This design comes from an exercise in tuning for small area on the open sky130 flow, not from production work. The RTL was checked by simulation tests, not by an equivalence proof against the original design. The series may have gaps, and a smaller design here may also do less where the tests do not look.

Figure 1. Sizing map (run 1).
Scale bar: 100 microns.
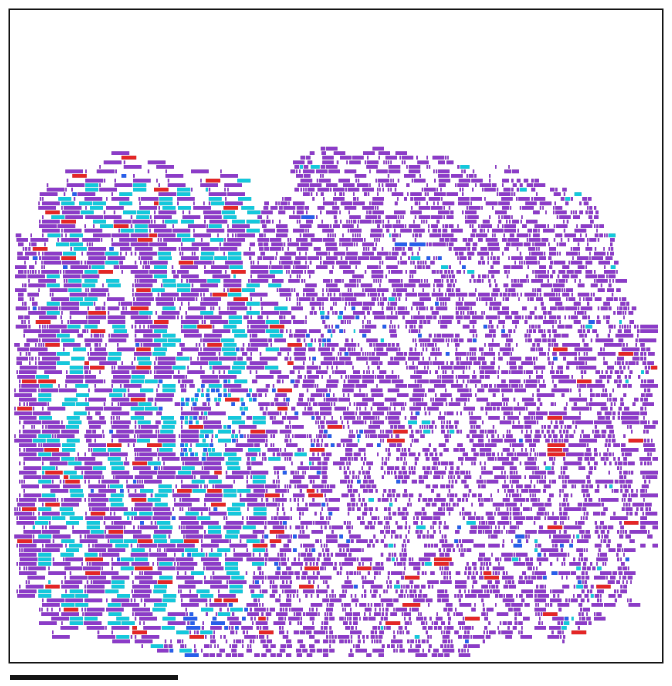
Figure 2. I/O nets highlighted (run 1).
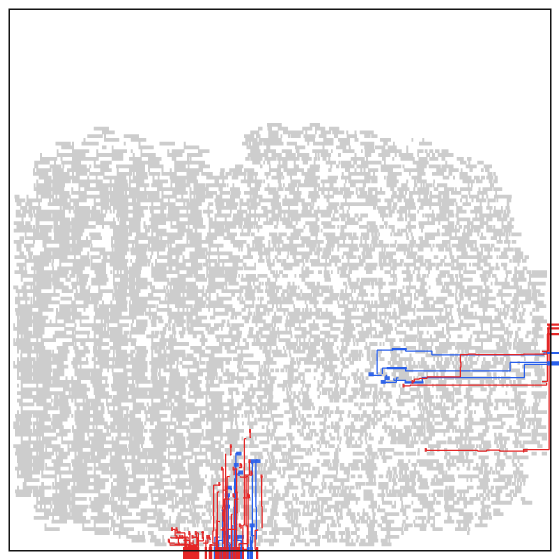
Figure 3. The clock network (run 1).
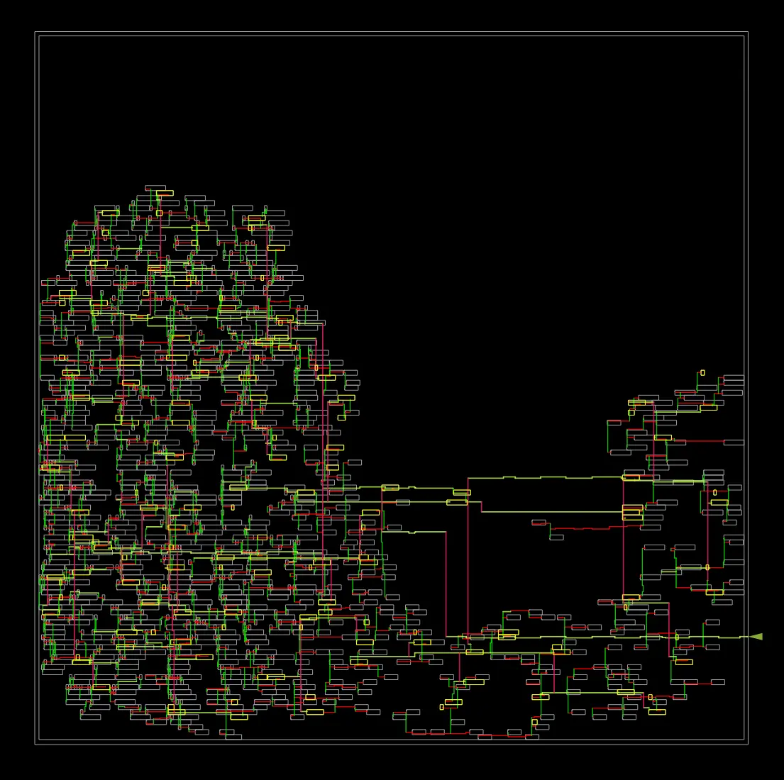
Figure 4. Close-up of the layout (run 1).
Region (281, 281) to (301, 301) microns. Cells in gray, sequential cells in the stronger gray; small squares are vias.
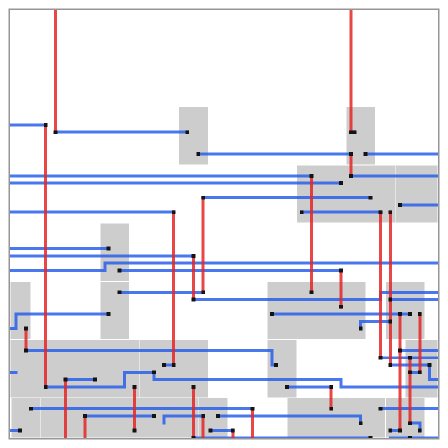
**design.v**
```verilog
`timescale 1ns / 1ps
module Data_MUX(S_1,S_0,sel,Out);
    input [15:0] S_0;
    input [15:0] S_1;
    input sel;
    output [15:0] Out;
	 reg [15:0] Out;
	 always @ (S_0,S_1,sel)
	 begin
		case(sel)
			0: Out = S_0;
			1: Out = S_1;
		endcase
	 end
endmodule
`timescale 1ns / 1ps
module Decoder(In_Code,J,B,Mem,Store,Div,Im,MWE,Mux,RWE);
    input [7:0] In_Code;
    output J;
    output B;
    output Mem;
    output Store;
    output Div;
    output Im;
    output MWE;
    output Mux;
    output RWE;
    reg J;
    reg B;
    reg Mem;
    reg Store;
    reg Div;
    reg Im;
    reg MWE;
    reg Mux;
    reg RWE;
	 parameter OP_SIZE  = 8;
	 parameter [OP_SIZE-1:0] ADD_OP = 8'b10000000;
	 parameter [OP_SIZE-1:0] SUB_OP = 8'b10000001;
	 parameter [OP_SIZE-1:0] MUL_OP = 8'b10000010;
	 parameter [OP_SIZE-1:0] DIV_OP = 8'b10000011;
	 parameter [OP_SIZE-1:0] REAL_OP = 8'b10000100;
	 parameter [OP_SIZE-1:0] IMAGINE_OP = 8'b10000101;
	 parameter [OP_SIZE-1:0] CONJ_OP = 8'b10000110;
	 parameter [OP_SIZE-1:0] MOVE = 8'b10000111;
	 parameter [OP_SIZE-1:0] LESS_COMP = 8'b10001001;
	 parameter [OP_SIZE-1:0] EQUAL_COMP = 8'b10001010;
	 parameter [OP_SIZE-1:0] LORE_COMP = 8'b10001011;
	 parameter [OP_SIZE-1:0] GREAT_COMP = 8'b10001100;
	 parameter [OP_SIZE-1:0] NEQUAL_COMP = 8'b10001101;
	 parameter [OP_SIZE-1:0] GORE_COMP = 8'b10001110;
	 parameter [OP_SIZE-1:0] STORE = 8'b10001111;
	 parameter [OP_SIZE-1:0] LOAD = 8'b10011111;
	 parameter [OP_SIZE-1:0] BRANCH =  8'b10010000;
	 parameter [OP_SIZE-1:0] JUMP =  8'b10110000;
	 parameter [OP_SIZE-1:0] IMED_LD = 8'b10100000;
	 always @ (In_Code)
	 begin
	 case(In_Code)
	 ADD_OP:
	 begin
		J = 0;
		B = 0;
		Mem = 0;
     	Store = 0;
		Div = 0;
		Im = 0;
		MWE = 0;
		Mux = 0;
		RWE = 1;
	 end
	 SUB_OP:
	 begin
		J = 0;
		B = 0;
		Mem = 0;
     	Store = 0;
		Div = 0;
		Im = 0;
		MWE = 0;
		Mux = 0;
		RWE = 1;
	 end
	 MUL_OP:
	 begin
		J = 0;
		B = 0;
		Mem = 0;
     	Store = 0;
		Div = 0;
		Im = 0;
		MWE = 0;
		Mux = 0;
		RWE = 1;
	 end
	 DIV_OP:
	 begin
		J = 0;
		B = 0;
		Mem = 0;
     	Store = 0;
		Div = 1;
		Im = 0;
		MWE = 0;
		Mux = 0;
		RWE = 1;
	 end
	 REAL_OP:
	 begin
		J = 0;
		B = 0;
		Mem = 0;
     	Store = 0;
		Div = 0;
		Im = 0;
		MWE = 0;
		Mux = 0;
		RWE = 1;
	 end
	 IMAGINE_OP:
	 begin
		J = 0;
		B = 0;
		Mem = 0;
     	Store = 0;
		Div = 0;
		Im = 0;
		MWE = 0;
		Mux = 0;
		RWE = 1;
	 end
	 CONJ_OP:
	 begin
		J = 0;
		B = 0;
		Mem = 0;
     	Store = 0;
		Div = 0;
		Im = 0;
		MWE = 0;
		Mux = 0;
		RWE = 1;
	 end
	 IMED_LD:
	 begin
		J = 0;
		B = 0;
		Mem = 0;
     	Store = 0;
		Div = 0;
		Im = 1;
		MWE = 0;
		Mux = 0;
		RWE = 1;
	 end
	 LESS_COMP:
	 begin
		J = 0;
		B = 0;
		Mem = 0;
     	Store = 0;
		Div = 0;
		Im = 0;
		MWE = 0;
		Mux = 0;
		RWE = 0;
	 end
	 EQUAL_COMP:
	 begin
		J = 0;
		B = 0;
		Mem = 0;
     	Store = 0;
		Div = 0;
		Im = 0;
		MWE = 0;
		Mux = 0;
		RWE = 0;
	 end
	 LORE_COMP:
	 begin
		J = 0;
		B = 0;
		Mem = 0;
     	Store = 0;
		Div = 0;
		Im = 0;
		MWE = 0;
		Mux = 0;
		RWE = 0;
	 end
	 GREAT_COMP:
	 begin
		J = 0;
		B = 0;
		Mem = 0;
     	Store = 0;
		Div = 0;
		Im = 0;
		MWE = 0;
		Mux = 0;
		RWE = 0;
	 end
	 NEQUAL_COMP:
	 begin
		J = 0;
		B = 0;
		Mem = 0;
     	Store = 0;
		Div = 0;
		Im = 0;
		MWE = 0;
		Mux = 0;
		RWE = 0;
	 end
	 GORE_COMP:
	 begin
		J = 0;
		B = 0;
		Mem = 0;
     	Store = 0;
		Div = 0;
		Im = 0;
		MWE = 0;
		Mux = 0;
		RWE = 0;
	 end
	 STORE:
	 begin
		J = 0;
		B = 0;
		Mem = 1;
     	Store = 1;
		Div = 0;
		Im = 0;
		MWE = 1;
		Mux = 0;
		RWE = 0;
	 end
	 LOAD:
	 begin
		J = 0;
		B = 0;
		Mem = 1;
     	Store = 0;
		Div = 0;
		Im = 0;
		MWE = 0;
		Mux = 1;
		RWE = 1;
	 end
	 BRANCH:
	 begin
		J = 0;
		B = 1;
		Mem = 0;
     	Store = 0;
		Div = 0;
		Im = 0;
		MWE = 0;
		Mux = 0;
		RWE = 0;
	 end
	 JUMP:
	 begin
		J = 1;
		B = 0;
		Mem = 0;
     	Store = 0;
		Div = 0;
		Im = 0;
		MWE = 0;
		Mux = 0;
		RWE = 0;
	 end
	 MOVE:
	 begin
		J = 0;
		B = 0;
		Mem = 0;
     	Store = 0;
		Div = 0;
		Im = 0;
		MWE = 0;
		Mux = 0;
		RWE = 1;
	 end
	 default:
	 begin
		J = 0;
		B = 0;
		Mem = 0;
     	Store = 0;
		Div = 0;
		Im = 0;
		MWE = 0;
		Mux = 0;
		RWE = 0;
	 end
	 endcase
	 end
endmodule
`timescale 1ns / 1ps
module ALU(A1,A2,B1,B2,Op,Out1,Out2,CompReg,clk,rst);
	 parameter NUMBER_SIZE = 8;
	 parameter OP_SIZE  = 4;
	 parameter [OP_SIZE-1:0] ADD_OP = 4'b0000;
	 parameter [OP_SIZE-1:0] SUB_OP = 4'b0001;
	 parameter [OP_SIZE-1:0] MUL_OP = 4'b0010;
	 parameter [OP_SIZE-1:0] REAL_OP = 4'b0100;
	 parameter [OP_SIZE-1:0] IMAGINE_OP = 4'b0101;
	 parameter [OP_SIZE-1:0] CONJ_OP = 4'b0110;
	 parameter [OP_SIZE-1:0] LESS_COMP = 4'b1001;
	 parameter [OP_SIZE-1:0] EQUAL_COMP = 4'b1010;
	 parameter [OP_SIZE-1:0] LORE_COMP = 4'b1011;
	 parameter [OP_SIZE-1:0] GREAT_COMP = 4'b1100;
	 parameter [OP_SIZE-1:0] NEQUAL_COMP = 4'b1101;
	 parameter [OP_SIZE-1:0] GORE_COMP = 4'b1110;
	 parameter [OP_SIZE-1:0] MEM_ACCESS = 4'b1111;
	 parameter [OP_SIZE-1:0] MOVE = 4'b0111;
	 parameter [NUMBER_SIZE-1:0] TRUE = 8'b11111111;
	 parameter [NUMBER_SIZE-1:0] FALSE = 8'b00000000;
    input [NUMBER_SIZE-1:0] A1;
	 input [NUMBER_SIZE-1:0] A2;
    input [NUMBER_SIZE-1:0] B1;
    input [NUMBER_SIZE-1:0] B2;	 	 
    input [OP_SIZE-1:0] Op;
	 input clk;
	 input rst;
    output [NUMBER_SIZE-1:0] Out1;
	 output [NUMBER_SIZE-1:0] Out2;
    output CompReg;
    reg [NUMBER_SIZE-1:0] Out1;
    reg [NUMBER_SIZE-1:0] Out2;
    reg CompReg;
	 wire [NUMBER_SIZE*2-1:0] MemSum;
	 assign MemSum = $signed({A1,A2})+$signed({B1,B2});
always @ (A1,A2,B1,B2,Op)
begin
	case(Op)
		ADD_OP : 
		begin
			Out1 = A1+B1;
			Out2 = A2+B2;
		end
		SUB_OP :
		begin
			Out1 = A1-B1;
			Out2 = A2-B2;
		end
		MUL_OP :
		begin
			Out1 = $signed(A1*B1) - $signed(A2*B2);
			Out2 = $signed(A1*B2) + $signed(A2*B1);
		end
		REAL_OP:
		begin
			Out1 = A1;
			Out2 = 8'd0;
		end
		IMAGINE_OP:
		begin
			Out1 = A2;
			Out2 = 8'd0;
		end
		CONJ_OP:
		begin
			Out1 = A1;
			Out2 = -A2;
		end
		LESS_COMP:
		begin
			if(A1<B1)
			begin
				Out1 = TRUE;
				Out2 = TRUE;
			end
			else
			begin
				Out1 = FALSE;
				Out2 = FALSE;
			end
		end 
		EQUAL_COMP:
		begin
			if((A1==B1)&&(A2==B2))
			begin
				Out1 = TRUE;
				Out2 = TRUE;
			end
			else
			begin
				Out1 = FALSE;
				Out2 = FALSE;
			end
		end 
		LORE_COMP:
		begin
			if(A1<=B1)
			begin
				Out1 = TRUE;
				Out2 = TRUE;
			end
			else
			begin
				Out1 = FALSE;
				Out2 = FALSE;
			end
		end 
		GREAT_COMP:
		begin
			if(A1>B1)
			begin
				Out1 = TRUE;
				Out2 = TRUE;
			end
			else
			begin
				Out1 = FALSE;
				Out2 = FALSE;
			end
		end 
		NEQUAL_COMP:
		begin
			if((A1!=B1)||(A2!=B2))
			begin
				Out1 = TRUE;
				Out2 = TRUE;
			end
			else
			begin
				Out1 = FALSE;
				Out2 = FALSE;
			end
		end 
		GORE_COMP:
		begin
			if(A1>=B1)
			begin
				Out1 = TRUE;
				Out2 = TRUE;
			end
			else
			begin
				Out1 = FALSE;
				Out2 = FALSE;
			end
		end
		MEM_ACCESS:
		begin
			Out1 = MemSum[NUMBER_SIZE*2-1:NUMBER_SIZE];
			Out2 = MemSum[NUMBER_SIZE-1:0];
		end
		MOVE:
		begin
			Out1 = A1;
			Out2 = A2;
		end
		default: 
		begin
			Out1 = FALSE;
			Out2 = FALSE;
		end
	endcase
end
always @ (posedge clk)
begin
	if(rst)
		CompReg <= 1'b0;
	else
	case(Op)
		LESS_COMP : CompReg <= A1<B1;
		EQUAL_COMP : CompReg <= (A1==B1)&&(A2==B2);
		LORE_COMP : CompReg <= A1<=B1;
		GREAT_COMP : CompReg <= A1>B1;
		NEQUAL_COMP : CompReg <= (A1!=B1)||(A2!=B2);
		GORE_COMP : CompReg <= A1>=B1;
		default : CompReg <= CompReg;
	endcase
end
endmodule
`timescale 1ns / 1ps
module Division_Mod(A1,A2,B1,B2,Out1,Out2,Stall,Op,clk,rst);
	 parameter DATA_SIZE  = 8;
	 parameter OP_SIZE = 4;
	 parameter [OP_SIZE-1:0] DIV_OP = 4'b0011;
    input clk;
    input rst;
	 input [DATA_SIZE-1:0] A1;
	 input [DATA_SIZE-1:0] A2;
    input [DATA_SIZE-1:0] B1;
    input [DATA_SIZE-1:0] B2;
	 wire [DATA_SIZE*2:0] C1;
	 assign C1 = $signed(A1)*$signed(B1)+$signed(A2)*$signed(B2);
	 wire [DATA_SIZE*2:0] C2;
	 assign C2 = $signed(A2)*$signed(B1)-$signed(A1)*$signed(B2);
	 wire [DATA_SIZE*2:0] div;
	 assign div = $signed(B1)*$signed(B1)+$signed(B2)*$signed(B2);
	 wire neg1;
	 assign neg1 = C1[DATA_SIZE*2];
	 wire neg2;
	 assign neg2 = C2[DATA_SIZE*2];
	 wire negDiv;
	 assign negDiv = div[DATA_SIZE*2];
	 reg [DATA_SIZE*2:0] D1;
	 always @(C1,neg1)
	 begin
		if(neg1)
			D1 = -C1;
		else
			D1 = C1;
	 end
	 reg [DATA_SIZE*2:0] D2;
	 always @(C2,neg2)
	 begin
		if(neg2)
			D2 = -C2;
		else
			D2 = C2;
	 end
	 reg [DATA_SIZE*2:0] divAbs;
	 always @ (div,negDiv)
	 begin
		if(negDiv)
			divAbs = -div;
		else
			divAbs = div;
	 end
	 wire negOut1;
	 assign negOut1 = neg1 ^ negDiv;
	 wire negOut2;
	 assign negOut2 = neg2 ^ negDiv;
    output [DATA_SIZE-1:0] Out1;
    output [DATA_SIZE-1:0] Out2;	 
    output Stall;
    input [3:0] Op;
	 reg [3:0] State;
	 wire Stall;
	 assign Stall = (State!=4'd1)&&(Op==DIV_OP);
	 parameter NUMBER_OF_ZEROS = DATA_SIZE-2;
	 parameter NUMBER_OF_COMPARISIONS = NUMBER_OF_ZEROS + 1;
	 parameter HIGHEST_STATE = NUMBER_OF_ZEROS + 2;
	 parameter SIZE_OF_D1 = DATA_SIZE*2+1;
	 always @ (posedge clk)
	 begin
	 if(rst)
		State <= 4'd0;
	 else if(Op==DIV_OP)
		begin	
			if(State>0)
				State <= State-1;
			else
				State <= HIGHEST_STATE;
		end
	 end
	 reg [DATA_SIZE-1:0] OutAbs1;
	 reg [DATA_SIZE-1:0] OutAbs2;
	 reg [SIZE_OF_D1+NUMBER_OF_ZEROS:0] SubReg1;
	 reg [SIZE_OF_D1+NUMBER_OF_ZEROS:0] SubReg2;
	 reg [SIZE_OF_D1+NUMBER_OF_ZEROS:0] ShiftReg; 
	 reg [DATA_SIZE-1:0] IncReg;
	 always @ (posedge clk)
	 begin
		if((State==4'd0)&&(Op==DIV_OP))
		begin
			OutAbs1 <= 17'd0;
			OutAbs2 <= 17'd0;
			SubReg1 <= {16'd0,D1};
			SubReg2 <= {16'd0,D2};
			ShiftReg <= {divAbs,6'd0};
			IncReg <= 8'b01000000;
		end
		else if(State>1)
		begin
			if(ShiftReg<=SubReg1)
			begin
				SubReg1 <= SubReg1-ShiftReg;
				OutAbs1 <= OutAbs1+IncReg;
			end
			if(ShiftReg<=SubReg2)
			begin
				SubReg2 <= SubReg2-ShiftReg;
				OutAbs2 <= OutAbs2+IncReg;
			end
			IncReg <= IncReg>>1;
			ShiftReg <= ShiftReg>>1;
		end
	 end
	 reg [DATA_SIZE-1:0] Out1;
	 always @ (negOut1,OutAbs1)
	 begin
			if(negOut1)
				Out1 = -OutAbs1;
			else
				Out1 = OutAbs1;
	 end
	 reg [DATA_SIZE-1:0] Out2;
	 always @ (negOut2,OutAbs2)
	 begin
			if(negOut2)
				Out2 = -OutAbs2;
			else
				Out2 = OutAbs2;
	 end
endmodule
`timescale 1ns / 1ps
module EX_Stage(J,B,Mem,Store,Div,Im,OpCode,MWE,Mux,RWE,Data_A,Data_B,A_Reg,B_Reg,C_Reg,clk,
						shouldJump,stall,MWE_Out,Mux_Out,RWE_Out,ALU_Result,Data_B_Out,C_Reg_Out,BranchAmmount,rst);
	 output [15:0] BranchAmmount;
	 wire [15:0] BranchAmmount;
    input J;
    input B;
    input Mem;
    input Store;
    input Div;
    input Im;
    input [3:0] OpCode;
    input MWE;
    input Mux;
    input RWE;
    input [15:0] Data_A;
    input [15:0] Data_B;
    input [7:0] A_Reg;
    input [7:0] B_Reg;
    input [7:0] C_Reg;
	 input clk;
	 input rst;
    output shouldJump;
    output stall;
    output MWE_Out;
    output Mux_Out;
    output RWE_Out;
	 output [15:0] ALU_Result;
	 output [15:0] Data_B_Out;
    output [7:0] C_Reg_Out;
	 wire shouldJump;
    wire stall;
    wire MWE_Out;
    wire Mux_Out;
    wire RWE_Out;
	 wire [15:0] ALU_Result;
	 wire [15:0] Data_B_Out;
    wire [7:0] C_Reg_Out;
	 assign BranchAmmount = {A_Reg,B_Reg};
	 wire [15:0] B_or_C;
	 Data_MUX B_or_C_MUX({8'b00000000,C_Reg},{8'b00000000,B_Reg},Store,B_or_C);
	 wire [15:0] data_or_mem;
	 Data_MUX data_or_mem_MUX(B_or_C,Data_B,Mem,data_or_mem);
	 wire [15:0] div_res;
	 Division_Mod d_mod(Data_A[15:8],Data_A[7:0],data_or_mem[15:8],data_or_mem[7:0],div_res[15:8],div_res[7:0],stall,OpCode,clk,rst);
	 wire [15:0] alu_out;
	 wire compRes;
	 ALU alu(Data_A[15:8],Data_A[7:0],data_or_mem[15:8],data_or_mem[7:0],OpCode,alu_out[15:8],alu_out[7:0],compRes,clk,rst);
	 assign shouldJump = J | (B & compRes);
	 wire [15:0] div_or_not;
	 Data_MUX div_or_not_MUX(div_res,alu_out,Div,div_or_not);
	 Data_MUX alu_out_MUX({A_Reg,B_Reg},div_or_not,Im,ALU_Result);
	 assign Data_B_Out = Data_B;
	 assign C_Reg_Out = C_Reg;
	 assign MWE_Out = MWE;
	 assign Mux_Out = Mux;
	 assign RWE_Out = RWE;
endmodule
`timescale 1ns / 1ps
module PC_MOD(shouldJump,BranchAmmount,clk,PC,stall,rst);
	 parameter DELAY_SUB = 8; 
    input shouldJump;
    input [15:0] BranchAmmount;
    input clk;
    output [15:0] PC;
    reg [15:0] PC;
	 reg [15:0] newPC;
	 input stall;
	 input rst;
	 always @ (shouldJump, BranchAmmount, PC)
	 begin
		if(shouldJump)
			newPC = PC+BranchAmmount - DELAY_SUB;
		else
			newPC = PC + 4;
	 end
	 always @ (posedge clk)
	 begin
	 if(rst)
		PC <= 16'd0;
	 else if(~stall)
		PC <= newPC;
	 end
endmodule
`timescale 1ns / 1ps
module Inst_Reg(Opi,Ai,Bi,Ci,Opo,Ao,Bo,Co,stall,clk,rst);
    input [7:0] Opi;
    input [7:0] Ai;
    input [7:0] Bi;
    input [7:0] Ci;
    output [7:0] Opo;
	 reg [7:0] Opo;
    output [7:0] Ao;
	 reg [7:0] Ao;
    output [7:0] Bo;
	 reg [7:0] Bo;
    output [7:0] Co;
	 reg [7:0] Co;
    input stall;
    input clk;
	 input rst;
	 always @ (posedge clk)
	 begin
	 if(rst)
	 begin
		Opo <= 8'h08;
		Ao <= 8'd0;
		Bo <= 8'd0;
		Co <= 8'd0;
	 end
	 else if(~stall)
	 begin
		Opo <= Opi;
		Ao <= Ai;
		Bo <= Bi;
		Co <= Ci;
	 end
	 end
endmodule
`timescale 1ns / 1ps
module Reg_Block(Addr_Out_A,Addr_Out_B,Addr_In,Data_In,WE,Data_Out_A,Data_Out_B,clk);
	 parameter ADDR_WIDTH = 5;
	 parameter DATA_WIDTH = 16;
	 parameter RAM_DEPTH = 1 << ADDR_WIDTH;
    input [7:0] Addr_Out_A; 
    input [7:0] Addr_Out_B;
    input [7:0] Addr_In;
    input [15:0] Data_In;
    input WE;
    output [15:0] Data_Out_A;
	 wire [15:0] Data_Out_A;
    output [15:0] Data_Out_B;
	 wire [15:0] Data_Out_B;
	 input clk;
	 reg [DATA_WIDTH-1:0] regBlock [RAM_DEPTH-1:0];
	always @ (negedge clk) 
	begin
		if(WE)
		begin
			regBlock[Addr_In[ADDR_WIDTH-1:0]] <= Data_In;
		end
	end
		assign Data_Out_A = regBlock[Addr_Out_A[ADDR_WIDTH-1:0]];
		assign Data_Out_B = regBlock[Addr_Out_B[ADDR_WIDTH-1:0]];
endmodule
`timescale 1ns / 1ps
module Dec_To_Ex_Reg(Ji,Jo,Bi,Bo,Memi,Memo,Storei,Storeo,Divi,Divo,Imi,Imo,MWEi,MWEo,
							Muxi,Muxo,RWEi,RWEo,DATA_Ai,DATA_Ao,DATA_Bi,DATA_Bo,A_Regi,A_Rego,
							B_Regi,B_Rego,C_Regi,C_Rego,stall,clk,Opi,Opo,rst);
    input Ji;
    output Jo;
	 reg Jo;
    input Bi;
    output Bo;
	 reg Bo;
    input Memi;
    output Memo;
	 reg Memo;
    input Storei;
    output Storeo;
	 reg Storeo;
    input Divi;
    output Divo;
	 reg Divo;
    input Imi;
    output Imo;
	 reg Imo;
	 input [3:0] Opi;
    output [3:0] Opo;
	 reg [3:0] Opo;
    input MWEi;
    output MWEo;
	 reg MWEo;
    input Muxi;
    output Muxo;
	 reg Muxo;
    input RWEi;
    output RWEo;
	 reg RWEo;
    input [15:0] DATA_Ai;
    output [15:0] DATA_Ao;
	 reg [15:0] DATA_Ao;
    input [15:0] DATA_Bi;
    output [15:0] DATA_Bo;
	 reg [15:0] DATA_Bo;
    input [7:0] A_Regi;
    output [7:0] A_Rego;
	 reg [7:0] A_Rego;
    input [7:0] B_Regi;
    output [7:0] B_Rego;
	 reg [7:0] B_Rego;
    input [7:0] C_Regi;
    output [7:0] C_Rego;
	 reg [7:0] C_Rego;
    input stall;
    input clk;
    input rst;
	 always @ (posedge clk)
	 begin
	 if(rst)
	 begin
		   Jo<=0;
			Bo<=0;
			Memo<=0;
			Storeo<=0;
			Divo<=0;
			Imo<=0;
			Opo<=0;
			MWEo<=0;
			Muxo<=0;
			RWEo<=0;
			DATA_Ao<=16'd0;
			DATA_Bo<=16'd0;
    		A_Rego<=8'd0;
			B_Rego<=8'd0;
			C_Rego<=8'd0;
		end
	 else if(~stall)
		begin
			Jo<=Ji;
			Bo<=Bi;
			Memo<=Memi;
			Storeo<=Storei;
			Divo<=Divi;
			Imo<=Imi;
			Opo<=Opi;
			MWEo<=MWEi;
			Muxo<=Muxi;
			RWEo<=RWEi;
			DATA_Ao<=DATA_Ai;
			DATA_Bo<=DATA_Bi;
    		A_Rego<=A_Regi;
			B_Rego<=B_Regi;
			C_Rego<=C_Regi;
		end
	 end
endmodule
`timescale 1ns / 1ps
module Ex_To_Mem_Reg(MWEi,MWEo,Muxi,Muxo,RWEi,RWEo,Resi,Reso,DATA_Bi,DATA_Bo,C_Regi,C_Rego,clk,stall,rst);
    input MWEi;
    output MWEo;
	 reg MWEo;
    input Muxi;
    output Muxo;
	 reg Muxo;
    input RWEi;
    output RWEo;
	 reg RWEo;
    input [15:0] Resi;
    output [15:0] Reso;
	 reg [15:0] Reso;
    input [15:0] DATA_Bi;
    output [15:0] DATA_Bo;
	 reg [15:0] DATA_Bo;
    input [7:0] C_Regi;
    output [7:0] C_Rego;
	 reg [7:0] C_Rego;
    input clk;
    input stall;       
    input rst;
	 always @ (posedge clk)
	 begin
	 if(rst)
		begin
			MWEo <= 0;
			Muxo <= 0;
			RWEo <= 0;
			Reso <= 16'd0;
			DATA_Bo <= 16'd0;
			C_Rego <= 8'd0;	 
		end
	 else if(~stall)
		begin
			MWEo <= MWEi;
			Muxo <= Muxi;
			RWEo <= RWEi;
			Reso <= Resi;
			DATA_Bo <= DATA_Bi;
			C_Rego <= C_Regi;
		end
	 end
endmodule
`timescale 1ns / 1ps
module Mem_To_WB_Reg(RWEi,RWEo,Resi,Reso,C_Regi,C_Rego,clk,stall,rst);
    input RWEi;
    output RWEo;
	 reg RWEo;
    input [15:0] Resi;
    output [15:0] Reso;
	 reg [15:0] Reso;
    input [7:0] C_Regi;
    output [7:0] C_Rego;
	 reg [7:0] C_Rego;
    input clk;
    input stall;
    input rst;
	 always @ (posedge clk)
	 begin
		if(rst)
		begin
			RWEo <= 0;
			Reso <= 16'd0;
			C_Rego <= 8'd0;
		end
		else if(~stall)
		begin
			RWEo <= RWEi;
			Reso <= Resi;
			C_Rego <= C_Regi;
		end
	 end
endmodule
`timescale 1ns / 1ps
module ImagineThinker(clk,rst,inst_addr,inst_data,data_addr,data_rdata,data_wdata,data_we);
    input clk;
	 input rst;
	 output [15:0] inst_addr;
	 input [31:0] inst_data;
	 output [15:0] data_addr;
	 input [15:0] data_rdata;
	 output [15:0] data_wdata;
	 output data_we;
	 wire stall; 
	 wire [15:0] BranchAmmount; 
	 wire shouldJump; 
	 wire [15:0] dataAddr; 
	 wire [15:0] dataOut; 
	 wire [15:0] inData; 
	 wire memWE;  
	 wire [15:0] Data_In; 
	 wire [7:0] Addr_In; 
	 wire WE; 
	 wire [15:0] PC;
	 PC_MOD pc(shouldJump,BranchAmmount,clk,PC,stall,rst);
	 wire [31:0] nextInst;
	 assign inst_addr = PC;
	 assign nextInst = inst_data;
	 assign data_addr = dataAddr;
	 assign dataOut = data_rdata;
	 assign data_wdata = inData;
	 assign data_we = memWE;
	 wire [7:0] Opo;
	 wire [7:0] Ao;
	 wire [7:0] Bo;
	 wire [7:0] Co;
	 Inst_Reg instReg(nextInst[31:24],nextInst[23:16],nextInst[15:8],nextInst[7:0],Opo,Ao,Bo,Co,stall,clk,rst);
	 wire J,B,Mem,Store,Div,Im,MWE,Mux,RWE;
	 Decoder dec(Opo,J,B,Mem,Store,Div,Im,MWE,Mux,RWE);
	 wire [15:0] DATA_A;
	 wire [15:0] DATA_B;
    Reg_Block regBlock(Ao,Bo,Addr_In,Data_In,WE,DATA_A,DATA_B,clk);
	 wire Jo2,Bo2,Memo2,Storeo2,Divo2,Imo2,MWEo2,Muxo2,RWEo2;
	 wire [15:0] DATA_Ao2;
	 wire [15:0] DATA_Bo2;
	 wire [7:0]Ao2;
	 wire [7:0]B_Rego2;
	 wire [7:0]Co2;
	 wire [3:0]Opo2;
	 Dec_To_Ex_Reg DTE_Reg(J,Jo2,B,Bo2,Mem,Memo2,Store,Storeo2,Div,Divo2,Im,Imo2,MWE,MWEo2,
							Mux,Muxo2,RWE,RWEo2,DATA_A,DATA_Ao2,DATA_B,DATA_Bo2,Ao,Ao2,
							Bo,B_Rego2,Co,Co2,stall,clk,Opo[3:0],Opo2,rst);
	 wire MWEo3,Muxo3,RWEo3;
	 wire [15:0] ALU_Resulto3;
	 wire [15:0] DATA_Bo3;
	 wire [7:0] C_Rego3;
	 EX_Stage ExStage(Jo2,Bo2,Memo2,Storeo2,Divo2,Imo2,Opo2,MWEo2,Muxo2,RWEo2,DATA_Ao2,DATA_Bo2,Ao2,B_Rego2,Co2,clk,
						shouldJump,stall,MWEo3,Muxo3,RWEo3,ALU_Resulto3,DATA_Bo3,C_Rego3,BranchAmmount,rst);
	 wire Muxo4,RWEo4;
	 wire [7:0] C_Rego4;
	 Ex_To_Mem_Reg ETM_Reg(MWEo3,memWE,Muxo3,Muxo4,RWEo3,RWEo4,ALU_Resulto3,dataAddr,DATA_Bo3,inData,C_Rego3,C_Rego4,clk,stall,rst);
	 wire [15:0] finalStore;
	 Data_MUX DMux(dataOut,dataAddr,Muxo4,finalStore);
	 Mem_To_WB_Reg MTW_Reg(RWEo4,WE,finalStore,Data_In,C_Rego4,Addr_In,clk,stall,rst);
endmodule
```
**run.sh**
```bash
#!/bin/bash
# synth_recipe.tcl (not shown) runs the flow's synth.tcl, then flattens the netlist and writes it again
# the make line also repeats each setting of config.mk as NAME=value (left out here)
make -C /OpenROAD-flow-scripts/flow DESIGN_CONFIG=/design/flow/config.mk WORK_HOME=/design/flow/orfs CLKGATE_MAP_FILE= SYNTH_SCRIPT=/design/flow/synth_recipe.tcl finish
```
**config.mk**
```make
export PLATFORM = sky130hd
export DESIGN_NAME = ImagineThinker
export DESIGN_NICKNAME = ImagineThinker
export VERILOG_FILES = /design/flow/design.v
export SDC_FILE = /design/flow/constraint.sdc
export NUM_CORES = 4
export LEC_CHECK = 0
export CAP_MARGIN = 20
export CORE_MARGIN = 2
export CORE_UTILIZATION = 40
export SLEW_MARGIN = 20
```
**constraint.sdc**
```tcl
create_clock -name core_clock -period 10.0 [get_ports {clk}]
set_input_delay 2.0000 -clock core_clock [delete_from_list [all_inputs] [get_ports {clk}]]
set_output_delay 2.0000 -clock core_clock [all_outputs]
set_load 0.01 [all_outputs]
```
==> flow_metrics.py, run 1 <==
metrics = {
    "layout": {
        "finish.cell_count_without_fillers": 7710,
        "multi_input_comb_area_sq_um": 34100,
    },
    "yosys": {
        "number_of_register_bits_inferred_by_synthesis": 789,
        "synth_area_sq_um": 59200,
        "synthAdderAreaFrac_pct": 23.0,
        "synth.net_count": 6016,
        "yosysSeqAreaShare_pct": 36.2,
        "synth_cell_types": 90,
        "main_combinational_cell_family_by_area_after_synthesis": "adder cells",
        "post_synth.cell_area_avg_sq_um": 11.5,
        "yosys.area.top_type": "edfxtp_1",
    },
    "setup_path": {
        "cp_common_cell": "fa_1",
        "cp_class": "register to register",
        "worstSetupEndpointType": "register",
        "critical_path.slowest_cell": "nor2_1",
        "worst_path_largest_cell_delay_ns": 0.81,
        "worstPathMaxFanout": 19,
    },
    "worst_hold_path": {
        "worst_hold_path.num_cells": 2,
    },
    "run_status": {
        "outcome": "complete, no violations",
    },
    "clock_network": {
        "cts_inserted_buffers": 83,
        "worst_skew_pair.late_latency_ns": 0.73,
        "post-cts-setup-buffers": 0,
        "clkSlewWorstSetupHoldPaths_ns": 0.07,
        "cts-hold-fix-buffers": 0,
        "cts_tree": "yes",
        "cts_max_level": 3,
    },
    "timing": {
        "setup_total_negative_slack_ns": 0,
        "setup_repair_after_global_routing_missed_its_margin": "false",
        "slew_viol_final": 0,
    },
    "grt": {
        "met1_usage_grt_pct": 30.6,
        "largest_net_degree_at_the_start_of_global_routing": 88,
        "globalRoute.totalOverflow": 0,
        "grt_pass1_vias": 43400,
        "top_usage_layer": "met2",
        "grt_antenna_before_repair": 11,
    },
    "floorplanning": {
        "dieHeight_microns": 389,
        "floorplan.rows": 141,
    },
    "route": {
        "routedWlPerCell_microns": 23.2,
        "detailedRoute.firstPassIterationCount": 6,
        "final_antenna_net_count": 0,
        "dr_wl_met3_mm": 14.2,
        "routed-wl-met2_mm": 85.3,
    },
}
About Figure 1:
[drive 2] cyan | cells: 430 | share: 7.4%
[drive 1 or less] purple | cells: 5,097 | share: 88%
[drive 3 to 4] blue | cells: 139 | share: 2.4%
[drive 6 and up] red | cells: 111 | share: 1.9%
Non-clock buffers: 212
final design area excluding fillers: 67,400 sq um
synthesis-to-layout area growth: 13.9%
setup ws final: 1.07 ns

About Figure 2:
[data_rdata] blue | direction: input | edge: 13 bottom, 3 right | end cells: 16 | buffers: 16 | wire: 955 microns
[inst_data] red | direction: input | edge: 29 bottom, 3 right | end cells: 32 | buffers: 32 | wire: 1,550 microns
top-level I/O count: 99
count of input and output buffers: 98

About Figure 3:
Final Skew: 0.0655 ns
number of flip-flops and latches: 789

About Figure 4:
[met2] red
[met1] blue
most frequent: inv_1 (7), ha_1 (3), fa_1 (2)
sequential cells in the window: 0
cells with their middle in the window: 16

[run 1: final cells by class]
class / count / area share, %
Tap cell: 1930 / 3.58
Inverter: 724 / 4.04
Timing Repair Buffer: 212 / 2.73
Clock inverter: 567 / 3.80
Antenna cell: 3 / 0.0111
Clock buffer: 99 / 3.32
Multi-Input combinational cell: 3386 / 50.7
Sequential cell: 789 / 31.8
[run 1: tightest hold or removal path: cells and delay by family, from the launching register on]
kind,cells,cell delay [ns]
AO/OA/AOI/OAI,1,0.05
flip-flops,1,0.31
AND/OR/NAND/NOR,1,0.05
[run 1: final timing paths]
| check | from | endpoint | slack (ns) |
|---|---|---|---|
| max | DTE_Reg.Memo | ETM_Reg.Reso[11] | 1.07 |
| min | ETM_Reg.C_Rego[1] | MTW_Reg.C_Rego[1] | 0.45 |
| max reg2reg | DTE_Reg.Memo | ETM_Reg.Reso[11] | 1.07 |
| min reg2reg | ETM_Reg.C_Rego[1] | MTW_Reg.C_Rego[1] | 0.45 |
[run 1: kinds of logic after synthesis]
logic type,Yosys count
simple gates,1166
flops,789
mux,407
buf+inv,980
fa+ha+maj,811
compound gates,744
xor+xnor,258
Figure 5. Gate families picked out (run 1).
Scale bar: 100 microns.
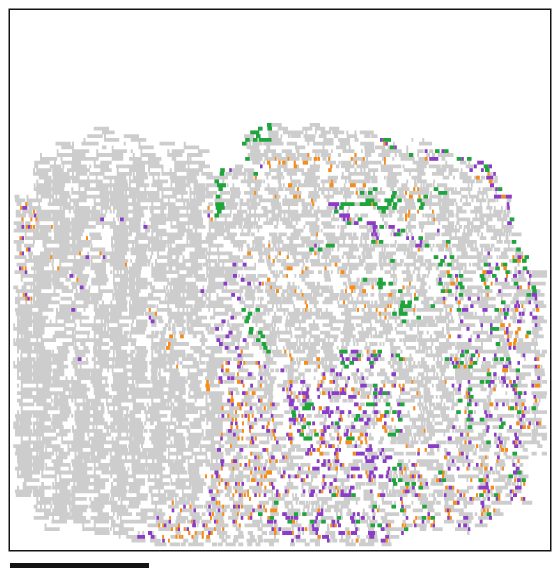

## Run 2: large edit since run 1, in outline
design.v: 979 -> 1035 lines; modules unchanged: 0
  it_mul1: new, 550 lines
  it_mul2: new, 244 lines
  ImagineThinker: edited, 61 -> 240 lines
  removed: Data_MUX, Decoder, ALU, Division_Mod, EX_Stage, PC_MOD, Inst_Reg, Reg_Block, Dec_To_Ex_Reg, Ex_To_Mem_Reg, Mem_To_WB_Reg
==> module ImagineThinker as of run 2 <==
module ImagineThinker(clk,rst,inst_addr,inst_data,data_addr,data_rdata,data_wdata,data_we);
    input clk;
    input rst;
    output [15:0] inst_addr;
    input [31:0] inst_data;
    output [15:0] data_addr;
    input [15:0] data_rdata;
    output [15:0] data_wdata;
    output data_we;
    reg [15:0] pc;
    reg [7:0]  d_op, d_a, d_b, d_c;           
    reg [7:0]  e_op, e_a, e_b, e_c;           
    reg [15:0] e_da, e_db;
    reg [15:0] m_res, m_wdata;                
    reg        m_we, m_rwe, m_ld;
    reg [4:0]  m_c;
    reg        comp;                          
    reg [3:0]  st;                            
    reg [15:0] p1, p2;                        
    reg [5:0]  l1, l2;                        
    reg        n1, n2;                        
    wire stall;
    function [16:0] radd16;
        input [15:0] x, y;
        input c;
        integer k;
        reg cc;
        begin
            cc = c;
            for (k = 0; k < 16; k = k + 1) begin
                radd16[k] = x[k] ^ y[k] ^ cc;
                cc = (x[k] & y[k]) | (cc & (x[k] ^ y[k]));
            end
            radd16[16] = cc;
        end
    endfunction
    function [8:0] radd8;
        input [7:0] x, y;
        input c;
        integer k;
        reg cc;
        begin
            cc = c;
            for (k = 0; k < 8; k = k + 1) begin
                radd8[k] = x[k] ^ y[k] ^ cc;
                cc = (x[k] & y[k]) | (cc & (x[k] ^ y[k]));
            end
            radd8[8] = cc;
        end
    endfunction
    function [15:0] rinc16;
        input [15:0] x;
        input c;
        integer k;
        reg cc;
        begin
            cc = c;
            for (k = 0; k < 16; k = k + 1) begin
                rinc16[k] = x[k] ^ cc;
                cc = x[k] & cc;
            end
        end
    endfunction
    function [7:0] rinc8;
        input [7:0] x;
        input c;
        integer k;
        reg cc;
        begin
            cc = c;
            for (k = 0; k < 8; k = k + 1) begin
                rinc8[k] = x[k] ^ cc;
                cc = x[k] & cc;
            end
        end
    endfunction
    reg [15:0] rf [0:31];
    wire       rf_we = m_rwe & ~stall & ~rst;
    wire [15:0] rf_wd = m_ld ? data_rdata : m_res;
    always @(posedge clk)
        if (rf_we) rf[m_c] <= rf_wd;
    reg [15:0] rd_a, rd_b;
    integer i;
    always @* begin
        rd_a = 16'd0;
        rd_b = 16'd0;
        for (i = 0; i < 32; i = i + 1) begin
            rd_a = rd_a | (rf[i] & {16{d_a[4:0] == i}});
            rd_b = rd_b | (rf[i] & {16{d_b[4:0] == i}});
        end
    end
    always @(posedge clk)
        if (rst) begin
            d_op <= 8'h08;
        end else if (~stall) begin
            d_op <= inst_data[31:24];
        end
    always @(posedge clk)
        if (~stall) begin
            d_a <= inst_data[23:16];
            d_b <= inst_data[15:8];
            d_c <= inst_data[7:0];
        end
    always @(posedge clk)
        if (rst) begin
            e_op <= 8'h08;
        end else if (~stall) begin
            e_op <= d_op;
        end
    always @(posedge clk)
        if (~stall) begin
            e_a  <= d_a;
            e_b  <= d_b;
            e_c  <= d_c;
            e_da <= rd_a;
            e_db <= rd_b;
        end
    wire [3:0] op = e_op[3:0];
    wire is_j   = (e_op == 8'hB0);
    wire is_br  = (e_op == 8'h90);
    wire is_st  = (e_op == 8'h8F);
    wire is_ld  = (e_op == 8'h9F);
    wire is_mem = is_st | is_ld;
    wire is_div = (e_op == 8'h83);
    wire is_im  = (e_op == 8'hA0);
    wire is_rwe = (e_op[7:3] == 5'b10000) | is_im | is_ld;
    wire [7:0] a1 = e_da[15:8];
    wire [7:0] a2 = e_da[7:0];
    wire [7:0] b1 = e_db[15:8];
    wire [7:0] b2 = e_db[7:0];
    wire sub  = (op == 4'd1) | ((op >= 4'd9) & (op <= 4'd14));
    wire link = (op == 4'd15);
    wire [15:0] yb  = is_mem ? {8'd0, (is_st ? e_c : e_b)} : e_db;
    wire [15:0] yv  = yb ^ {16{sub}};
    wire [8:0]  slo = radd8(a2, yv[7:0], sub);
    wire [8:0]  shi = radd8(a1, yv[15:8], (link ? slo[8] : sub));
    wire eq1 = (shi[7:0] == 8'd0);
    wire eq2 = (slo[7:0] == 8'd0);
    wire lt1 = ~shi[8];
    wire cmp_res = (op == 4'd9)  ? lt1 :
                   (op == 4'd10) ? (eq1 & eq2) :
                   (op == 4'd11) ? (lt1 | eq1) :
                   (op == 4'd12) ? ~(lt1 | eq1) :
                   (op == 4'd13) ? ~(eq1 & eq2) :
                                   ~lt1;
    wire is_cmp = (op >= 4'd9) & (op <= 4'd14);
    wire div_op = (op == 4'd3);
    wire ph_c1  = div_op & (st == 4'd0);
    wire ph_c2  = div_op & (st == 4'd8);
    wire ph_den = div_op & ~ph_c1 & ~ph_c2;
    wire [7:0] x1 = ph_den ? b1 : (ph_c2 ? a2 : a1);
    wire [7:0] x2 = ph_den ? b2 : (ph_c2 ? a1 : a2);
    wire neg2nd = ~(ph_c1 | ph_den);
    wire [7:0] x2n = x2 ^ {8{neg2nd}};
    wire [16:0] u1;
    wire [7:0]  u2;
    it_mul1 mul1(.x1(x1), .x2(x2n), .y1(b1), .y2(b2), .s(neg2nd), .u(u1));
    it_mul2 mul2(.a1(a1), .a2(a2), .b1(b1), .b2(b2), .u(u2));
    wire        u1neg = u1[16];
    wire [15:0] u1mag = rinc16(u1[15:0] ^ {16{u1neg}}, u1neg);
    wire [15:0] den   = u1[15:0];
    wire [16:0] df1 = radd16(p1, ~den, 1'b1);
    wire [16:0] df2 = radd16(p2, ~den, 1'b1);
    wire ge1 = df1[16];
    wire ge2 = df2[16];
    wire [15:0] r1 = ge1 ? df1[15:0] : p1;
    wire [15:0] r2 = ge2 ? df2[15:0] : p2;
    wire step = ph_den & (st != 4'd1);
    always @(posedge clk) begin
        if (ph_c1) begin
            p1 <= {6'd0, u1mag[15:6]};
            l1 <= u1mag[5:0];
            n1 <= u1neg;
        end else if (step) begin
            p1 <= {r1[14:0], l1[5]};
            l1 <= {l1[4:0], ge1};
        end
        if (ph_c2) begin
            p2 <= {6'd0, u1mag[15:6]};
            l2 <= u1mag[5:0];
            n2 <= u1neg;
        end else if (step) begin
            p2 <= {r2[14:0], l2[5]};
            l2 <= {l2[4:0], ge2};
        end
    end
    wire [7:0] q1 = {1'b0, l1, ge1};
    wire [7:0] q2 = {1'b0, l2, ge2};
    wire [7:0] dv1 = rinc8(q1 ^ {8{n1}}, n1);
    wire [7:0] dv2 = rinc8(q2 ^ {8{n2}}, n2);
    always @(posedge clk)
        if (rst) st <= 4'd0;
        else if (div_op) st <= (st == 4'd0) ? 4'd8 : st - 4'd1;
    assign stall = div_op & (st != 4'd1);
    reg [15:0] alu;
    always @* begin
        case (op)
            4'd0, 4'd1, 4'd15: alu = {shi[7:0], slo[7:0]};
            4'd2:  alu = {u1[7:0], u2};
            4'd3:  alu = is_div ? {dv1, dv2} : 16'd0;
            4'd4:  alu = {a1, 8'd0};
            4'd5:  alu = {a2, 8'd0};
            4'd6:  alu = {a1, rinc8(~a2, 1'b1)};
            4'd7:  alu = {a1, a2};
            4'd8:  alu = 16'd0;
            default: alu = {16{cmp_res}};
        endcase
    end
    wire [15:0] result = is_im ? {e_a, e_b} : alu;
    always @(posedge clk)
        if (rst) comp <= 1'b0;
        else if (is_cmp) comp <= cmp_res;
    wire jump = is_j | (is_br & comp);
    wire [15:0] ab_hi = ~rinc16({3'b000, ~e_a, ~e_b[7:3]}, 1'b1);    
    wire [15:0] pc_inc = jump ? {ab_hi[12:0], e_b[2:0]} : 16'd4;
    wire [16:0] pc_nx = radd16(pc, pc_inc, 1'b0);
    always @(posedge clk)
        if (rst) pc <= 16'd0;
        else if (~stall) pc <= pc_nx[15:0];
    always @(posedge clk)
        if (rst) begin
            m_res <= 16'd0;
            m_we  <= 1'b0;
            m_rwe <= 1'b0;
        end else if (~stall) begin
            m_res <= result;
            m_we  <= is_st;
            m_rwe <= is_rwe;
        end
    always @(posedge clk)
        if (~stall) begin
            m_ld    <= is_ld;
            m_c     <= e_c[4:0];
            m_wdata <= e_db;
        end
    assign inst_addr  = pc;
    assign data_addr  = m_res;
    assign data_wdata = m_wdata;
    assign data_we    = m_we;
endmodule
--- a/config.mk
+++ b/config.mk
@@ -6,6 +6,7 @@
 export NUM_CORES = 4
 export LEC_CHECK = 0
+export ABC_CLOCK_PERIOD_IN_PS = 10000
 export CAP_MARGIN = 20
 export CORE_MARGIN = 2
-export CORE_UTILIZATION = 40
+export CORE_UTILIZATION = 65
 export SLEW_MARGIN = 20
Figure 6. Gate families picked out (run 2).
Scale bar: 50 microns.
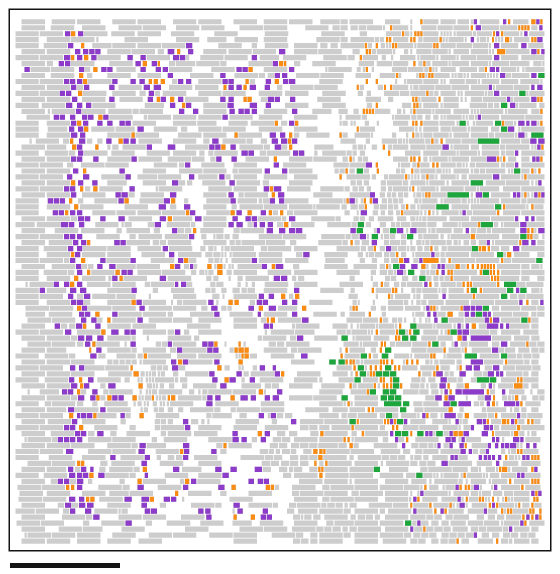
[XOR/XNOR gates] green | cells: 85
[inverting AOI/OAI gates] purple | cells: 625 | where: all over the die
[NAND gates] orange | cells: 480 | where: all over the die
leading cell type in the layout, fill and taps excluded: edfxtp_1
final non-filler cell total: 4,165

Figure 7. I/O nets highlighted (run 2).
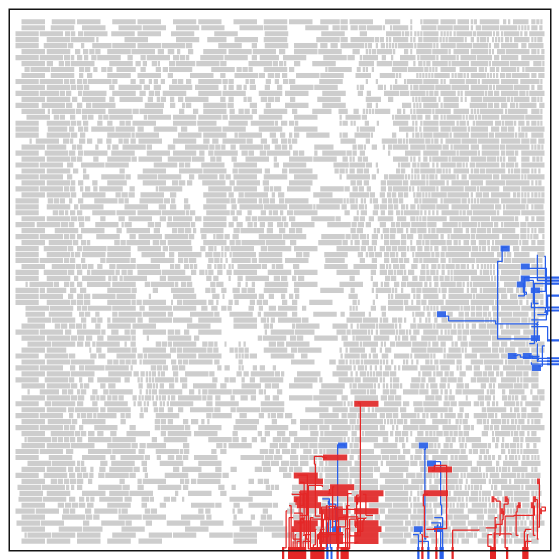
[inst_data] red | direction: input | edge: bottom | end cells: 32 | buffers: 32 | wire: 1,100 microns
[data_rdata] blue | direction: input | edge: 10 right, 6 bottom | end cells: 16 | buffers: 16 | wire: 609 microns

Figure 8. The clock network (run 2).
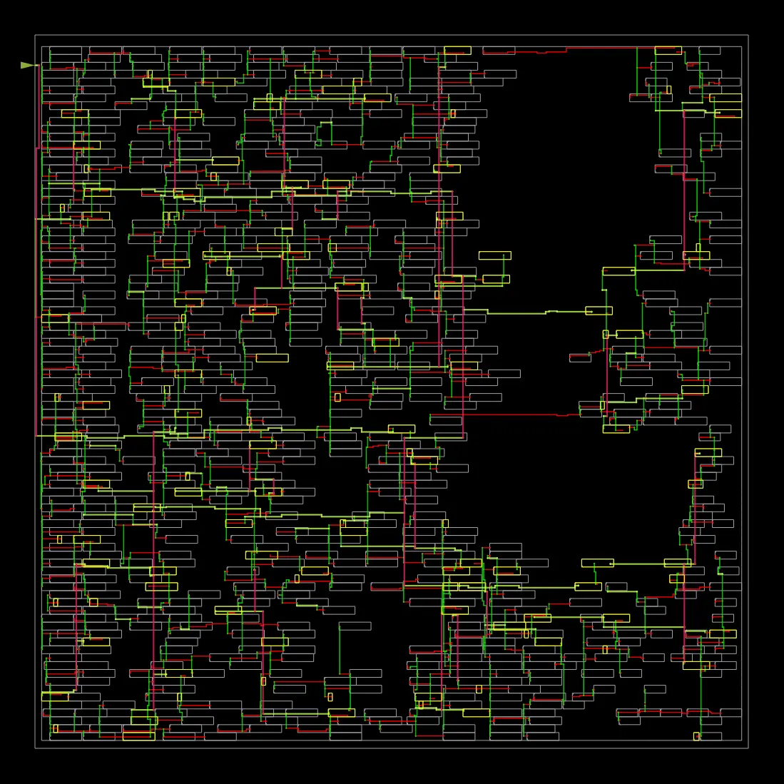
Final Skew: 0.0419 ns

==> run 2 against run 1 <==
  * Now fails the layout checks on setup timing
  * Fmax down 26%
  * Via count decreased by 22%
  * Register-to-register slack lost 3.1 ns
  * Highest routed layer unchanged
  * Critical path type unchanged
  * Die area fell by 60%
  * Sequential cell count down 74
  * First-iteration DRC count rose by 110%
==> flow_metrics.py, run 2 <==
metrics = {
    "run_status": {
        "outcome": "finished with violations",
        "failed_checks": "setup timing",
    },
    "layout": {
        "design.seq.count": 715,
        "top_area_cell_class": "registers",
        "layout.buffer.nonclock.area_share_pct": 6.40,
        "multi_input_gates": 1970,
        "clock_buffer_instance_count_of_the_final_layout": 91,
        "multi_input_comb_area_sq_um": 16900,
        "final_design_area_excluding_fillers_sq_um": 44900,
        "seq-cell-share_pct": 46.4,
        "multi_input_area_share_pct": 37.6,
        "diodes": 6,
    },
    "timing": {
        "final-setup-viol-count": 56,
        "setup_total_negative_slack_ns": -48.77,
        "setup_ws_final_ns": -2.01,
        "setup_repair_after_global_routing_missed_its_margin": "true",
    },
    "yosys": {
        "yosysSeqAreaShare_pct": 54.6,
        "synth_cell_types": 67,
        "post_synth.cell_area_avg_sq_um": 12.3,
        "number_of_register_bits_inferred_by_synthesis": 715,
    },
    "worst_hold_path": {
        "worst_hold_path.endpoint": "e_a[6]",
        "worst_hold_path.num_cells": 0,
    },
    "grt": {
        "largest_net_degree_at_the_start_of_global_routing": 80,
        "grt_pass1_vias": 31700,
    },
    "floorplanning": {
        "dieHeight_microns": 246,
        "design.portCount": 99,
        "well_tap_count": 765,
    },
    "setup_path": {
        "reg2reg_setup_slack_ns": -2.01,
        "critical_path.reg2reg.startpoint": "e_op[3]",
    },
    "placement": {
        "io_buffers": 98,
    },
    "clock_network": {
        "cts-hold-fix-buffers": 0,
        "clkSlewWorstSetupHoldPaths_ns": 0.06,
    },
    "route": {
        "routedWlPerCell_microns": 39.9,
        "dr_wl_met3_mm": 29.8,
        "detailedRoute.firstPassIterationCount": 14,
    },
}
run 2: cell count changes after synthesis, moves of 112 or more:
cell | before | now
dfxtp_1 | 226 | 67
fa_1 | 459 | 213
a21oi_1 | 258 | 103
nand2_1 | 436 | 324
xnor2_1 | 176 | 59
a22oi_1 | 6 | 303
mux4_2 | 320 | 0
ha_1 | 352 | 67
nor2_1 | 354 | 169
inv_1 | 718 | 233
run 2: kinds of logic (layout without fill, tap and decap cells):
family | after synthesis | count (layout) | synth area share [%]
flip-flops | 715 | 715 | 54.6
other | 0 | 6 | 0
AO/OA/AOI/OAI | 737 | 737 | 14.3
buffers and inverters | 408 | 709 | 4.15
AND/OR/NAND/NOR | 818 | 818 | 10.2
adder cells (fa/ha/maj) | 280 | 280 | 13.4
multiplexers | 50 | 50 | 1.37
XOR/XNOR | 85 | 85 | 1.99
run 2: metal layers:
layer  up-vias  global-route usage (%)
li1      12000                       -
met1     15400                    60.3
met2      3905                    77.7
met3      1384                    24.1
met4         8                    41.4
met5         -                    1.96
run 2: timing repair:
action | in CTS | in global routing
buffers inserted | 6 | 5
pin swaps | 22 | 27
setup endpoints to repair | 53 | 56
resized for setup | 59 | 60
cloned | 0 | 1
Figure 9. Sizing map (run 2).
Scale bar: 50 microns.
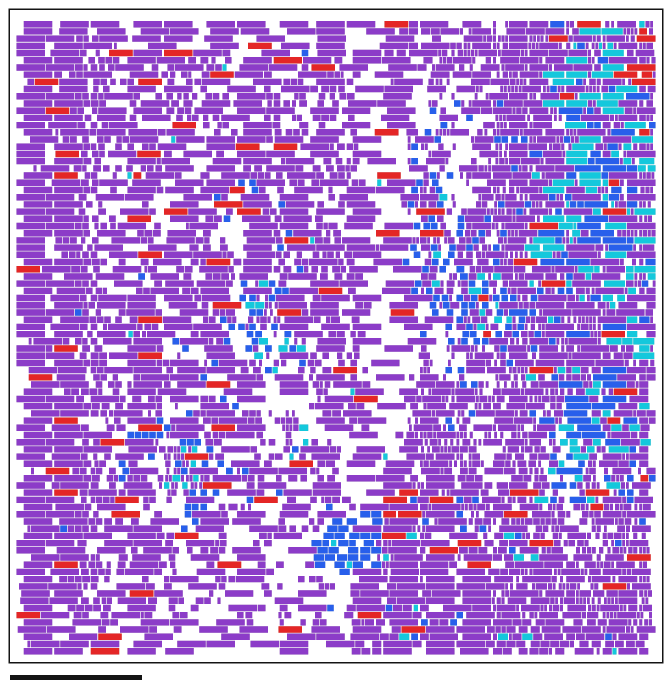

## Run 3: what changed since run 2
--- a/config.mk
+++ b/config.mk
@@ -8,5 +8,5 @@
 export ABC_CLOCK_PERIOD_IN_PS = 10000
 export CAP_MARGIN = 20
 export CORE_MARGIN = 2
-export CORE_UTILIZATION = 65
+export CORE_UTILIZATION = 40
 export SLEW_MARGIN = 20
Figure 10. Sizing map (run 3).
Scale bar: 100 microns.
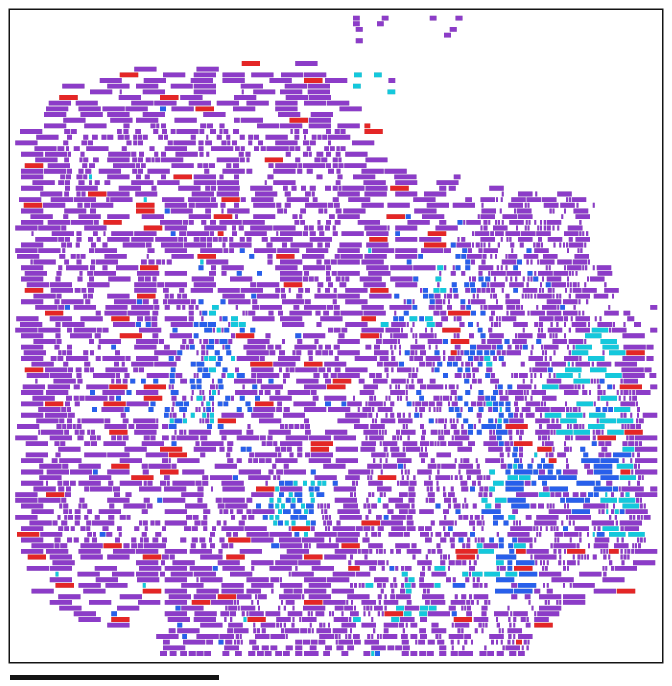
[drive 6 and up] red | cells: 104 | share: 3.0%
[drive 3 to 4] blue | cells: 319 | share: 9.3%
[drive 2] cyan | cells: 147 | share: 4.3%
[drive 1 or less] purple | cells: 2,845 | share: 83%
setup ws final: -1.43 ns
final design area excluding fillers: 45,400 sq um
Non-clock buffers: 353
synthesis-to-layout area growth: 19.3%

Figure 11. I/O nets highlighted (run 3).
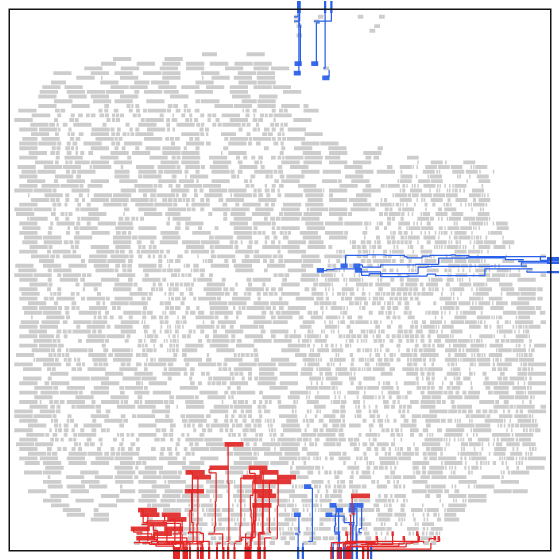
[data_rdata] blue | direction: input | edge: 8 bottom, 4 top, 4 right | end cells: 16 | buffers: 16 | wire: 926 microns
[inst_data] red | direction: input | edge: bottom | end cells: 32 | buffers: 32 | wire: 1,350 microns

Figure 12. Routed metal, one color a layer (run 3).
Scale bar: 100 microns.
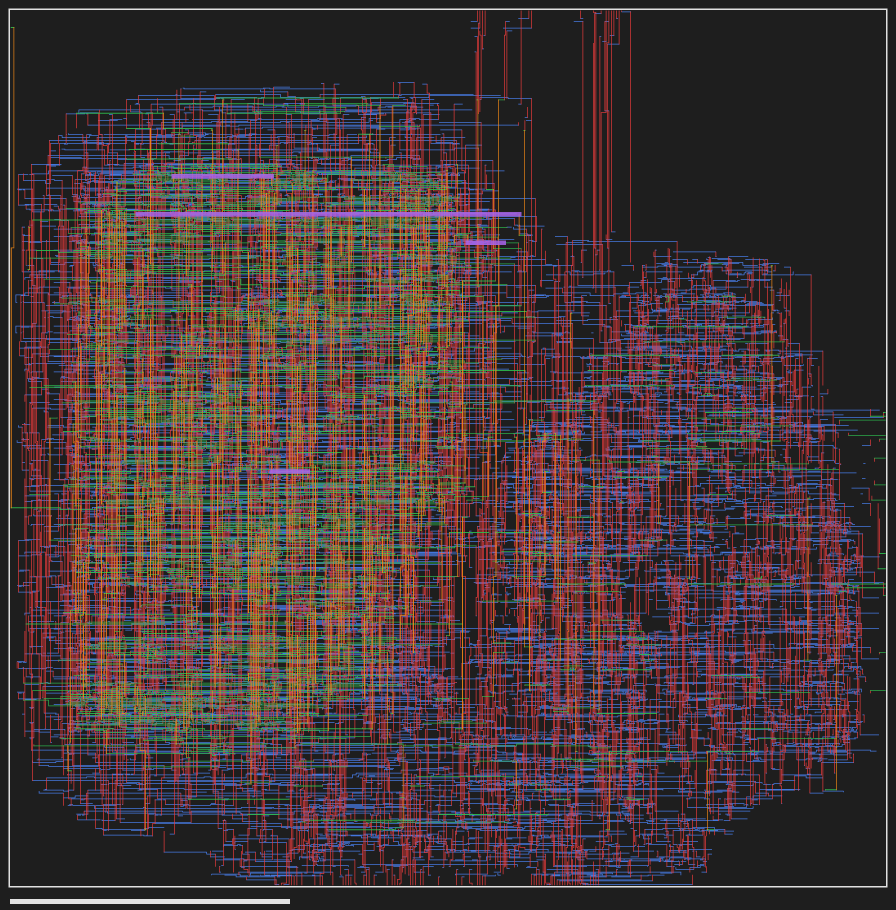
[met4] orange | wire length: 12,100 microns
[met3] green | wire length: 20.8 mm
[met1] blue | wire length: 57.9 mm
[met5] purple | wire length: 197 microns
[met2] red | wire length: 69.4 mm

==> run 3 against run 2 <==
  * Still fails the layout checks on setup timing
  * Non-clock buffer count grew 12
  * Worst setup slack gained 0.58 ns
  * Critical path type unchanged
  * Clock-buffer cell count grew 6
  * Via count shrank 7.9%
  * Hold slack gained 0.0024 ns
  * Synthesized area is the same
  * Critical endpoint unchanged
  * Register-to-register slack gained 0.58 ns
  * Sequential share of layout area shrank 0.58 points
==> flow_metrics.py, run 3 <==
metrics = {
    "setup_path": {
        "worst_path_largest_cell_delay_ns": 0.52,
        "worstSetupEndpointType": "register",
        "cp_common_cell": "ha_4",
        "critical_path.reg2reg.startpoint": "e_op[2]",
        "cp_class": "register to register",
    },
    "route": {
        "dr_wl_met3_mm": 20.8,
        "routedWlPerCell_microns": 34.3,
        "routed-wl-met2_mm": 69.4,
        "final_antenna_net_count": 0,
        "detailedRoute.firstPassIterationCount": 8,
    },
    "layout": {
        "layout.cells.most_common": "edfxtp_1",
    },
    "grt": {
        "met1_usage_grt_pct": 40.5,
        "grt_util_met3_pct": 10.9,
        "top_usage_layer": "met2",
    },
    "run_status": {
        "failed_checks": "setup timing",
        "outcome": "finished with violations",
    },
    "yosys": {
        "yosysSeqAreaShare_pct": 54.6,
        "synth_area_sq_um": 38100,
        "yosys.area.top_type": "edfxtp_1",
        "post_synth.cell_area_avg_sq_um": 12.3,
    },
    "clock_network": {
        "cts_tree": "yes",
        "cts-hold-fix-buffers": 0,
        "worst_skew_pair.late_latency_ns": 0.67,
        "cts_max_level": 3,
    },
    "timing": {
        "finClkSkew_ns": 0.0477,
        "setup_repair_after_global_routing_missed_its_margin": "true",
        "setup_ws_final_ns": -1.43,
        "setup_total_negative_slack_ns": -22.17,
        "final-setup-viol-count": 34,
    },
    "floorplanning": {
        "dieHeight_microns": 313,
        "floorplan.rows": 113,
    },
}
==> run 3: cell type report <==
type,instances,area (sq um)
inverters,237,901
clock inverters,43,621
fillers,8543,49300
clock buffers,97,2050
flip-flops and latches,715,20800
repair buffers,353,2920
well taps,1265,1580
multi-input cells,1970,16600
diodes,3,7.51
==> run 3: timing repair <==
item                       4_1_cts  5_1_grt
gates resized for setup         25       11
setup buffers                    4        4
gates cloned                     0        1
pin swaps                       19        3
setup endpoints to repair       43       51
==> run 3: worst paths after layout <==
path / end / slack, ns / cells after the start
max: p2[9] / -1.43 / 46
min reg2reg: e_b[5] / 0.42 / 0
max reg2reg: p2[9] / -1.43 / 46
min: e_b[5] / 0.42 / 0
==> run 3: cells by family after synthesis <==
family	Yosys count	share of synthesized area (%)
flip-flops	715	54.6
adder cells (fa/ha/maj)	280	13.4
AO/OA/AOI/OAI	737	14.3
multiplexers	50	1.37
buffers and inverters	408	4.15
AND/OR/NAND/NOR	818	10.2
XOR/XNOR	85	1.99
Figure 13. Gate families picked out (run 3).
Scale bar: 100 microns.
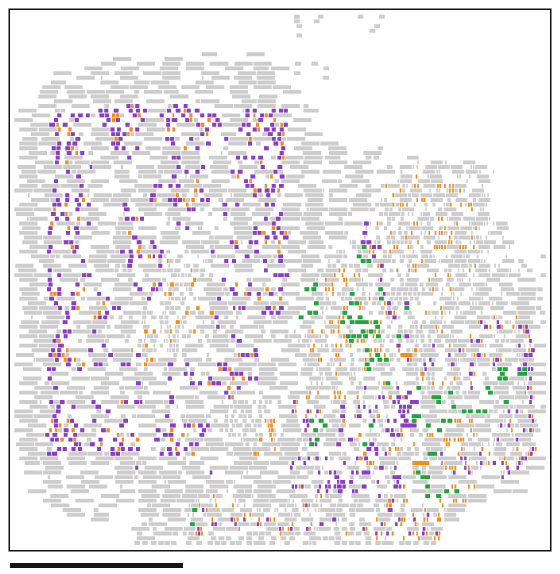

## Run 4: what changed since run 3
--- a/design.v
+++ b/design.v
@@ -811,7 +811,7 @@
     reg [4:0]  m_c;
     reg        comp;                          
     reg [3:0]  st;                            
-    reg [15:0] p1, p2;                        
+    reg [16:0] p1, p2;                        
     reg [5:0]  l1, l2;                        
     reg        n1, n2;                        
     wire stall;
@@ -829,6 +829,33 @@
             radd16[16] = cc;
         end
     endfunction
+    function [17:0] radd17;
+        input [16:0] x, y;
+        input c;
+        integer k;
+        reg cc;
+        begin
+            cc = c;
+            for (k = 0; k < 17; k = k + 1) begin
+                radd17[k] = x[k] ^ y[k] ^ cc;
+                cc = (x[k] & y[k]) | (cc & (x[k] ^ y[k]));
+            end
+            radd17[17] = cc;
+        end
+    endfunction
+    function [6:0] rinc7;
+        input [6:0] x;
+        input c;
+        integer k;
+        reg cc;
+        begin
+            cc = c;
+            for (k = 0; k < 7; k = k + 1) begin
+                rinc7[k] = x[k] ^ cc;
+                cc = x[k] & cc;
+            end
+        end
+    endfunction
     function [8:0] radd8;
         input [7:0] x, y;
         input c;
@@ -940,53 +967,70 @@
                                    ~lt1;
     wire is_cmp = (op >= 4'd9) & (op <= 4'd14);
     wire div_op = (op == 4'd3);
-    wire ph_c1  = div_op & (st == 4'd0);
-    wire ph_c2  = div_op & (st == 4'd8);
-    wire ph_den = div_op & ~ph_c1 & ~ph_c2;
-    wire [7:0] x1 = ph_den ? b1 : (ph_c2 ? a2 : a1);
-    wire [7:0] x2 = ph_den ? b2 : (ph_c2 ? a1 : a2);
-    wire neg2nd = ~(ph_c1 | ph_den);
+    assign stall = div_op & (st != 4'd1);
+    reg f_c1, f_c2, f_den;
+    always @(posedge clk) begin
+        f_c1  <= ~rst & ~stall & (d_op[3:0] == 4'd3);
+        f_c2  <= ~rst & div_op & (st == 4'd0);
+        f_den <= ~rst & div_op & (st != 4'd0) & (st != 4'd1);
+    end
+    wire [7:0] x1 = f_den ? b1 : (f_c2 ? a2 : a1);
+    wire [7:0] x2 = f_den ? b2 : (f_c2 ? a1 : a2);
+    wire neg2nd = ~(f_c1 | f_den);
     wire [7:0] x2n = x2 ^ {8{neg2nd}};
     wire [16:0] u1;
     wire [7:0]  u2;
     it_mul1 mul1(.x1(x1), .x2(x2n), .y1(b1), .y2(b2), .s(neg2nd), .u(u1));
     it_mul2 mul2(.a1(a1), .a2(a2), .b1(b1), .b2(b2), .u(u2));
     wire        u1neg = u1[16];
-    wire [15:0] u1mag = rinc16(u1[15:0] ^ {16{u1neg}}, u1neg);
+    wire [15:0] v     = u1[15:0] ^ {16{u1neg}};
     wire [15:0] den   = u1[15:0];
-    wire [16:0] df1 = radd16(p1, ~den, 1'b1);
-    wire [16:0] df2 = radd16(p2, ~den, 1'b1);
-    wire ge1 = df1[16];
-    wire ge2 = df2[16];
-    wire [15:0] r1 = ge1 ? df1[15:0] : p1;
-    wire [15:0] r2 = ge2 ? df2[15:0] : p2;
-    wire step = ph_den & (st != 4'd1);
+    wire [17:0] df1 = radd17(p1, ~{1'b0, den}, 1'b1);
+    wire [17:0] df2 = radd17(p2, ~{1'b0, den}, 1'b1);
+    reg [5:0] lmask;
+    always @* begin
+        case (st)
+            4'd7:    lmask = 6'b000000;
+            4'd6:    lmask = 6'b000001;
+            4'd5:    lmask = 6'b000011;
+            4'd4:    lmask = 6'b000111;
+            4'd3:    lmask = 6'b001111;
+            4'd2:    lmask = 6'b011111;
+            default: lmask = 6'b111111;
+        endcase
+    end
+    wire c1 = n1 & (&(l1 | lmask));
+    wire c2 = n2 & (&(l2 | lmask));
+    wire ge1 = ~df1[16] | (c1 & (&df1[16:0]));
+    wire ge2 = ~df2[16] | (c2 & (&df2[16:0]));
+    wire [16:0] r1 = ge1 ? df1[16:0] : p1;
+    wire [16:0] r2 = ge2 ? df2[16:0] : p2;
+    wire step = f_den & (st != 4'd1);
     always @(posedge clk) begin
-        if (ph_c1) begin
-            p1 <= {6'd0, u1mag[15:6]};
-            l1 <= u1mag[5:0];
+        if (f_c1) begin
+            p1 <= {7'd0, v[15:6]};
+            l1 <= v[5:0];
             n1 <= u1neg;
         end else if (step) begin
-            p1 <= {r1[14:0], l1[5]};
+            p1 <= {r1[15:0], l1[5]};
             l1 <= {l1[4:0], ge1};
         end
-        if (ph_c2) begin
-            p2 <= {6'd0, u1mag[15:6]};
-            l2 <= u1mag[5:0];
+        if (f_c2) begin
+            p2 <= {7'd0, v[15:6]};
+            l2 <= v[5:0];
             n2 <= u1neg;
         end else if (step) begin
-            p2 <= {r2[14:0], l2[5]};
+            p2 <= {r2[15:0], l2[5]};
             l2 <= {l2[4:0], ge2};
         end
     end
-    wire [7:0] q1 = {1'b0, l1, ge1};
-    wire [7:0] q2 = {1'b0, l2, ge2};
-    wire [7:0] dv1 = rinc8(q1 ^ {8{n1}}, n1);
-    wire [7:0] dv2 = rinc8(q2 ^ {8{n2}}, n2);
+    wire [6:0] nl1 = rinc7(~{1'b0, l1}, 1'b1);
+    wire [6:0] nl2 = rinc7(~{1'b0, l2}, 1'b1);
+    wire [7:0] dv1 = n1 ? (ge1 ? {1'b1, ~l1, 1'b1} : {nl1, 1'b0}) : {1'b0, l1, ge1};
+    wire [7:0] dv2 = n2 ? (ge2 ? {1'b1, ~l2, 1'b1} : {nl2, 1'b0}) : {1'b0, l2, ge2};
     always @(posedge clk)
         if (rst) st <= 4'd0;
         else if (div_op) st <= (st == 4'd0) ? 4'd8 : st - 4'd1;
-    assign stall = div_op & (st != 4'd1);
     reg [15:0] alu;
     always @* begin
         case (op)
--- a/config.mk
+++ b/config.mk
@@ -6,7 +6,8 @@
 export NUM_CORES = 4
 export LEC_CHECK = 0
 export ABC_CLOCK_PERIOD_IN_PS = 10000
-export CAP_MARGIN = 20
+export CAP_MARGIN = 0
 export CORE_MARGIN = 2
-export CORE_UTILIZATION = 40
-export SLEW_MARGIN = 20
+export CORE_UTILIZATION = 50
+export CTS_BUF_LIST = sky130_fd_sc_hd__clkbuf_2 sky130_fd_sc_hd__clkbuf_4
+export SLEW_MARGIN = 0
Figure 14. Gate families picked out (run 4).
Scale bar: 100 microns.
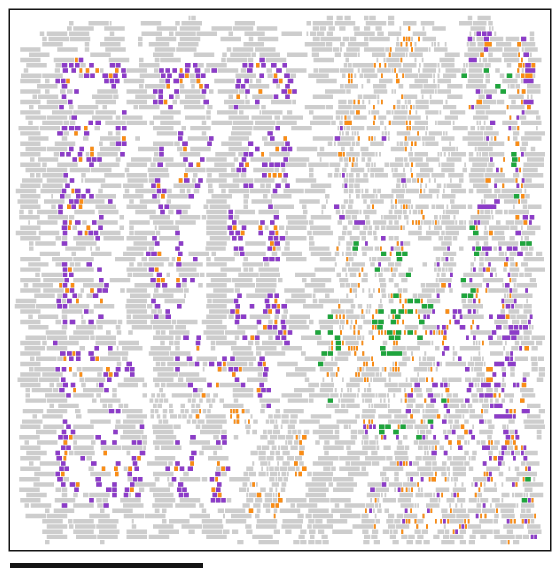
[NAND gates] orange | cells: 442 | where: all over the die
[inverting AOI/OAI gates] purple | cells: 624 | where: all over the die
[XOR/XNOR gates] green | cells: 71

Figure 15. Close-up of the layout (run 4).
Region (200, 200) to (220, 220) microns. Cells in gray, sequential cells in the stronger gray; small squares are vias.
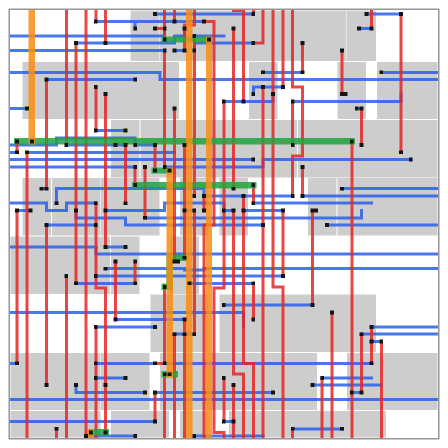
[met3] green
[met2] red
[met4] orange
[met1] blue
sequential cells in the window: 0
cells with their middle in the window: 26
most frequent: fa_1 (9), nand2_1 (7), inv_1 (5)

Figure 16. I/O nets highlighted (run 4).
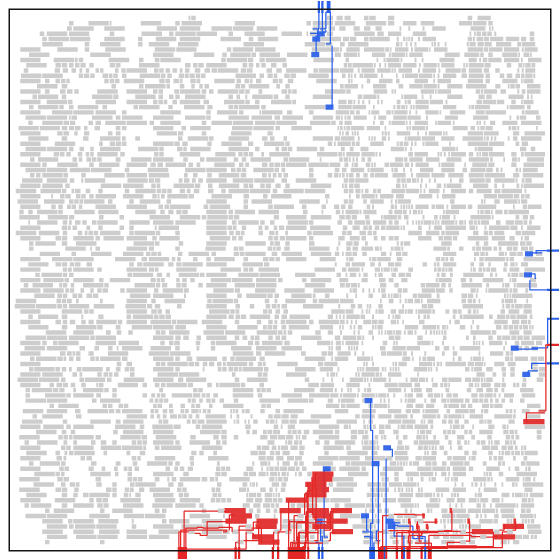
[inst_data] red | direction: input | edge: 31 bottom, 1 right | end cells: 32 | buffers: 32 | wire: 1,170 microns
[data_rdata] blue | direction: input | edge: 8 bottom, 4 right, 4 top | end cells: 16 | buffers: 16 | wire: 531 microns

==> run 4 against run 3 <==
  * The layout still fails its checks (setup timing)
  * Sequential cell count grew 5
  * Design area decreased by 1.8%
  * Global-route usage grew 8.8 points
  * Clock skew rose by 0.050 ns
  * Synthesized cell count down 0.97%
  * Critical path depth is 11 lower
  * Critical path type unchanged
  * Critical endpoint is now p1[7]
  * Largest cell class unchanged
==> flow_metrics.py, run 4 <==
metrics = {
    "clock_network": {
        "clkSlewWorstSetupHoldPaths_ns": 0.07,
        "cts_inserted_buffers": 183,
        "cts_max_level": 4,
        "cts-hold-fix-buffers": 0,
        "post-cts-setup-buffers": 5,
    },
    "setup_path": {
        "startpoint": "e_da[0]",
        "critical_path.slowest_cell": "fa_2",
        "worst_path_largest_cell_delay_ns": 0.55,
        "critical_path.reg2reg.startpoint": "e_da[0]",
        "worstSetupEndpointType": "register",
        "r2r.worst_path.cells": 35,
        "timing.rr.end": "p1[7]",
        "cp_class": "register to register",
        "cp_common_cell": "fa_2",
    },
    "placement": {
        "io_buffers": 98,
    },
    "route": {
        "detailedRoute.firstPassIterationCount": 7,
        "final_antenna_net_count": 0,
        "routed-wl-met2_mm": 71.6,
        "routedWlPerCell_microns": 36.0,
        "dr_wl_met3_mm": 22.0,
    },
    "yosys": {
        "post_synth.cell_area_avg_sq_um": 12.5,
        "number_of_register_bits_inferred_by_synthesis": 720,
        "main_combinational_cell_family_by_area_after_synthesis": "compound AO/OA/AOI/OAI gates",
        "synth_compound_area_share_pct": 14.9,
        "yosys.area.top_type": "edfxtp_1",
        "muxShareOfSynthArea_pct": 1.99,
        "synth.net_count": 3377,
        "yosysSeqAreaShare_pct": 54.8,
        "synth_cell_types": 69,
        "synth_area_sq_um": 38200,
    },
    "layout": {
        "multi_input_comb_area_sq_um": 16600,
        "layout.cells.most_common": "edfxtp_1",
        "final.fill_count": 6228,
        "ff_latch_area_sq_um": 20900,
        "final_design_area_excluding_fillers_sq_um": 44600,
        "finish.cell_count_without_fillers": 4508,
        "synthToLayoutAreaGrowth_pct": 16.9,
    },
    "timing": {
        "finClkSkew_ns": 0.0980,
        "final-setup-viol-count": 45,
        "slew_viol_final": 0,
        "setup_total_negative_slack_ns": -6.10,
        "setup_ws_final_ns": -0.253,
        "setup_repair_after_global_routing_missed_its_margin": "true",
    },
    "grt": {
        "met1_usage_grt_pct": 49.8,
        "grt_util_met3_pct": 15.1,
        "groute.layer.met2.usage_pct": 62.5,
        "largest_net_degree_at_the_start_of_global_routing": 60,
        "grt_antenna_before_repair": 9,
        "grt_pass1_vias": 31200,
        "top_usage_layer": "met2",
        "globalRoute.totalOverflow": 0,
    },
    "run_status": {
        "failed_checks": "setup timing",
        "outcome": "finished with violations",
    },
    "floorplanning": {
        "floorplan.rows": 101,
        "dieHeight_microns": 280,
        "initial_core_util_pct": 50.4,
    },
    "worst_hold_path": {
        "worst_hold_startpoint": "d_b[7]",
        "worst_hold_path.num_cells": 0,
    },
}
-- run 4: cell count changes in the layout (fill, tap and decap cells not counted), sizes merged, moves of 15 or more --
cell	change
nand2	-47
a211oi	+16
nor2	+32
buf	-43
a222oi	-15
a22o	+19
a21oi	-43
clkbuf	+161
nand4	+20
ha	-18
nand3	-18
mux2i	+19
and2	-15
-- run 4: how the worst max path moves through the flow --
stage	to	slack (ns)	cells after the start
6_report	p1[7]	-0.25	35
5_1_grt	m_res[14]	-0.53	36
4_1_cts	p1[3]	-0.18	35
3_5_place_dp	p1[7]	-0.39	35
3_3_place_gp	p1[8]	-0.20	31
2_1_floorplan	p1[6]	-0.17	36
-- run 4: final cells by class --
cell class | count | area share [%]
sequential | 720 | 46.8
tap | 978 | 2.74
clock inverter | 52 | 0.808
inverter | 222 | 1.88
antenna | 10 | 0.0561
clock buffer | 258 | 4.34
timing repair buffer | 310 | 6.06
multi-input combinational | 1958 | 37.3
Figure 17. The clock network (run 4).
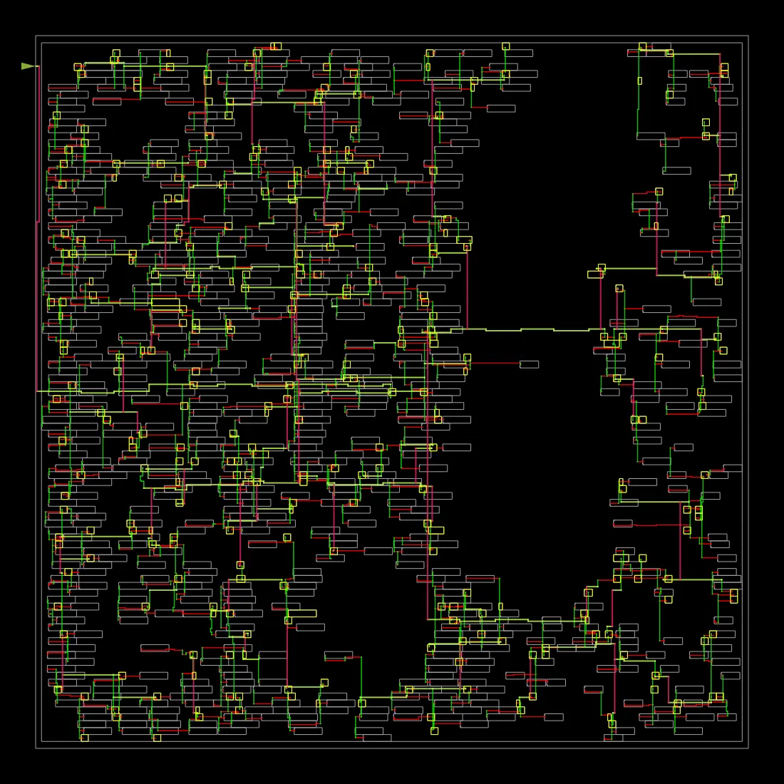

## Run 5: what changed since run 4
==> config.mk (replaced) <==
export PLATFORM = sky130hd
export DESIGN_NAME = ImagineThinker
export DESIGN_NICKNAME = ImagineThinker
export VERILOG_FILES = /design/flow/design.v
export SDC_FILE = /design/flow/constraint.sdc
export NUM_CORES = 4
export LEC_CHECK = 0
export ABC_CLOCK_PERIOD_IN_PS = 10000
export CAP_MARGIN = 20
export CORE_MARGIN = 2
export CORE_UTILIZATION = 45
export CTS_BUF_LIST = sky130_fd_sc_hd__clkbuf_4 sky130_fd_sc_hd__clkbuf_8
export SLEW_MARGIN = 20
Figure 18. The clock network (run 5).
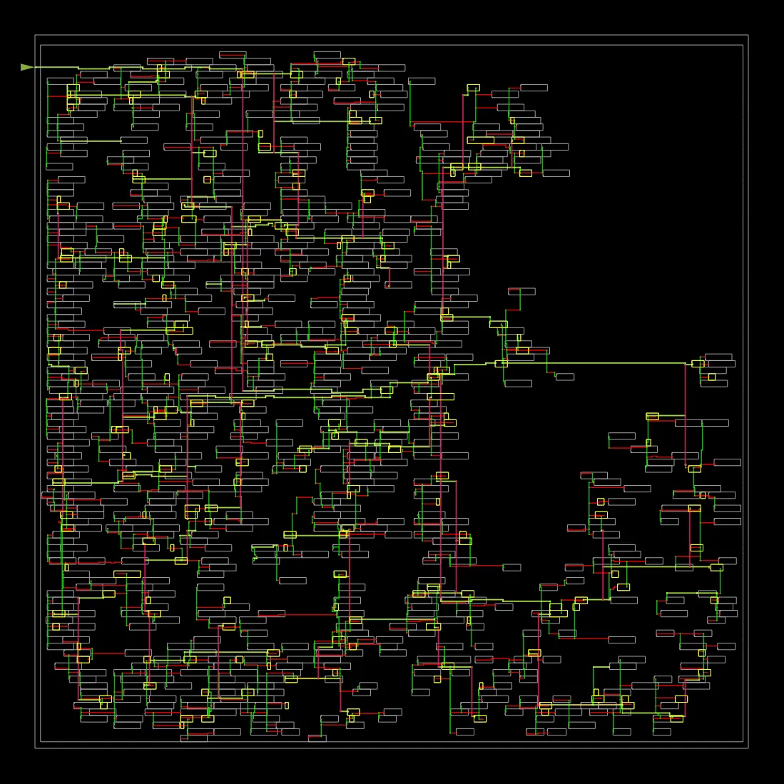
number of flip-flops and latches: 720
number of clock buffers inserted by TritonCTS: 115
number of sinks on the clock net: 720

Figure 19. I/O nets highlighted (run 5).
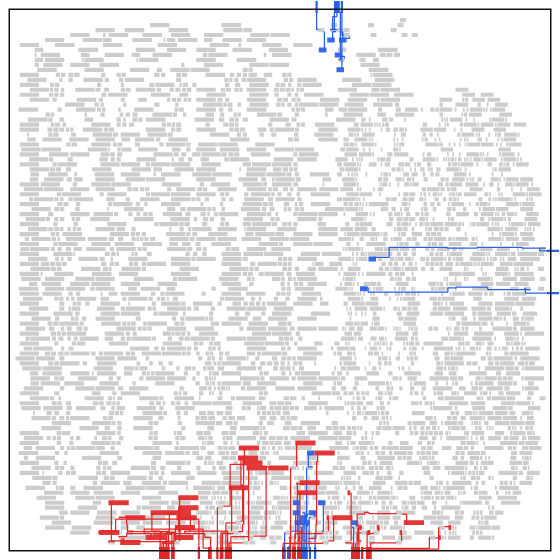
[data_rdata] blue | direction: input | edge: 9 bottom, 5 top, 2 right | end cells: 16 | buffers: 16 | wire: 571 microns
[inst_data] red | direction: input | edge: bottom | end cells: 32 | buffers: 32 | wire: 1,360 microns

Figure 20. Sizing map (run 5).
Scale bar: 100 microns.
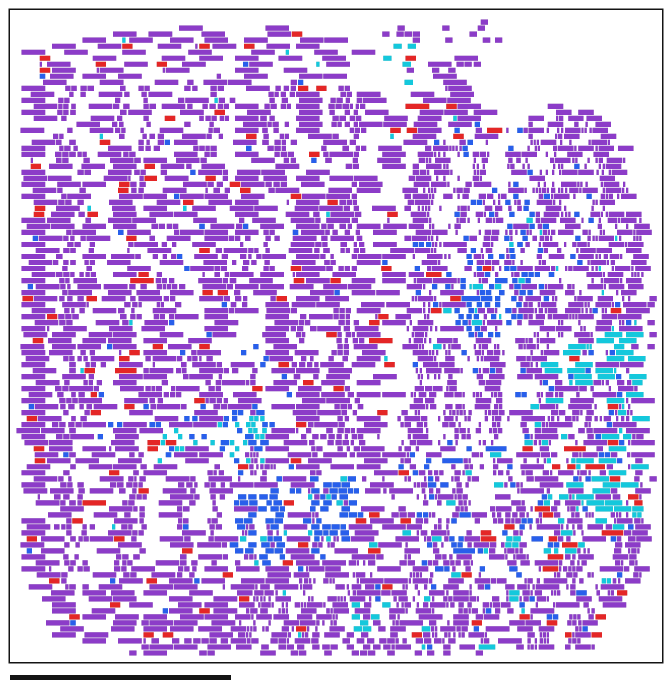
[drive 2] cyan | cells: 178 | share: 5.2%
[drive 1 or less] purple | cells: 2,790 | share: 81%
[drive 6 and up] red | cells: 142 | share: 4.1%
[drive 3 to 4] blue | cells: 334 | share: 9.7%

==> run 5 against run 4 <==
  * Still fails the layout checks on setup timing
  * Worst setup slack better by 0.011 ns
  * Clock skew shrank 0.0041 ns
  * Wire length increased by 3.4%
  * Non-clock buffer count increased by 17
  * Core utilization decreased by 5.2 points
  * Sequential cell count is the same
  * Largest cell class unchanged
==> flow_metrics.py, run 5 <==
metrics = {
    "run_status": {
        "outcome": "finished with violations",
        "failed_checks": "setup timing",
    },
    "yosys": {
        "muxShareOfSynthArea_pct": 1.99,
        "synth_area_sq_um": 38200,
        "synth.net_count": 3377,
        "synth_compound_area_share_pct": 14.9,
        "post_synth_and_or_nand_nor_area_fraction_pct": 9.98,
        "yosysSeqAreaShare_pct": 54.8,
        "synth_cell_types": 69,
        "synthAdderAreaFrac_pct": 12.9,
        "synthXorXnorAreaFrac_pct": 1.67,
        "main_combinational_cell_family_by_area_after_synthesis": "compound AO/OA/AOI/OAI gates",
    },
    "floorplanning": {
        "floorplan.rows": 106,
        "design.portCount": 99,
        "initial_core_util_pct": 45.5,
    },
    "worst_hold_path": {
        "worst_hold_path.num_cells": 0,
    },
    "route": {
        "routedWlPerCell_microns": 36.6,
        "final_antenna_net_count": 0,
        "routed-wl-met2_mm": 73.6,
        "detailedRoute.firstPassIterationCount": 9,
    },
    "placement": {
        "io_buffers": 98,
    },
    "setup_path": {
        "cp_common_cell": "fa_2",
        "critical_path.slowest_cell": "fa_1",
        "worstSetupEndpointType": "register",
        "cp_class": "register to register",
        "worstPathMaxFanout": 6,
        "startpoint_type": "register",
    },
    "timing": {
        "setup_repair_after_global_routing_missed_its_margin": "true",
        "slew_viol_final": 0,
        "setup_ws_final_ns": -0.242,
        "finClkSkew_ns": 0.0939,
        "final-setup-viol-count": 47,
    },
    "layout": {
        "layout.cells.most_common": "edfxtp_1",
        "synthToLayoutAreaGrowth_pct": 18.0,
        "final.fill_count": 7170,
    },
    "clock_network": {
        "cts-hold-fix-buffers": 0,
        "worst_skew_pair.late_latency_ns": 0.81,
        "cts_max_level": 3,
    },
    "grt": {
        "met1_usage_grt_pct": 46.9,
        "globalRoute.totalOverflow": 0,
        "grt_pass1_vias": 30800,
        "largest_net_degree_at_the_start_of_global_routing": 60,
        "grt_util_met3_pct": 12.1,
        "grt_antenna_before_repair": 8,
        "top_usage_layer": "met2",
    },
}
-- run 5: layout make-up --
| type | instances | area, sq um | share of cell area [%] |
|---|---|---|---|
| diodes | 8 | 20.0 | 0.0445 |
| clock buffers | 154 | 1890 | 4.19 |
| clock inverters | 63 | 445 | 0.989 |
| inverters | 222 | 838 | 1.86 |
| multi-input cells | 1958 | 16600 | 37.0 |
| flip-flops and latches | 720 | 20900 | 46.4 |
| well taps | 1134 | 1420 | 3.15 |
| repair buffers | 327 | 2850 | 6.34 |
-- run 5: what timing repair did --
action                                  CTS  global route
setup buffers                            11             4
pin swaps                                30             6
endpoints found under the setup margin   49            50
gates resized for setup                  51            40
cloned                                    2             1
-- run 5: worst paths after layout --
path | from | slack, ns | end
max | e_da[8] | -0.24 | m_res[6]
min reg2reg | d_b[7] | 0.42 | e_b[7]
min | d_b[7] | 0.42 | e_b[7]
max reg2reg | e_da[8] | -0.24 | m_res[6]
-- run 5: per-stage QoR --
stage          TNS, ns  std cells
2_1_floorplan    -1.72       3063
3_3_place_gp     -2.80       4343
3_5_place_dp     -8.01       4343
4_1_cts          -3.56       4573
5_1_grt         -21.17       4579
6_report         -6.21       4586
Figure 21. Gate families picked out (run 5).
Scale bar: 100 microns.
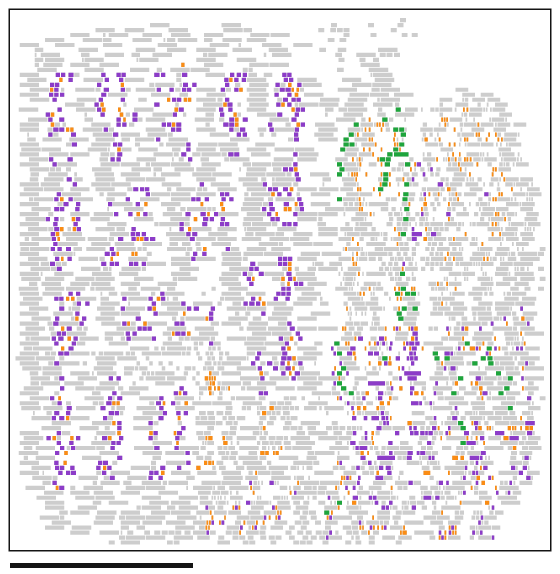

## Run 6: what changed since run 5
--- a/design.v
+++ b/design.v
@@ -811,7 +811,7 @@
     reg [4:0]  m_c;
     reg        comp;                          
     reg [3:0]  st;                            
-    reg [16:0] p1, p2;                        
+    reg [15:0] pn1, pn2;                      
     reg [5:0]  l1, l2;                        
     reg        n1, n2;                        
     wire stall;
@@ -983,51 +983,48 @@
     it_mul1 mul1(.x1(x1), .x2(x2n), .y1(b1), .y2(b2), .s(neg2nd), .u(u1));
     it_mul2 mul2(.a1(a1), .a2(a2), .b1(b1), .b2(b2), .u(u2));
     wire        u1neg = u1[16];
-    wire [15:0] v     = u1[15:0] ^ {16{u1neg}};
-    wire [15:0] den   = u1[15:0];
-    wire [17:0] df1 = radd17(p1, ~{1'b0, den}, 1'b1);
-    wire [17:0] df2 = radd17(p2, ~{1'b0, den}, 1'b1);
-    reg [5:0] lmask;
+    reg  [15:0] above;
+    integer j;
     always @* begin
-        case (st)
-            4'd7:    lmask = 6'b000000;
-            4'd6:    lmask = 6'b000001;
-            4'd5:    lmask = 6'b000011;
-            4'd4:    lmask = 6'b000111;
-            4'd3:    lmask = 6'b001111;
-            4'd2:    lmask = 6'b011111;
-            default: lmask = 6'b111111;
-        endcase
+        above[0] = 1'b0;
+        for (j = 1; j < 16; j = j + 1)
+            above[j] = above[j-1] | u1[j-1];
     end
-    wire c1 = n1 & (&(l1 | lmask));
-    wire c2 = n2 & (&(l2 | lmask));
-    wire ge1 = ~df1[16] | (c1 & (&df1[16:0]));
-    wire ge2 = ~df2[16] | (c2 & (&df2[16:0]));
-    wire [16:0] r1 = ge1 ? df1[16:0] : p1;
-    wire [16:0] r2 = ge2 ? df2[16:0] : p2;
+    wire [15:0] mag  = u1[15:0] ^ (above & {16{u1neg}});
+    wire [15:0] den  = u1[15:0];
+    wire [16:0] sm1  = radd16(pn1, den, 1'b0);
+    wire [16:0] sm2  = radd16(pn2, den, 1'b0);
+    wire ge1 = ~sm1[16];                       
+    wire ge2 = ~sm2[16];
+    wire [15:0] rn1 = ge1 ? sm1[15:0] : pn1;   
+    wire [15:0] rn2 = ge2 ? sm2[15:0] : pn2;
     wire step = f_den & (st != 4'd1);
     always @(posedge clk) begin
         if (f_c1) begin
-            p1 <= {7'd0, v[15:6]};
-            l1 <= v[5:0];
-            n1 <= u1neg;
+            pn1 <= ~{6'd0, mag[15:6]};
+            l1  <= mag[5:0];
+            n1  <= u1neg;
         end else if (step) begin
-            p1 <= {r1[15:0], l1[5]};
-            l1 <= {l1[4:0], ge1};
+            pn1 <= {rn1[14:0], ~l1[5]};
+            l1  <= {l1[4:0], ge1};
         end
         if (f_c2) begin
-            p2 <= {7'd0, v[15:6]};
-            l2 <= v[5:0];
-            n2 <= u1neg;
+            pn2 <= ~{6'd0, mag[15:6]};
+            l2  <= mag[5:0];
+            n2  <= u1neg;
         end else if (step) begin
-            p2 <= {r2[15:0], l2[5]};
-            l2 <= {l2[4:0], ge2};
+            pn2 <= {rn2[14:0], ~l2[5]};
+            l2  <= {l2[4:0], ge2};
         end
     end
     wire [6:0] nl1 = rinc7(~{1'b0, l1}, 1'b1);
     wire [6:0] nl2 = rinc7(~{1'b0, l2}, 1'b1);
-    wire [7:0] dv1 = n1 ? (ge1 ? {1'b1, ~l1, 1'b1} : {nl1, 1'b0}) : {1'b0, l1, ge1};
-    wire [7:0] dv2 = n2 ? (ge2 ? {1'b1, ~l2, 1'b1} : {nl2, 1'b0}) : {1'b0, l2, ge2};
+    wire [7:0] dv1_1 = n1 ? {1'b1, ~l1, 1'b1} : {1'b0, l1, 1'b1};
+    wire [7:0] dv1_0 = n1 ? {nl1, 1'b0}        : {1'b0, l1, 1'b0};
+    wire [7:0] dv2_1 = n2 ? {1'b1, ~l2, 1'b1} : {1'b0, l2, 1'b1};
+    wire [7:0] dv2_0 = n2 ? {nl2, 1'b0}        : {1'b0, l2, 1'b0};
+    wire [7:0] dv1 = ge1 ? dv1_1 : dv1_0;
+    wire [7:0] dv2 = ge2 ? dv2_1 : dv2_0;
     always @(posedge clk)
         if (rst) st <= 4'd0;
         else if (div_op) st <= (st == 4'd0) ? 4'd8 : st - 4'd1;
--- a/config.mk
+++ b/config.mk
@@ -9,5 +9,4 @@
 export CAP_MARGIN = 20
 export CORE_MARGIN = 2
 export CORE_UTILIZATION = 45
-export CTS_BUF_LIST = sky130_fd_sc_hd__clkbuf_4 sky130_fd_sc_hd__clkbuf_8
 export SLEW_MARGIN = 20
Figure 22. Gate families picked out (run 6).
Scale bar: 100 microns.
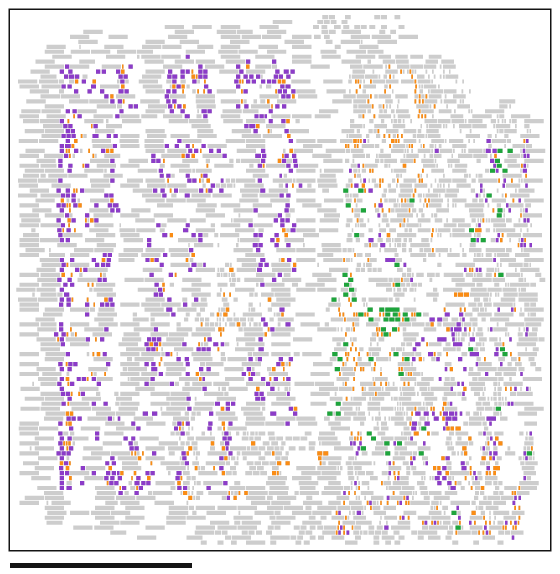
[XOR/XNOR gates] green | cells: 70
[inverting AOI/OAI gates] purple | cells: 668 | where: all over the die
[NAND gates] orange | cells: 502 | where: all over the die
final non-filler cell total: 4,621
multi-input logic portion of the cell area: 36.2%

Figure 23. Sizing map (run 6).
Scale bar: 100 microns.
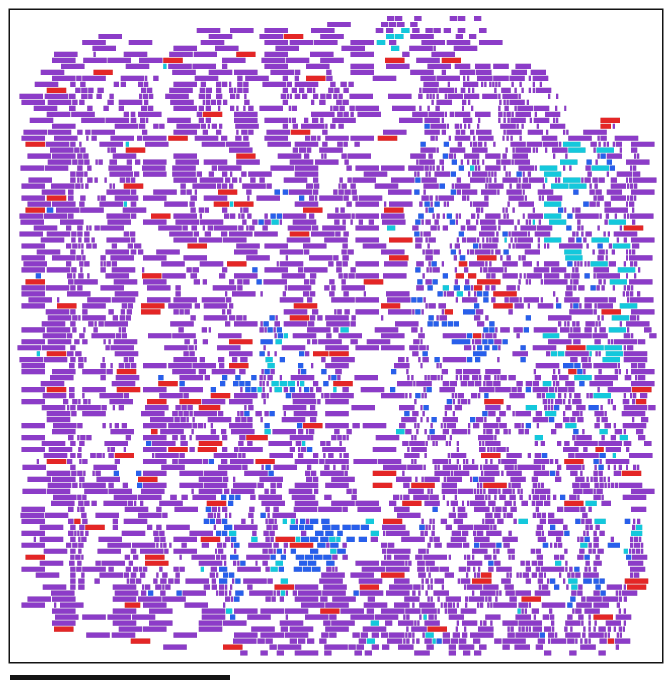
[drive 3 to 4] blue | cells: 257 | share: 7.4%
[drive 6 and up] red | cells: 117 | share: 3.4%
[drive 2] cyan | cells: 109 | share: 3.1%
[drive 1 or less] purple | cells: 2,988 | share: 86%

Figure 24. I/O nets highlighted (run 6).
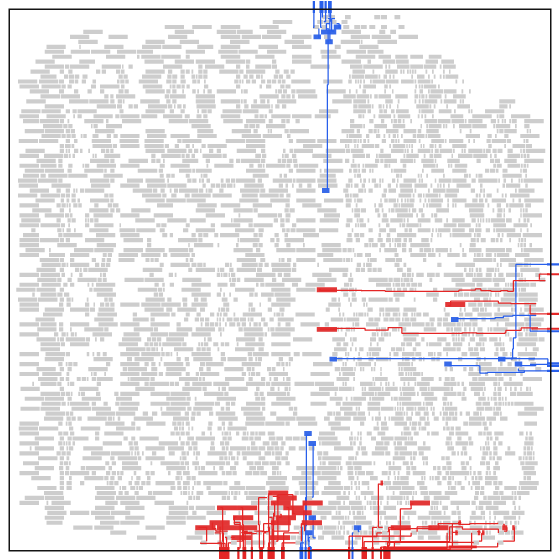
[data_rdata] blue | direction: input | edge: 6 top, 5 bottom, 5 right | end cells: 16 | buffers: 16 | wire: 689 microns
[inst_data] red | direction: input | edge: 29 bottom, 3 right | end cells: 32 | buffers: 32 | wire: 1,530 microns

==> run 6 against run 5 <==
  * Now clean on timing, DRC and antenna
  * Synthesized area rose by 0.73%
  * Wire length rose by 0.84%
  * Hold slack improved by 0.0012 ns
  * Final cell count rose by 0.76%
  * Sequential share of layout area fell by 0.084 points
  * Register-to-register slack improved by 0.50 ns
==> flow_metrics.py, run 6 <==
metrics = {
    "layout": {
        "non_clock_buffers": 315,
        "layout.cells.most_common": "edfxtp_1",
        "diodes": 6,
        "multi_input_gates": 2035,
        "seq-cell-share_pct": 46.4,
        "clock_buffer_instance_count_of_the_final_layout": 99,
        "num-nonclk-inverters": 260,
        "ff_latch_area_sq_um": 21000,
        "area_share_clock_buf_inv_pct": 6.11,
        "multi_input_comb_area_sq_um": 16400,
        "layout.buffer.nonclock.area_share_pct": 6.01,
    },
    "clock_network": {
        "cts_inserted_buffers": 81,
        "cts_max_level": 3,
        "worst_skew_pair.late_latency_ns": 0.69,
        "cts_tree": "yes",
        "tritoncts_num_sinks": 718,
    },
    "floorplanning": {
        "initial_core_util_pct": 45.3,
        "well_tap_count": 1144,
        "dieHeight_microns": 296,
        "floorplan.rows": 107,
    },
    "timing": {
        "slew_viol_final": 0,
        "setup_ws_final_ns": 0.261,
        "finClkSkew_ns": 0.0634,
        "final-setup-viol-count": 0,
        "setup_total_negative_slack_ns": 0,
    },
    "placement": {
        "post-place-cells": 4462,
    },
    "run_status": {
        "outcome": "complete, no violations",
    },
    "setup_path": {
        "critical_path.slowest_cell": "fa_1",
        "worstSetupEndpointType": "register",
        "cp_common_cell": "fa_2",
        "worst_path_largest_cell_delay_ns": 0.51,
        "cp_class": "register to register",
    },
    "grt": {
        "grt_antenna_before_repair": 12,
        "globalRoute.totalOverflow": 0,
        "largest_net_degree_at_the_start_of_global_routing": 88,
    },
    "yosys": {
        "synth.net_count": 3499,
        "yosysSeqAreaShare_pct": 54.6,
    },
    "route": {
        "routedWlPerCell_microns": 36.6,
    },
}
[run 6: path summary, 6_finish.rpt]
kind	startpoint	to	cells after the start
worst min-delay path	d_c[6]	e_c[6]	0
worst max-delay path	f_c2	m_res[10]	33
worst max register to register	f_c2	m_res[10]	33
worst min register to register	d_c[6]	e_c[6]	0
[run 6: timing repair]
action / in CTS / in global routing
setup buffers: 1 / 5
endpoints found under the hold margin: 0 / 0
setup endpoints to repair: 8 / 49
gates resized for setup: 3 / 41
cloned: 0 / 0
pin swaps: 2 / 18
[run 6: logic make-up (layout without fill, tap and decap cells)]
logic type	count (synthesis)	after routing	synth area share [%]
buf+inv	432	718	4.27
fa+ha+maj	264	264	12.8
mux	65	65	1.75
flops	718	718	54.6
compound gates	732	732	13.8
simple gates	904	904	11.2
other cells	0	6	0
xor+xnor	70	70	1.63
[run 6: per-layer routing]
layer | vias up | GRT usage (%) | wire [microns]
li1 | 12300 | - | -
met1 | 15500 | 46.7 | 58400
met2 | 2739 | 59.5 | 75000
met3 | 826 | 11.8 | 22200
met4 | 10 | 24.3 | 13500
met5 | - | 0 | 154
Figure 25. The clock network (run 6).
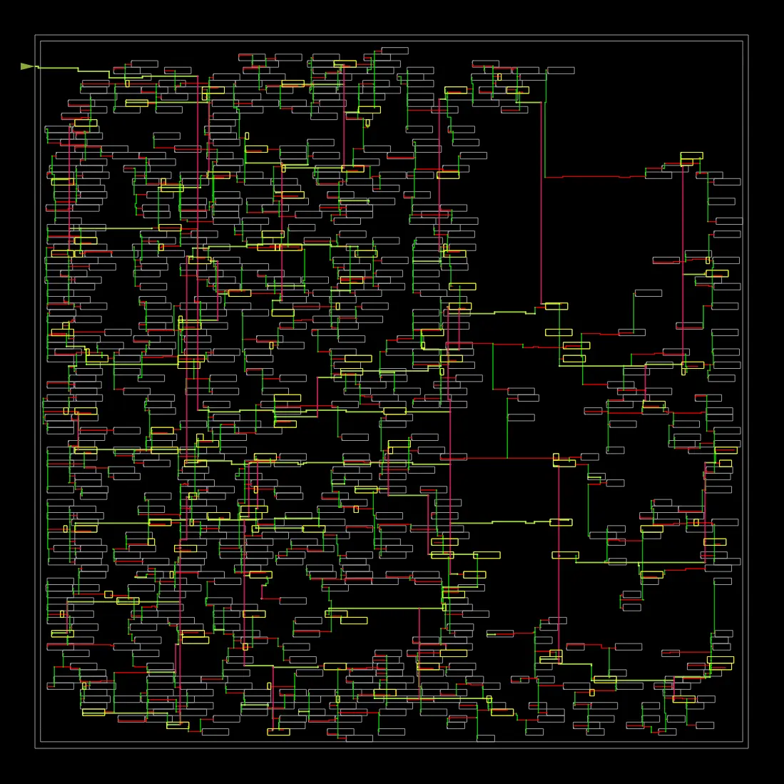

## Run 7: what changed since run 6
==> flow/run.sh (new file) <==
#!/bin/bash
# Own layout flow: the standard ORFS flow (standard.sh) with a copy of the
# ORFS scripts in which
#  - synthesis maps logic with an area-oriented ABC script (flow/abc_area.script);
#    flip-flops are mapped by the unchanged dfflibmap step, before ABC,
#  - port buffering uses the smallest buffer cell,
#  - clock tree synthesis inserts no dummy loads,
#  - after global routing, gates off the critical paths are downsized
#    (RECOVER_POWER).
set -euo pipefail
W=$(pwd)
S=$W/myscripts
{
  rm -rf "$S"
  cp -r "$FLOW_HOME/scripts" "$S"
  cp "$W/flow/abc_area.script" "$S/abc_speed.script"
  cp "$W/flow/abc_area.script" "$S/abc_area.script"
  sed -i 's/buffer_ports {\*}\[env_var_or_empty BUFFER_PORTS_ARGS\]/buffer_ports -buffer_cell sky130_fd_sc_hd__buf_1/' "$S/global_place.tcl"
  sed -i 's/^  -repair_clock_nets\]/  -repair_clock_nets -dont_use_dummy_load]/' "$S/cts.tcl"
  grep -n "buffer_ports" "$S/global_place.tcl"
  grep -n "dont_use_dummy_load" "$S/cts.tcl"
} > "$W/flow_setup.log" 2>&1
bash standard.sh SCRIPTS_DIR="$S" RECOVER_POWER=100 finish > "$W/flow_make.log" 2>&1
==> flow/abc_area.script (new file) <==
strash
dch -f
map -a
topo
==> standard.sh (new file) <==
#!/bin/bash
# synth_recipe.tcl (not shown) runs the flow's synth.tcl, then flattens the netlist and writes it again
# the make line also repeats each setting of config.mk as NAME=value (left out here)
make -C /OpenROAD-flow-scripts/flow DESIGN_CONFIG=/design/flow/config.mk WORK_HOME=/design/flow/orfs CLKGATE_MAP_FILE= SYNTH_SCRIPT=/design/flow/synth_recipe.tcl "${@:-finish}"
removed: run.sh
Figure 26. The clock network (run 7).
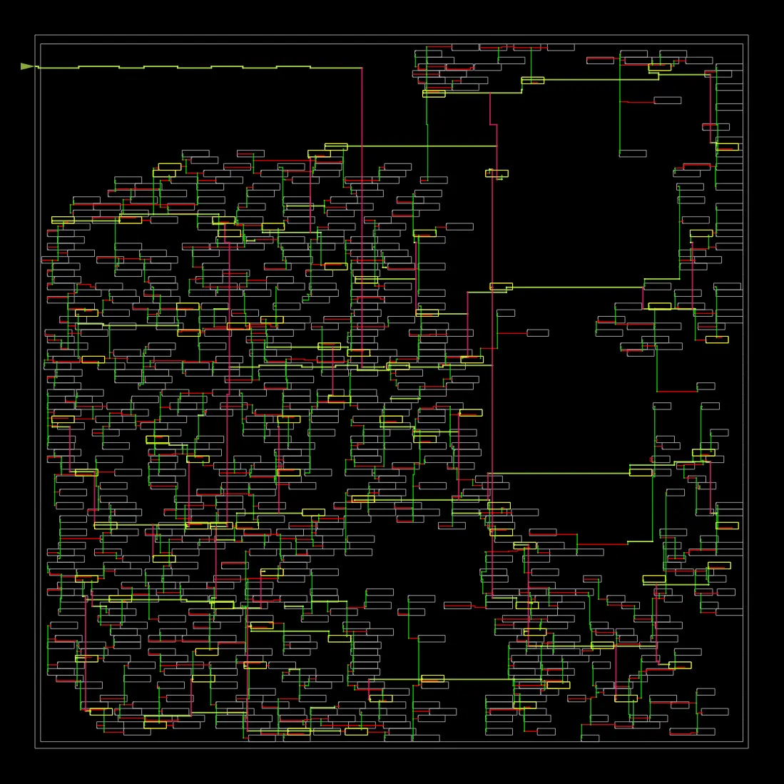
number of clock buffers inserted by TritonCTS: 80
Final Skew: 0.0949 ns
number of sinks on the clock net: 718
clock buffer instance count of the final layout: 80

Figure 27. I/O nets highlighted (run 7).
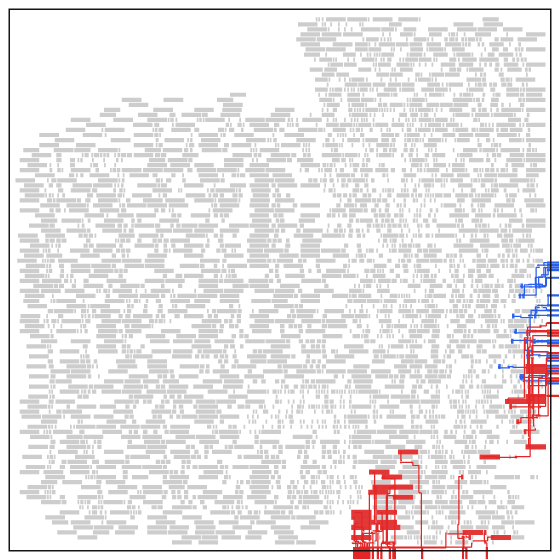
[data_rdata] blue | direction: input | edge: right | end cells: 16 | buffers: 16 | wire: 350 microns
[inst_data] red | direction: input | edge: 20 bottom, 12 right | end cells: 32 | buffers: 32 | wire: 1,230 microns

Figure 28. Sizing map (run 7).
Scale bar: 100 microns.
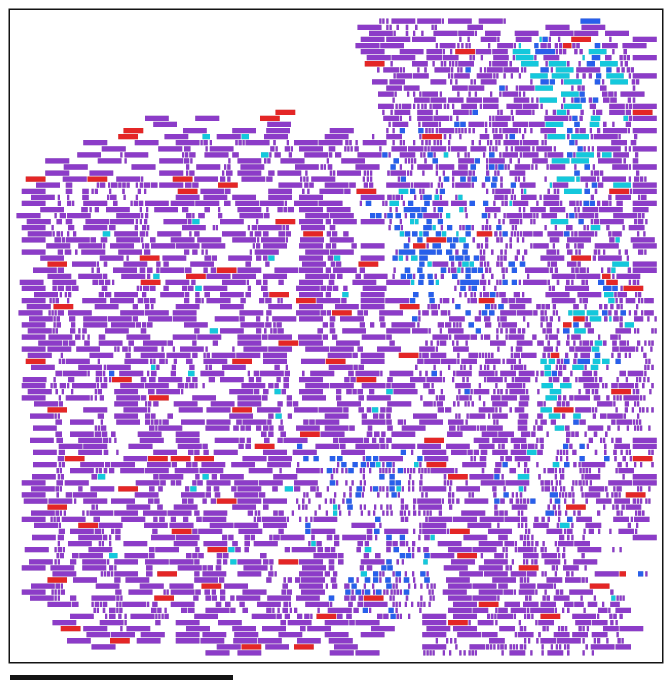
[drive 3 to 4] blue | cells: 237 | share: 6.5%
[drive 6 and up] red | cells: 90 | share: 2.5%
[drive 2] cyan | cells: 132 | share: 3.6%
[drive 1 or less] purple | cells: 3,205 | share: 87%
Non-clock buffers: 379
final design area excluding fillers: 43,500 sq um
synthesis-to-layout area growth: 16.6%

==> run 7 against run 6 <==
  * Now fails the layout checks on capacitance limit, slew limit
  * Non-clock buffer count rose by 64
  * Highest routed layer unchanged
==> flow_metrics.py, run 7 <==
metrics = {
    "grt": {
        "grt_antenna_before_repair": 5,
        "globalRoute.totalOverflow": 0,
        "top_usage_layer": "met2",
        "met1_usage_grt_pct": 44.6,
        "grt_pass1_vias": 29500,
        "grt_util_met3_pct": 11.1,
        "groute.layer.met2.usage_pct": 51.7,
    },
    "timing": {
        "slew_viol_final": 994,
        "setup_repair_after_global_routing_missed_its_margin": "true",
        "setup_total_negative_slack_ns": 0,
        "final-setup-viol-count": 0,
    },
    "route": {
        "dr_wl_met3_mm": 20.3,
        "routed-wl-met2_mm": 63.7,
        "detailedRoute.firstPassIterationCount": 9,
        "final_antenna_net_count": 0,
    },
    "run_status": {
        "failed_checks": "capacitance limit, slew limit",
        "outcome": "finished with violations",
    },
    "yosys": {
        "yosysSeqAreaShare_pct": 56.2,
        "yosys.area.top_type": "edfxtp_1",
        "post_synth.cell_area_avg_sq_um": 11.6,
    },
    "floorplanning": {
        "initial_core_util_pct": 45.5,
        "dieHeight_microns": 292,
        "design.portCount": 99,
        "well_tap_count": 1070,
    },
    "setup_path": {
        "cp_common_cell": "fa_2",
        "worstPathMaxFanout": 6,
        "worstSetupEndpointType": "register",
        "timing.rr.end": "m_res[5]",
        "critical_path.slowest_cell": "fa_1",
        "r2r.worst_path.cells": 39,
        "worst-path-stages": 39,
        "reg2reg_setup_slack_ns": 0.18,
        "worst_path_largest_cell_delay_ns": 0.54,
        "critical_path.reg2reg.startpoint": "f_c2",
    },
    "placement": {
        "post-place-cells": 4646,
    },
    "worst_hold_path": {
        "worst_hold_startpoint": "d_b[5]",
    },
    "layout": {
        "area_share_clock_buf_inv_pct": 4.60,
        "ff_latch_area_sq_um": 21000,
        "multi_input_comb_area_sq_um": 15300,
        "finish.cell_count_without_fillers": 4736,
        "seq-cell-share_pct": 48.2,
        "multi_input_gates": 2080,
    },
    "run": {
        "maxCapViolations": 44,
    },
    "clock_network": {
        "worst_skew_pair.late_latency_ns": 0.68,
        "clkSlewWorstSetupHoldPaths_ns": 0.06,
        "cts_tree": "yes",
    },
}
==> run 7: changes by cell type in the layout (fill, tap and decap cells not counted), sizes merged, moves of 97 or more <==
cell,previous run,this run
clkinv,26,396
nor2,201,316
inv,264,10
a22oi,439,319
clkdlybuf4s50,97,0
nand2,367,501
buf,218,318
==> run 7: how the worst min path moves through the flow <==
stage                     depth (start not counted)  endpoint  slack [ns]
after CTS                                         0    e_b[5]        0.42
after global placement                            0    e_b[5]        0.40
after global routing                              0    e_b[5]        0.43
after floorplan                                   1      f_c1        0.40
final                                             0    e_b[5]        0.42
after detailed placement                          0    e_b[5]        0.41
==> run 7: what timing repair did <==
action                                  CTS  global route
endpoints found under the hold margin     0             0
gates cloned                              0             1
buffers inserted                          2             5
pin swaps                                21            54
resized for setup                        24           102
endpoints found under the setup margin   33            43
==> run 7: logic make-up after synthesis <==
group / after synthesis / share of synthesized area [%]
simple gates: 1034 / 11.7
compound gates: 724 / 13.5
flops: 718 / 56.2
buf+inv: 407 / 4.09
fa+ha+maj: 264 / 13.1
xor+xnor: 58 / 1.36
Figure 29. Close-up of the layout (run 7).
Region (209, 209) to (229, 229) microns. Cells in gray, sequential cells in the stronger gray; small squares are vias.
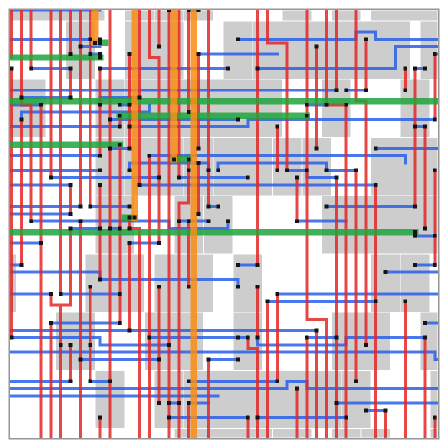

## Run 8: what changed since run 7
--- a/design.v
+++ b/design.v
@@ -934,9 +934,13 @@
             e_a  <= d_a;
             e_b  <= d_b;
             e_c  <= d_c;
-            e_da <= rd_a;
             e_db <= rd_b;
         end
+    always @(posedge clk)
+        if (~stall)
+            e_da <= rd_a;
+        else if (f_c2)
+            e_da <= e_db;
     wire [3:0] op = e_op[3:0];
     wire is_j   = (e_op == 8'hB0);
     wire is_br  = (e_op == 8'h90);
@@ -974,8 +978,8 @@
         f_c2  <= ~rst & div_op & (st == 4'd0);
         f_den <= ~rst & div_op & (st != 4'd0) & (st != 4'd1);
     end
-    wire [7:0] x1 = f_den ? b1 : (f_c2 ? a2 : a1);
-    wire [7:0] x2 = f_den ? b2 : (f_c2 ? a1 : a2);
+    wire [7:0] x1 = f_c2 ? a2 : a1;
+    wire [7:0] x2 = f_c2 ? a1 : a2;
     wire neg2nd = ~(f_c1 | f_den);
     wire [7:0] x2n = x2 ^ {8{neg2nd}};
     wire [16:0] u1;
@@ -996,24 +1000,27 @@
     wire [16:0] sm2  = radd16(pn2, den, 1'b0);
     wire ge1 = ~sm1[16];                       
     wire ge2 = ~sm2[16];
-    wire [15:0] rn1 = ge1 ? sm1[15:0] : pn1;   
-    wire [15:0] rn2 = ge2 ? sm2[15:0] : pn2;
     wire step = f_den & (st != 4'd1);
+    wire [15:0] ld_pn = ~{6'd0, mag[15:6]};
+    wire [15:0] pn1_t = f_c1 ? ld_pn : {sm1[14:0], ~l1[5]};
+    wire [15:0] pn1_f = f_c1 ? ld_pn : {pn1[14:0], ~l1[5]};
+    wire [15:0] pn2_t = f_c2 ? ld_pn : {sm2[14:0], ~l2[5]};
+    wire [15:0] pn2_f = f_c2 ? ld_pn : {pn2[14:0], ~l2[5]};
     always @(posedge clk) begin
+        if (f_c1 | step)
+            pn1 <= ge1 ? pn1_t : pn1_f;
         if (f_c1) begin
-            pn1 <= ~{6'd0, mag[15:6]};
             l1  <= mag[5:0];
             n1  <= u1neg;
         end else if (step) begin
-            pn1 <= {rn1[14:0], ~l1[5]};
             l1  <= {l1[4:0], ge1};
         end
+        if (f_c2 | step)
+            pn2 <= ge2 ? pn2_t : pn2_f;
         if (f_c2) begin
-            pn2 <= ~{6'd0, mag[15:6]};
             l2  <= mag[5:0];
             n2  <= u1neg;
         end else if (step) begin
-            pn2 <= {rn2[14:0], ~l2[5]};
             l2  <= {l2[4:0], ge2};
         end
     end
@@ -1023,8 +1030,6 @@
     wire [7:0] dv1_0 = n1 ? {nl1, 1'b0}        : {1'b0, l1, 1'b0};
     wire [7:0] dv2_1 = n2 ? {1'b1, ~l2, 1'b1} : {1'b0, l2, 1'b1};
     wire [7:0] dv2_0 = n2 ? {nl2, 1'b0}        : {1'b0, l2, 1'b0};
-    wire [7:0] dv1 = ge1 ? dv1_1 : dv1_0;
-    wire [7:0] dv2 = ge2 ? dv2_1 : dv2_0;
     always @(posedge clk)
         if (rst) st <= 4'd0;
         else if (div_op) st <= (st == 4'd0) ? 4'd8 : st - 4'd1;
@@ -1033,7 +1038,7 @@
         case (op)
             4'd0, 4'd1, 4'd15: alu = {shi[7:0], slo[7:0]};
             4'd2:  alu = {u1[7:0], u2};
-            4'd3:  alu = is_div ? {dv1, dv2} : 16'd0;
+            4'd3:  alu = 16'd0;
             4'd4:  alu = {a1, 8'd0};
             4'd5:  alu = {a2, 8'd0};
             4'd6:  alu = {a1, rinc8(~a2, 1'b1)};
@@ -1043,6 +1048,10 @@
         endcase
     end
     wire [15:0] result = is_im ? {e_a, e_b} : alu;
+    wire [15:0] res_t = result | (is_div ? {dv1_1, dv2_1} : 16'd0);
+    wire [15:0] res_f = result | (is_div ? {dv1_0, dv2_0} : 16'd0);
+    wire [15:0] mr_t = rst ? 16'd0 : (stall ? m_res : res_t);
+    wire [15:0] mr_f = rst ? 16'd0 : (stall ? m_res : res_f);
     always @(posedge clk)
         if (rst) comp <= 1'b0;
         else if (is_cmp) comp <= cmp_res;
@@ -1053,13 +1062,15 @@
     always @(posedge clk)
         if (rst) pc <= 16'd0;
         else if (~stall) pc <= pc_nx[15:0];
+    always @(posedge clk) begin
+        m_res[15:8] <= ge1 ? mr_t[15:8] : mr_f[15:8];
+        m_res[7:0]  <= ge2 ? mr_t[7:0]  : mr_f[7:0];
+    end
     always @(posedge clk)
         if (rst) begin
-            m_res <= 16'd0;
             m_we  <= 1'b0;
             m_rwe <= 1'b0;
         end else if (~stall) begin
-            m_res <= result;
             m_we  <= is_st;
             m_rwe <= is_rwe;
         end
--- a/flow/run.sh
+++ b/flow/run.sh
@@ -5,8 +5,6 @@
 #    flip-flops are mapped by the unchanged dfflibmap step, before ABC,
 #  - port buffering uses the smallest buffer cell,
 #  - clock tree synthesis inserts no dummy loads,
-#  - after global routing, gates off the critical paths are downsized
-#    (RECOVER_POWER).
 set -euo pipefail
 W=$(pwd)
 S=$W/myscripts
@@ -20,4 +18,4 @@
   grep -n "buffer_ports" "$S/global_place.tcl"
   grep -n "dont_use_dummy_load" "$S/cts.tcl"
 } > "$W/flow_setup.log" 2>&1
-bash standard.sh SCRIPTS_DIR="$S" RECOVER_POWER=100 finish > "$W/flow_make.log" 2>&1
+bash standard.sh SCRIPTS_DIR="$S" finish > "$W/flow_make.log" 2>&1
Figure 30. Close-up of the layout (run 8).
Region (210, 210) to (230, 230) microns. Cells in gray, sequential cells in the stronger gray; small squares are vias.
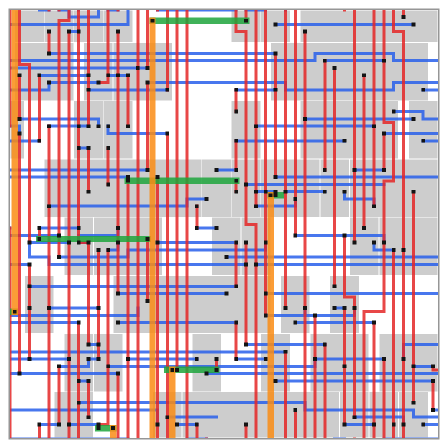
[met1] blue
[met4] orange
[met2] red
[met3] green
most frequent: nor2_1 (10), clkinv_1 (10), nand2_1 (9)
cells with their middle in the window: 44
sequential cells in the window: 0

Figure 31. Sizing map (run 8).
Scale bar: 100 microns.
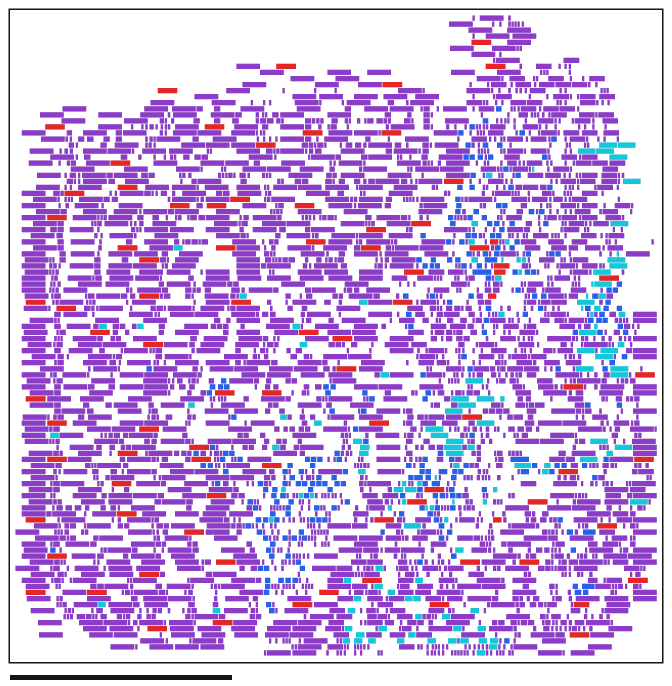
[drive 1 or less] purple | cells: 3,171 | share: 87%
[drive 3 to 4] blue | cells: 261 | share: 7.2%
[drive 2] cyan | cells: 130 | share: 3.6%
[drive 6 and up] red | cells: 86 | share: 2.4%

==> run 8 against run 7 <==
  * Now clean on timing, DRC and antenna
  * Critical path depth fell by 5
  * Via count down 5.4%
  * Clock-buffer cell count unchanged
  * Final cell count fell by 0.15%
==> flow_metrics.py, run 8 <==
metrics = {
    "run_status": {
        "outcome": "complete, no violations",
    },
    "grt": {
        "grt_util_met3_pct": 5.39,
        "grt_pass1_vias": 28300,
        "top_usage_layer": "met2",
    },
    "timing": {
        "setup_ws_final_ns": 0.293,
        "final-setup-viol-count": 0,
        "slew_viol_final": 0,
        "setup_total_negative_slack_ns": 0,
    },
    "yosys": {
        "yosysSeqAreaShare_pct": 56.1,
        "yosys.area.top_type": "edfxtp_1",
        "synth_area_sq_um": 37700,
        "synth_cell_types": 37,
        "muxShareOfSynthArea_pct": 0.558,
        "synthXorXnorAreaFrac_pct": 1.56,
        "synth_compound_area_share_pct": 13.4,
        "post_synth.cell_area_avg_sq_um": 11.7,
        "main_combinational_cell_family_by_area_after_synthesis": "compound AO/OA/AOI/OAI gates",
        "synth.net_count": 3533,
        "synthAdderAreaFrac_pct": 13.0,
        "post_synth_and_or_nand_nor_area_fraction_pct": 10.8,
        "number_of_register_bits_inferred_by_synthesis": 718,
    },
    "setup_path": {
        "worstPathMaxFanout": 5,
        "critical_path.slowest_cell": "fa_2",
        "startpoint_type": "register",
        "worstSetupEndpointType": "register",
    },
    "worst_hold_path": {
        "worst_hold_path.num_cells": 0,
        "worst_hold_startpoint": "d_c[3]",
        "worst_hold_path.endpoint": "e_c[3]",
    },
    "floorplanning": {
        "initial_core_util_pct": 45.2,
        "floorplan.rows": 106,
        "dieHeight_microns": 293,
        "design.portCount": 99,
    },
    "clock_network": {
        "tritoncts_num_sinks": 718,
        "clkSlewWorstSetupHoldPaths_ns": 0.07,
        "cts_max_level": 3,
        "cts_tree": "yes",
        "cts_inserted_buffers": 80,
    },
    "placement": {
        "io_buffers": 98,
        "post-place-cells": 4635,
    },
    "route": {
        "detailedRoute.firstPassIterationCount": 6,
        "topRoutingLayerUsed": "met5",
        "routedWlPerCell_microns": 27.5,
        "final_antenna_net_count": 0,
        "route.layer.met1.wl_mm": 50.8,
        "dr_wl_met3_mm": 10.8,
    },
    "run": {
        "maxCapViolations": 0,
    },
    "layout": {
        "synthToLayoutAreaGrowth_pct": 15.9,
        "finish.cell_count_without_fillers": 4729,
        "layout.cells.most_common": "edfxtp_1",
    },
}
Figure 32. The clock network (run 8).
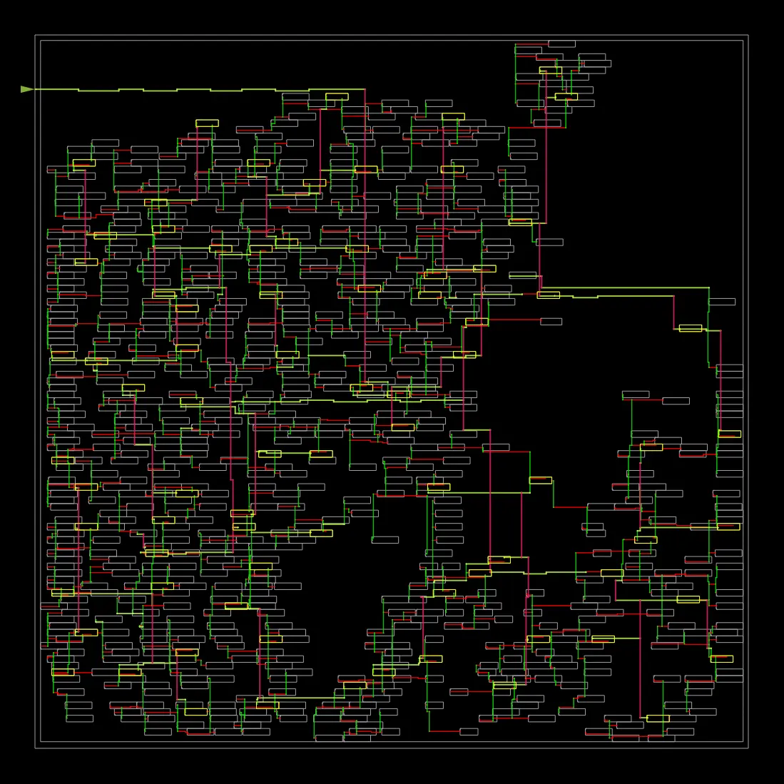
clock latency on the worst-skew pair: 0.66 ns
Final Skew: 0.0963 ns

==> run 8: cell type report <==
class                           count  area (sq um)
Antenna cell                        1          2.50
Clock buffer                       80          2000
Fill cell                        7370         39700
Inverter                          458          1750
Multi-Input combinational cell   2043         15100
Sequential cell                   718         21200
Tap cell                         1080          1350
Timing Repair Buffer              349          2300
==> run 8: worst max-delay path by stage <==
stage	startpoint	to	slack (ns)	cells past startpoint
6_report	f_c2	m_res[6]	0.29	34
5_1_grt	f_c2	pn2[9]	-0.05	41
4_1_cts	e_op[0]	m_res[13]	0.0006	43
3_5_place_dp	e_op[0]	m_res[11]	-0.21	42
3_3_place_gp	e_op[0]	m_res[12]	-0.03	42
2_1_floorplan	e_op[3]	m_res[10]	0.04	41
==> run 8: cells by family after synthesis <==
group,Yosys count
AO/OA/AOI/OAI,690
buffers and inverters,458
XOR/XNOR,67
adder cells (fa/ha/maj),264
AND/OR/NAND/NOR,1003
multiplexers,19
flip-flops,718
==> run 8: timing repair <==
action / 4_1_cts / 5_1_grt
pin swaps: 2 / 28
hold buffers: 0 / 0
endpoints found under the setup margin: 25 / 48
gates resized for setup: 12 / 62
setup buffers: 1 / 12

-- re-timing with driven ports --
No port has a modelled driver above. Below, the same layouts with a new extraction and two added sets of constraints.
Step 1, drivers: a clkbuf_16 drives clk and a buf_2 each remaining input, both assumed.
Step 2 adds t to the input delays and takes it off the output delays; t is the mean of the earliest and latest rising clock arrival at the registers after step 1. Input paths then give back, and output paths get back, about the clock's delay inside the block.
a / b / c = ideal / step 1 / step 2; a / b = the first two.
run | t (ns) | setup WS [ns] | worst slew at a driven data input, ns | cell pins on the clock port's net
run 2 | 0.724 | -2.005 / -2.005 / -2.005 | 0.05 | 1
run 3 | 0.720 | -1.425 / -1.425 / -1.425 | 0.07 | 1
run 4 | 1.097 | -0.253 / -0.253 / -0.253 | 0.07 | 1
run 5 | 0.838 | -0.242 / -0.242 / -0.242 | 0.07 | 1
run 6 | 0.736 | 0.261 / 0.261 / 0.261 | 0.09 | 1
run 7 | 0.683 | 0.182 / 0.182 / 0.182 | 0.08 | 1
run 8 | 0.680 | 0.293 / 0.293 / 0.293 | 0.04 | 1
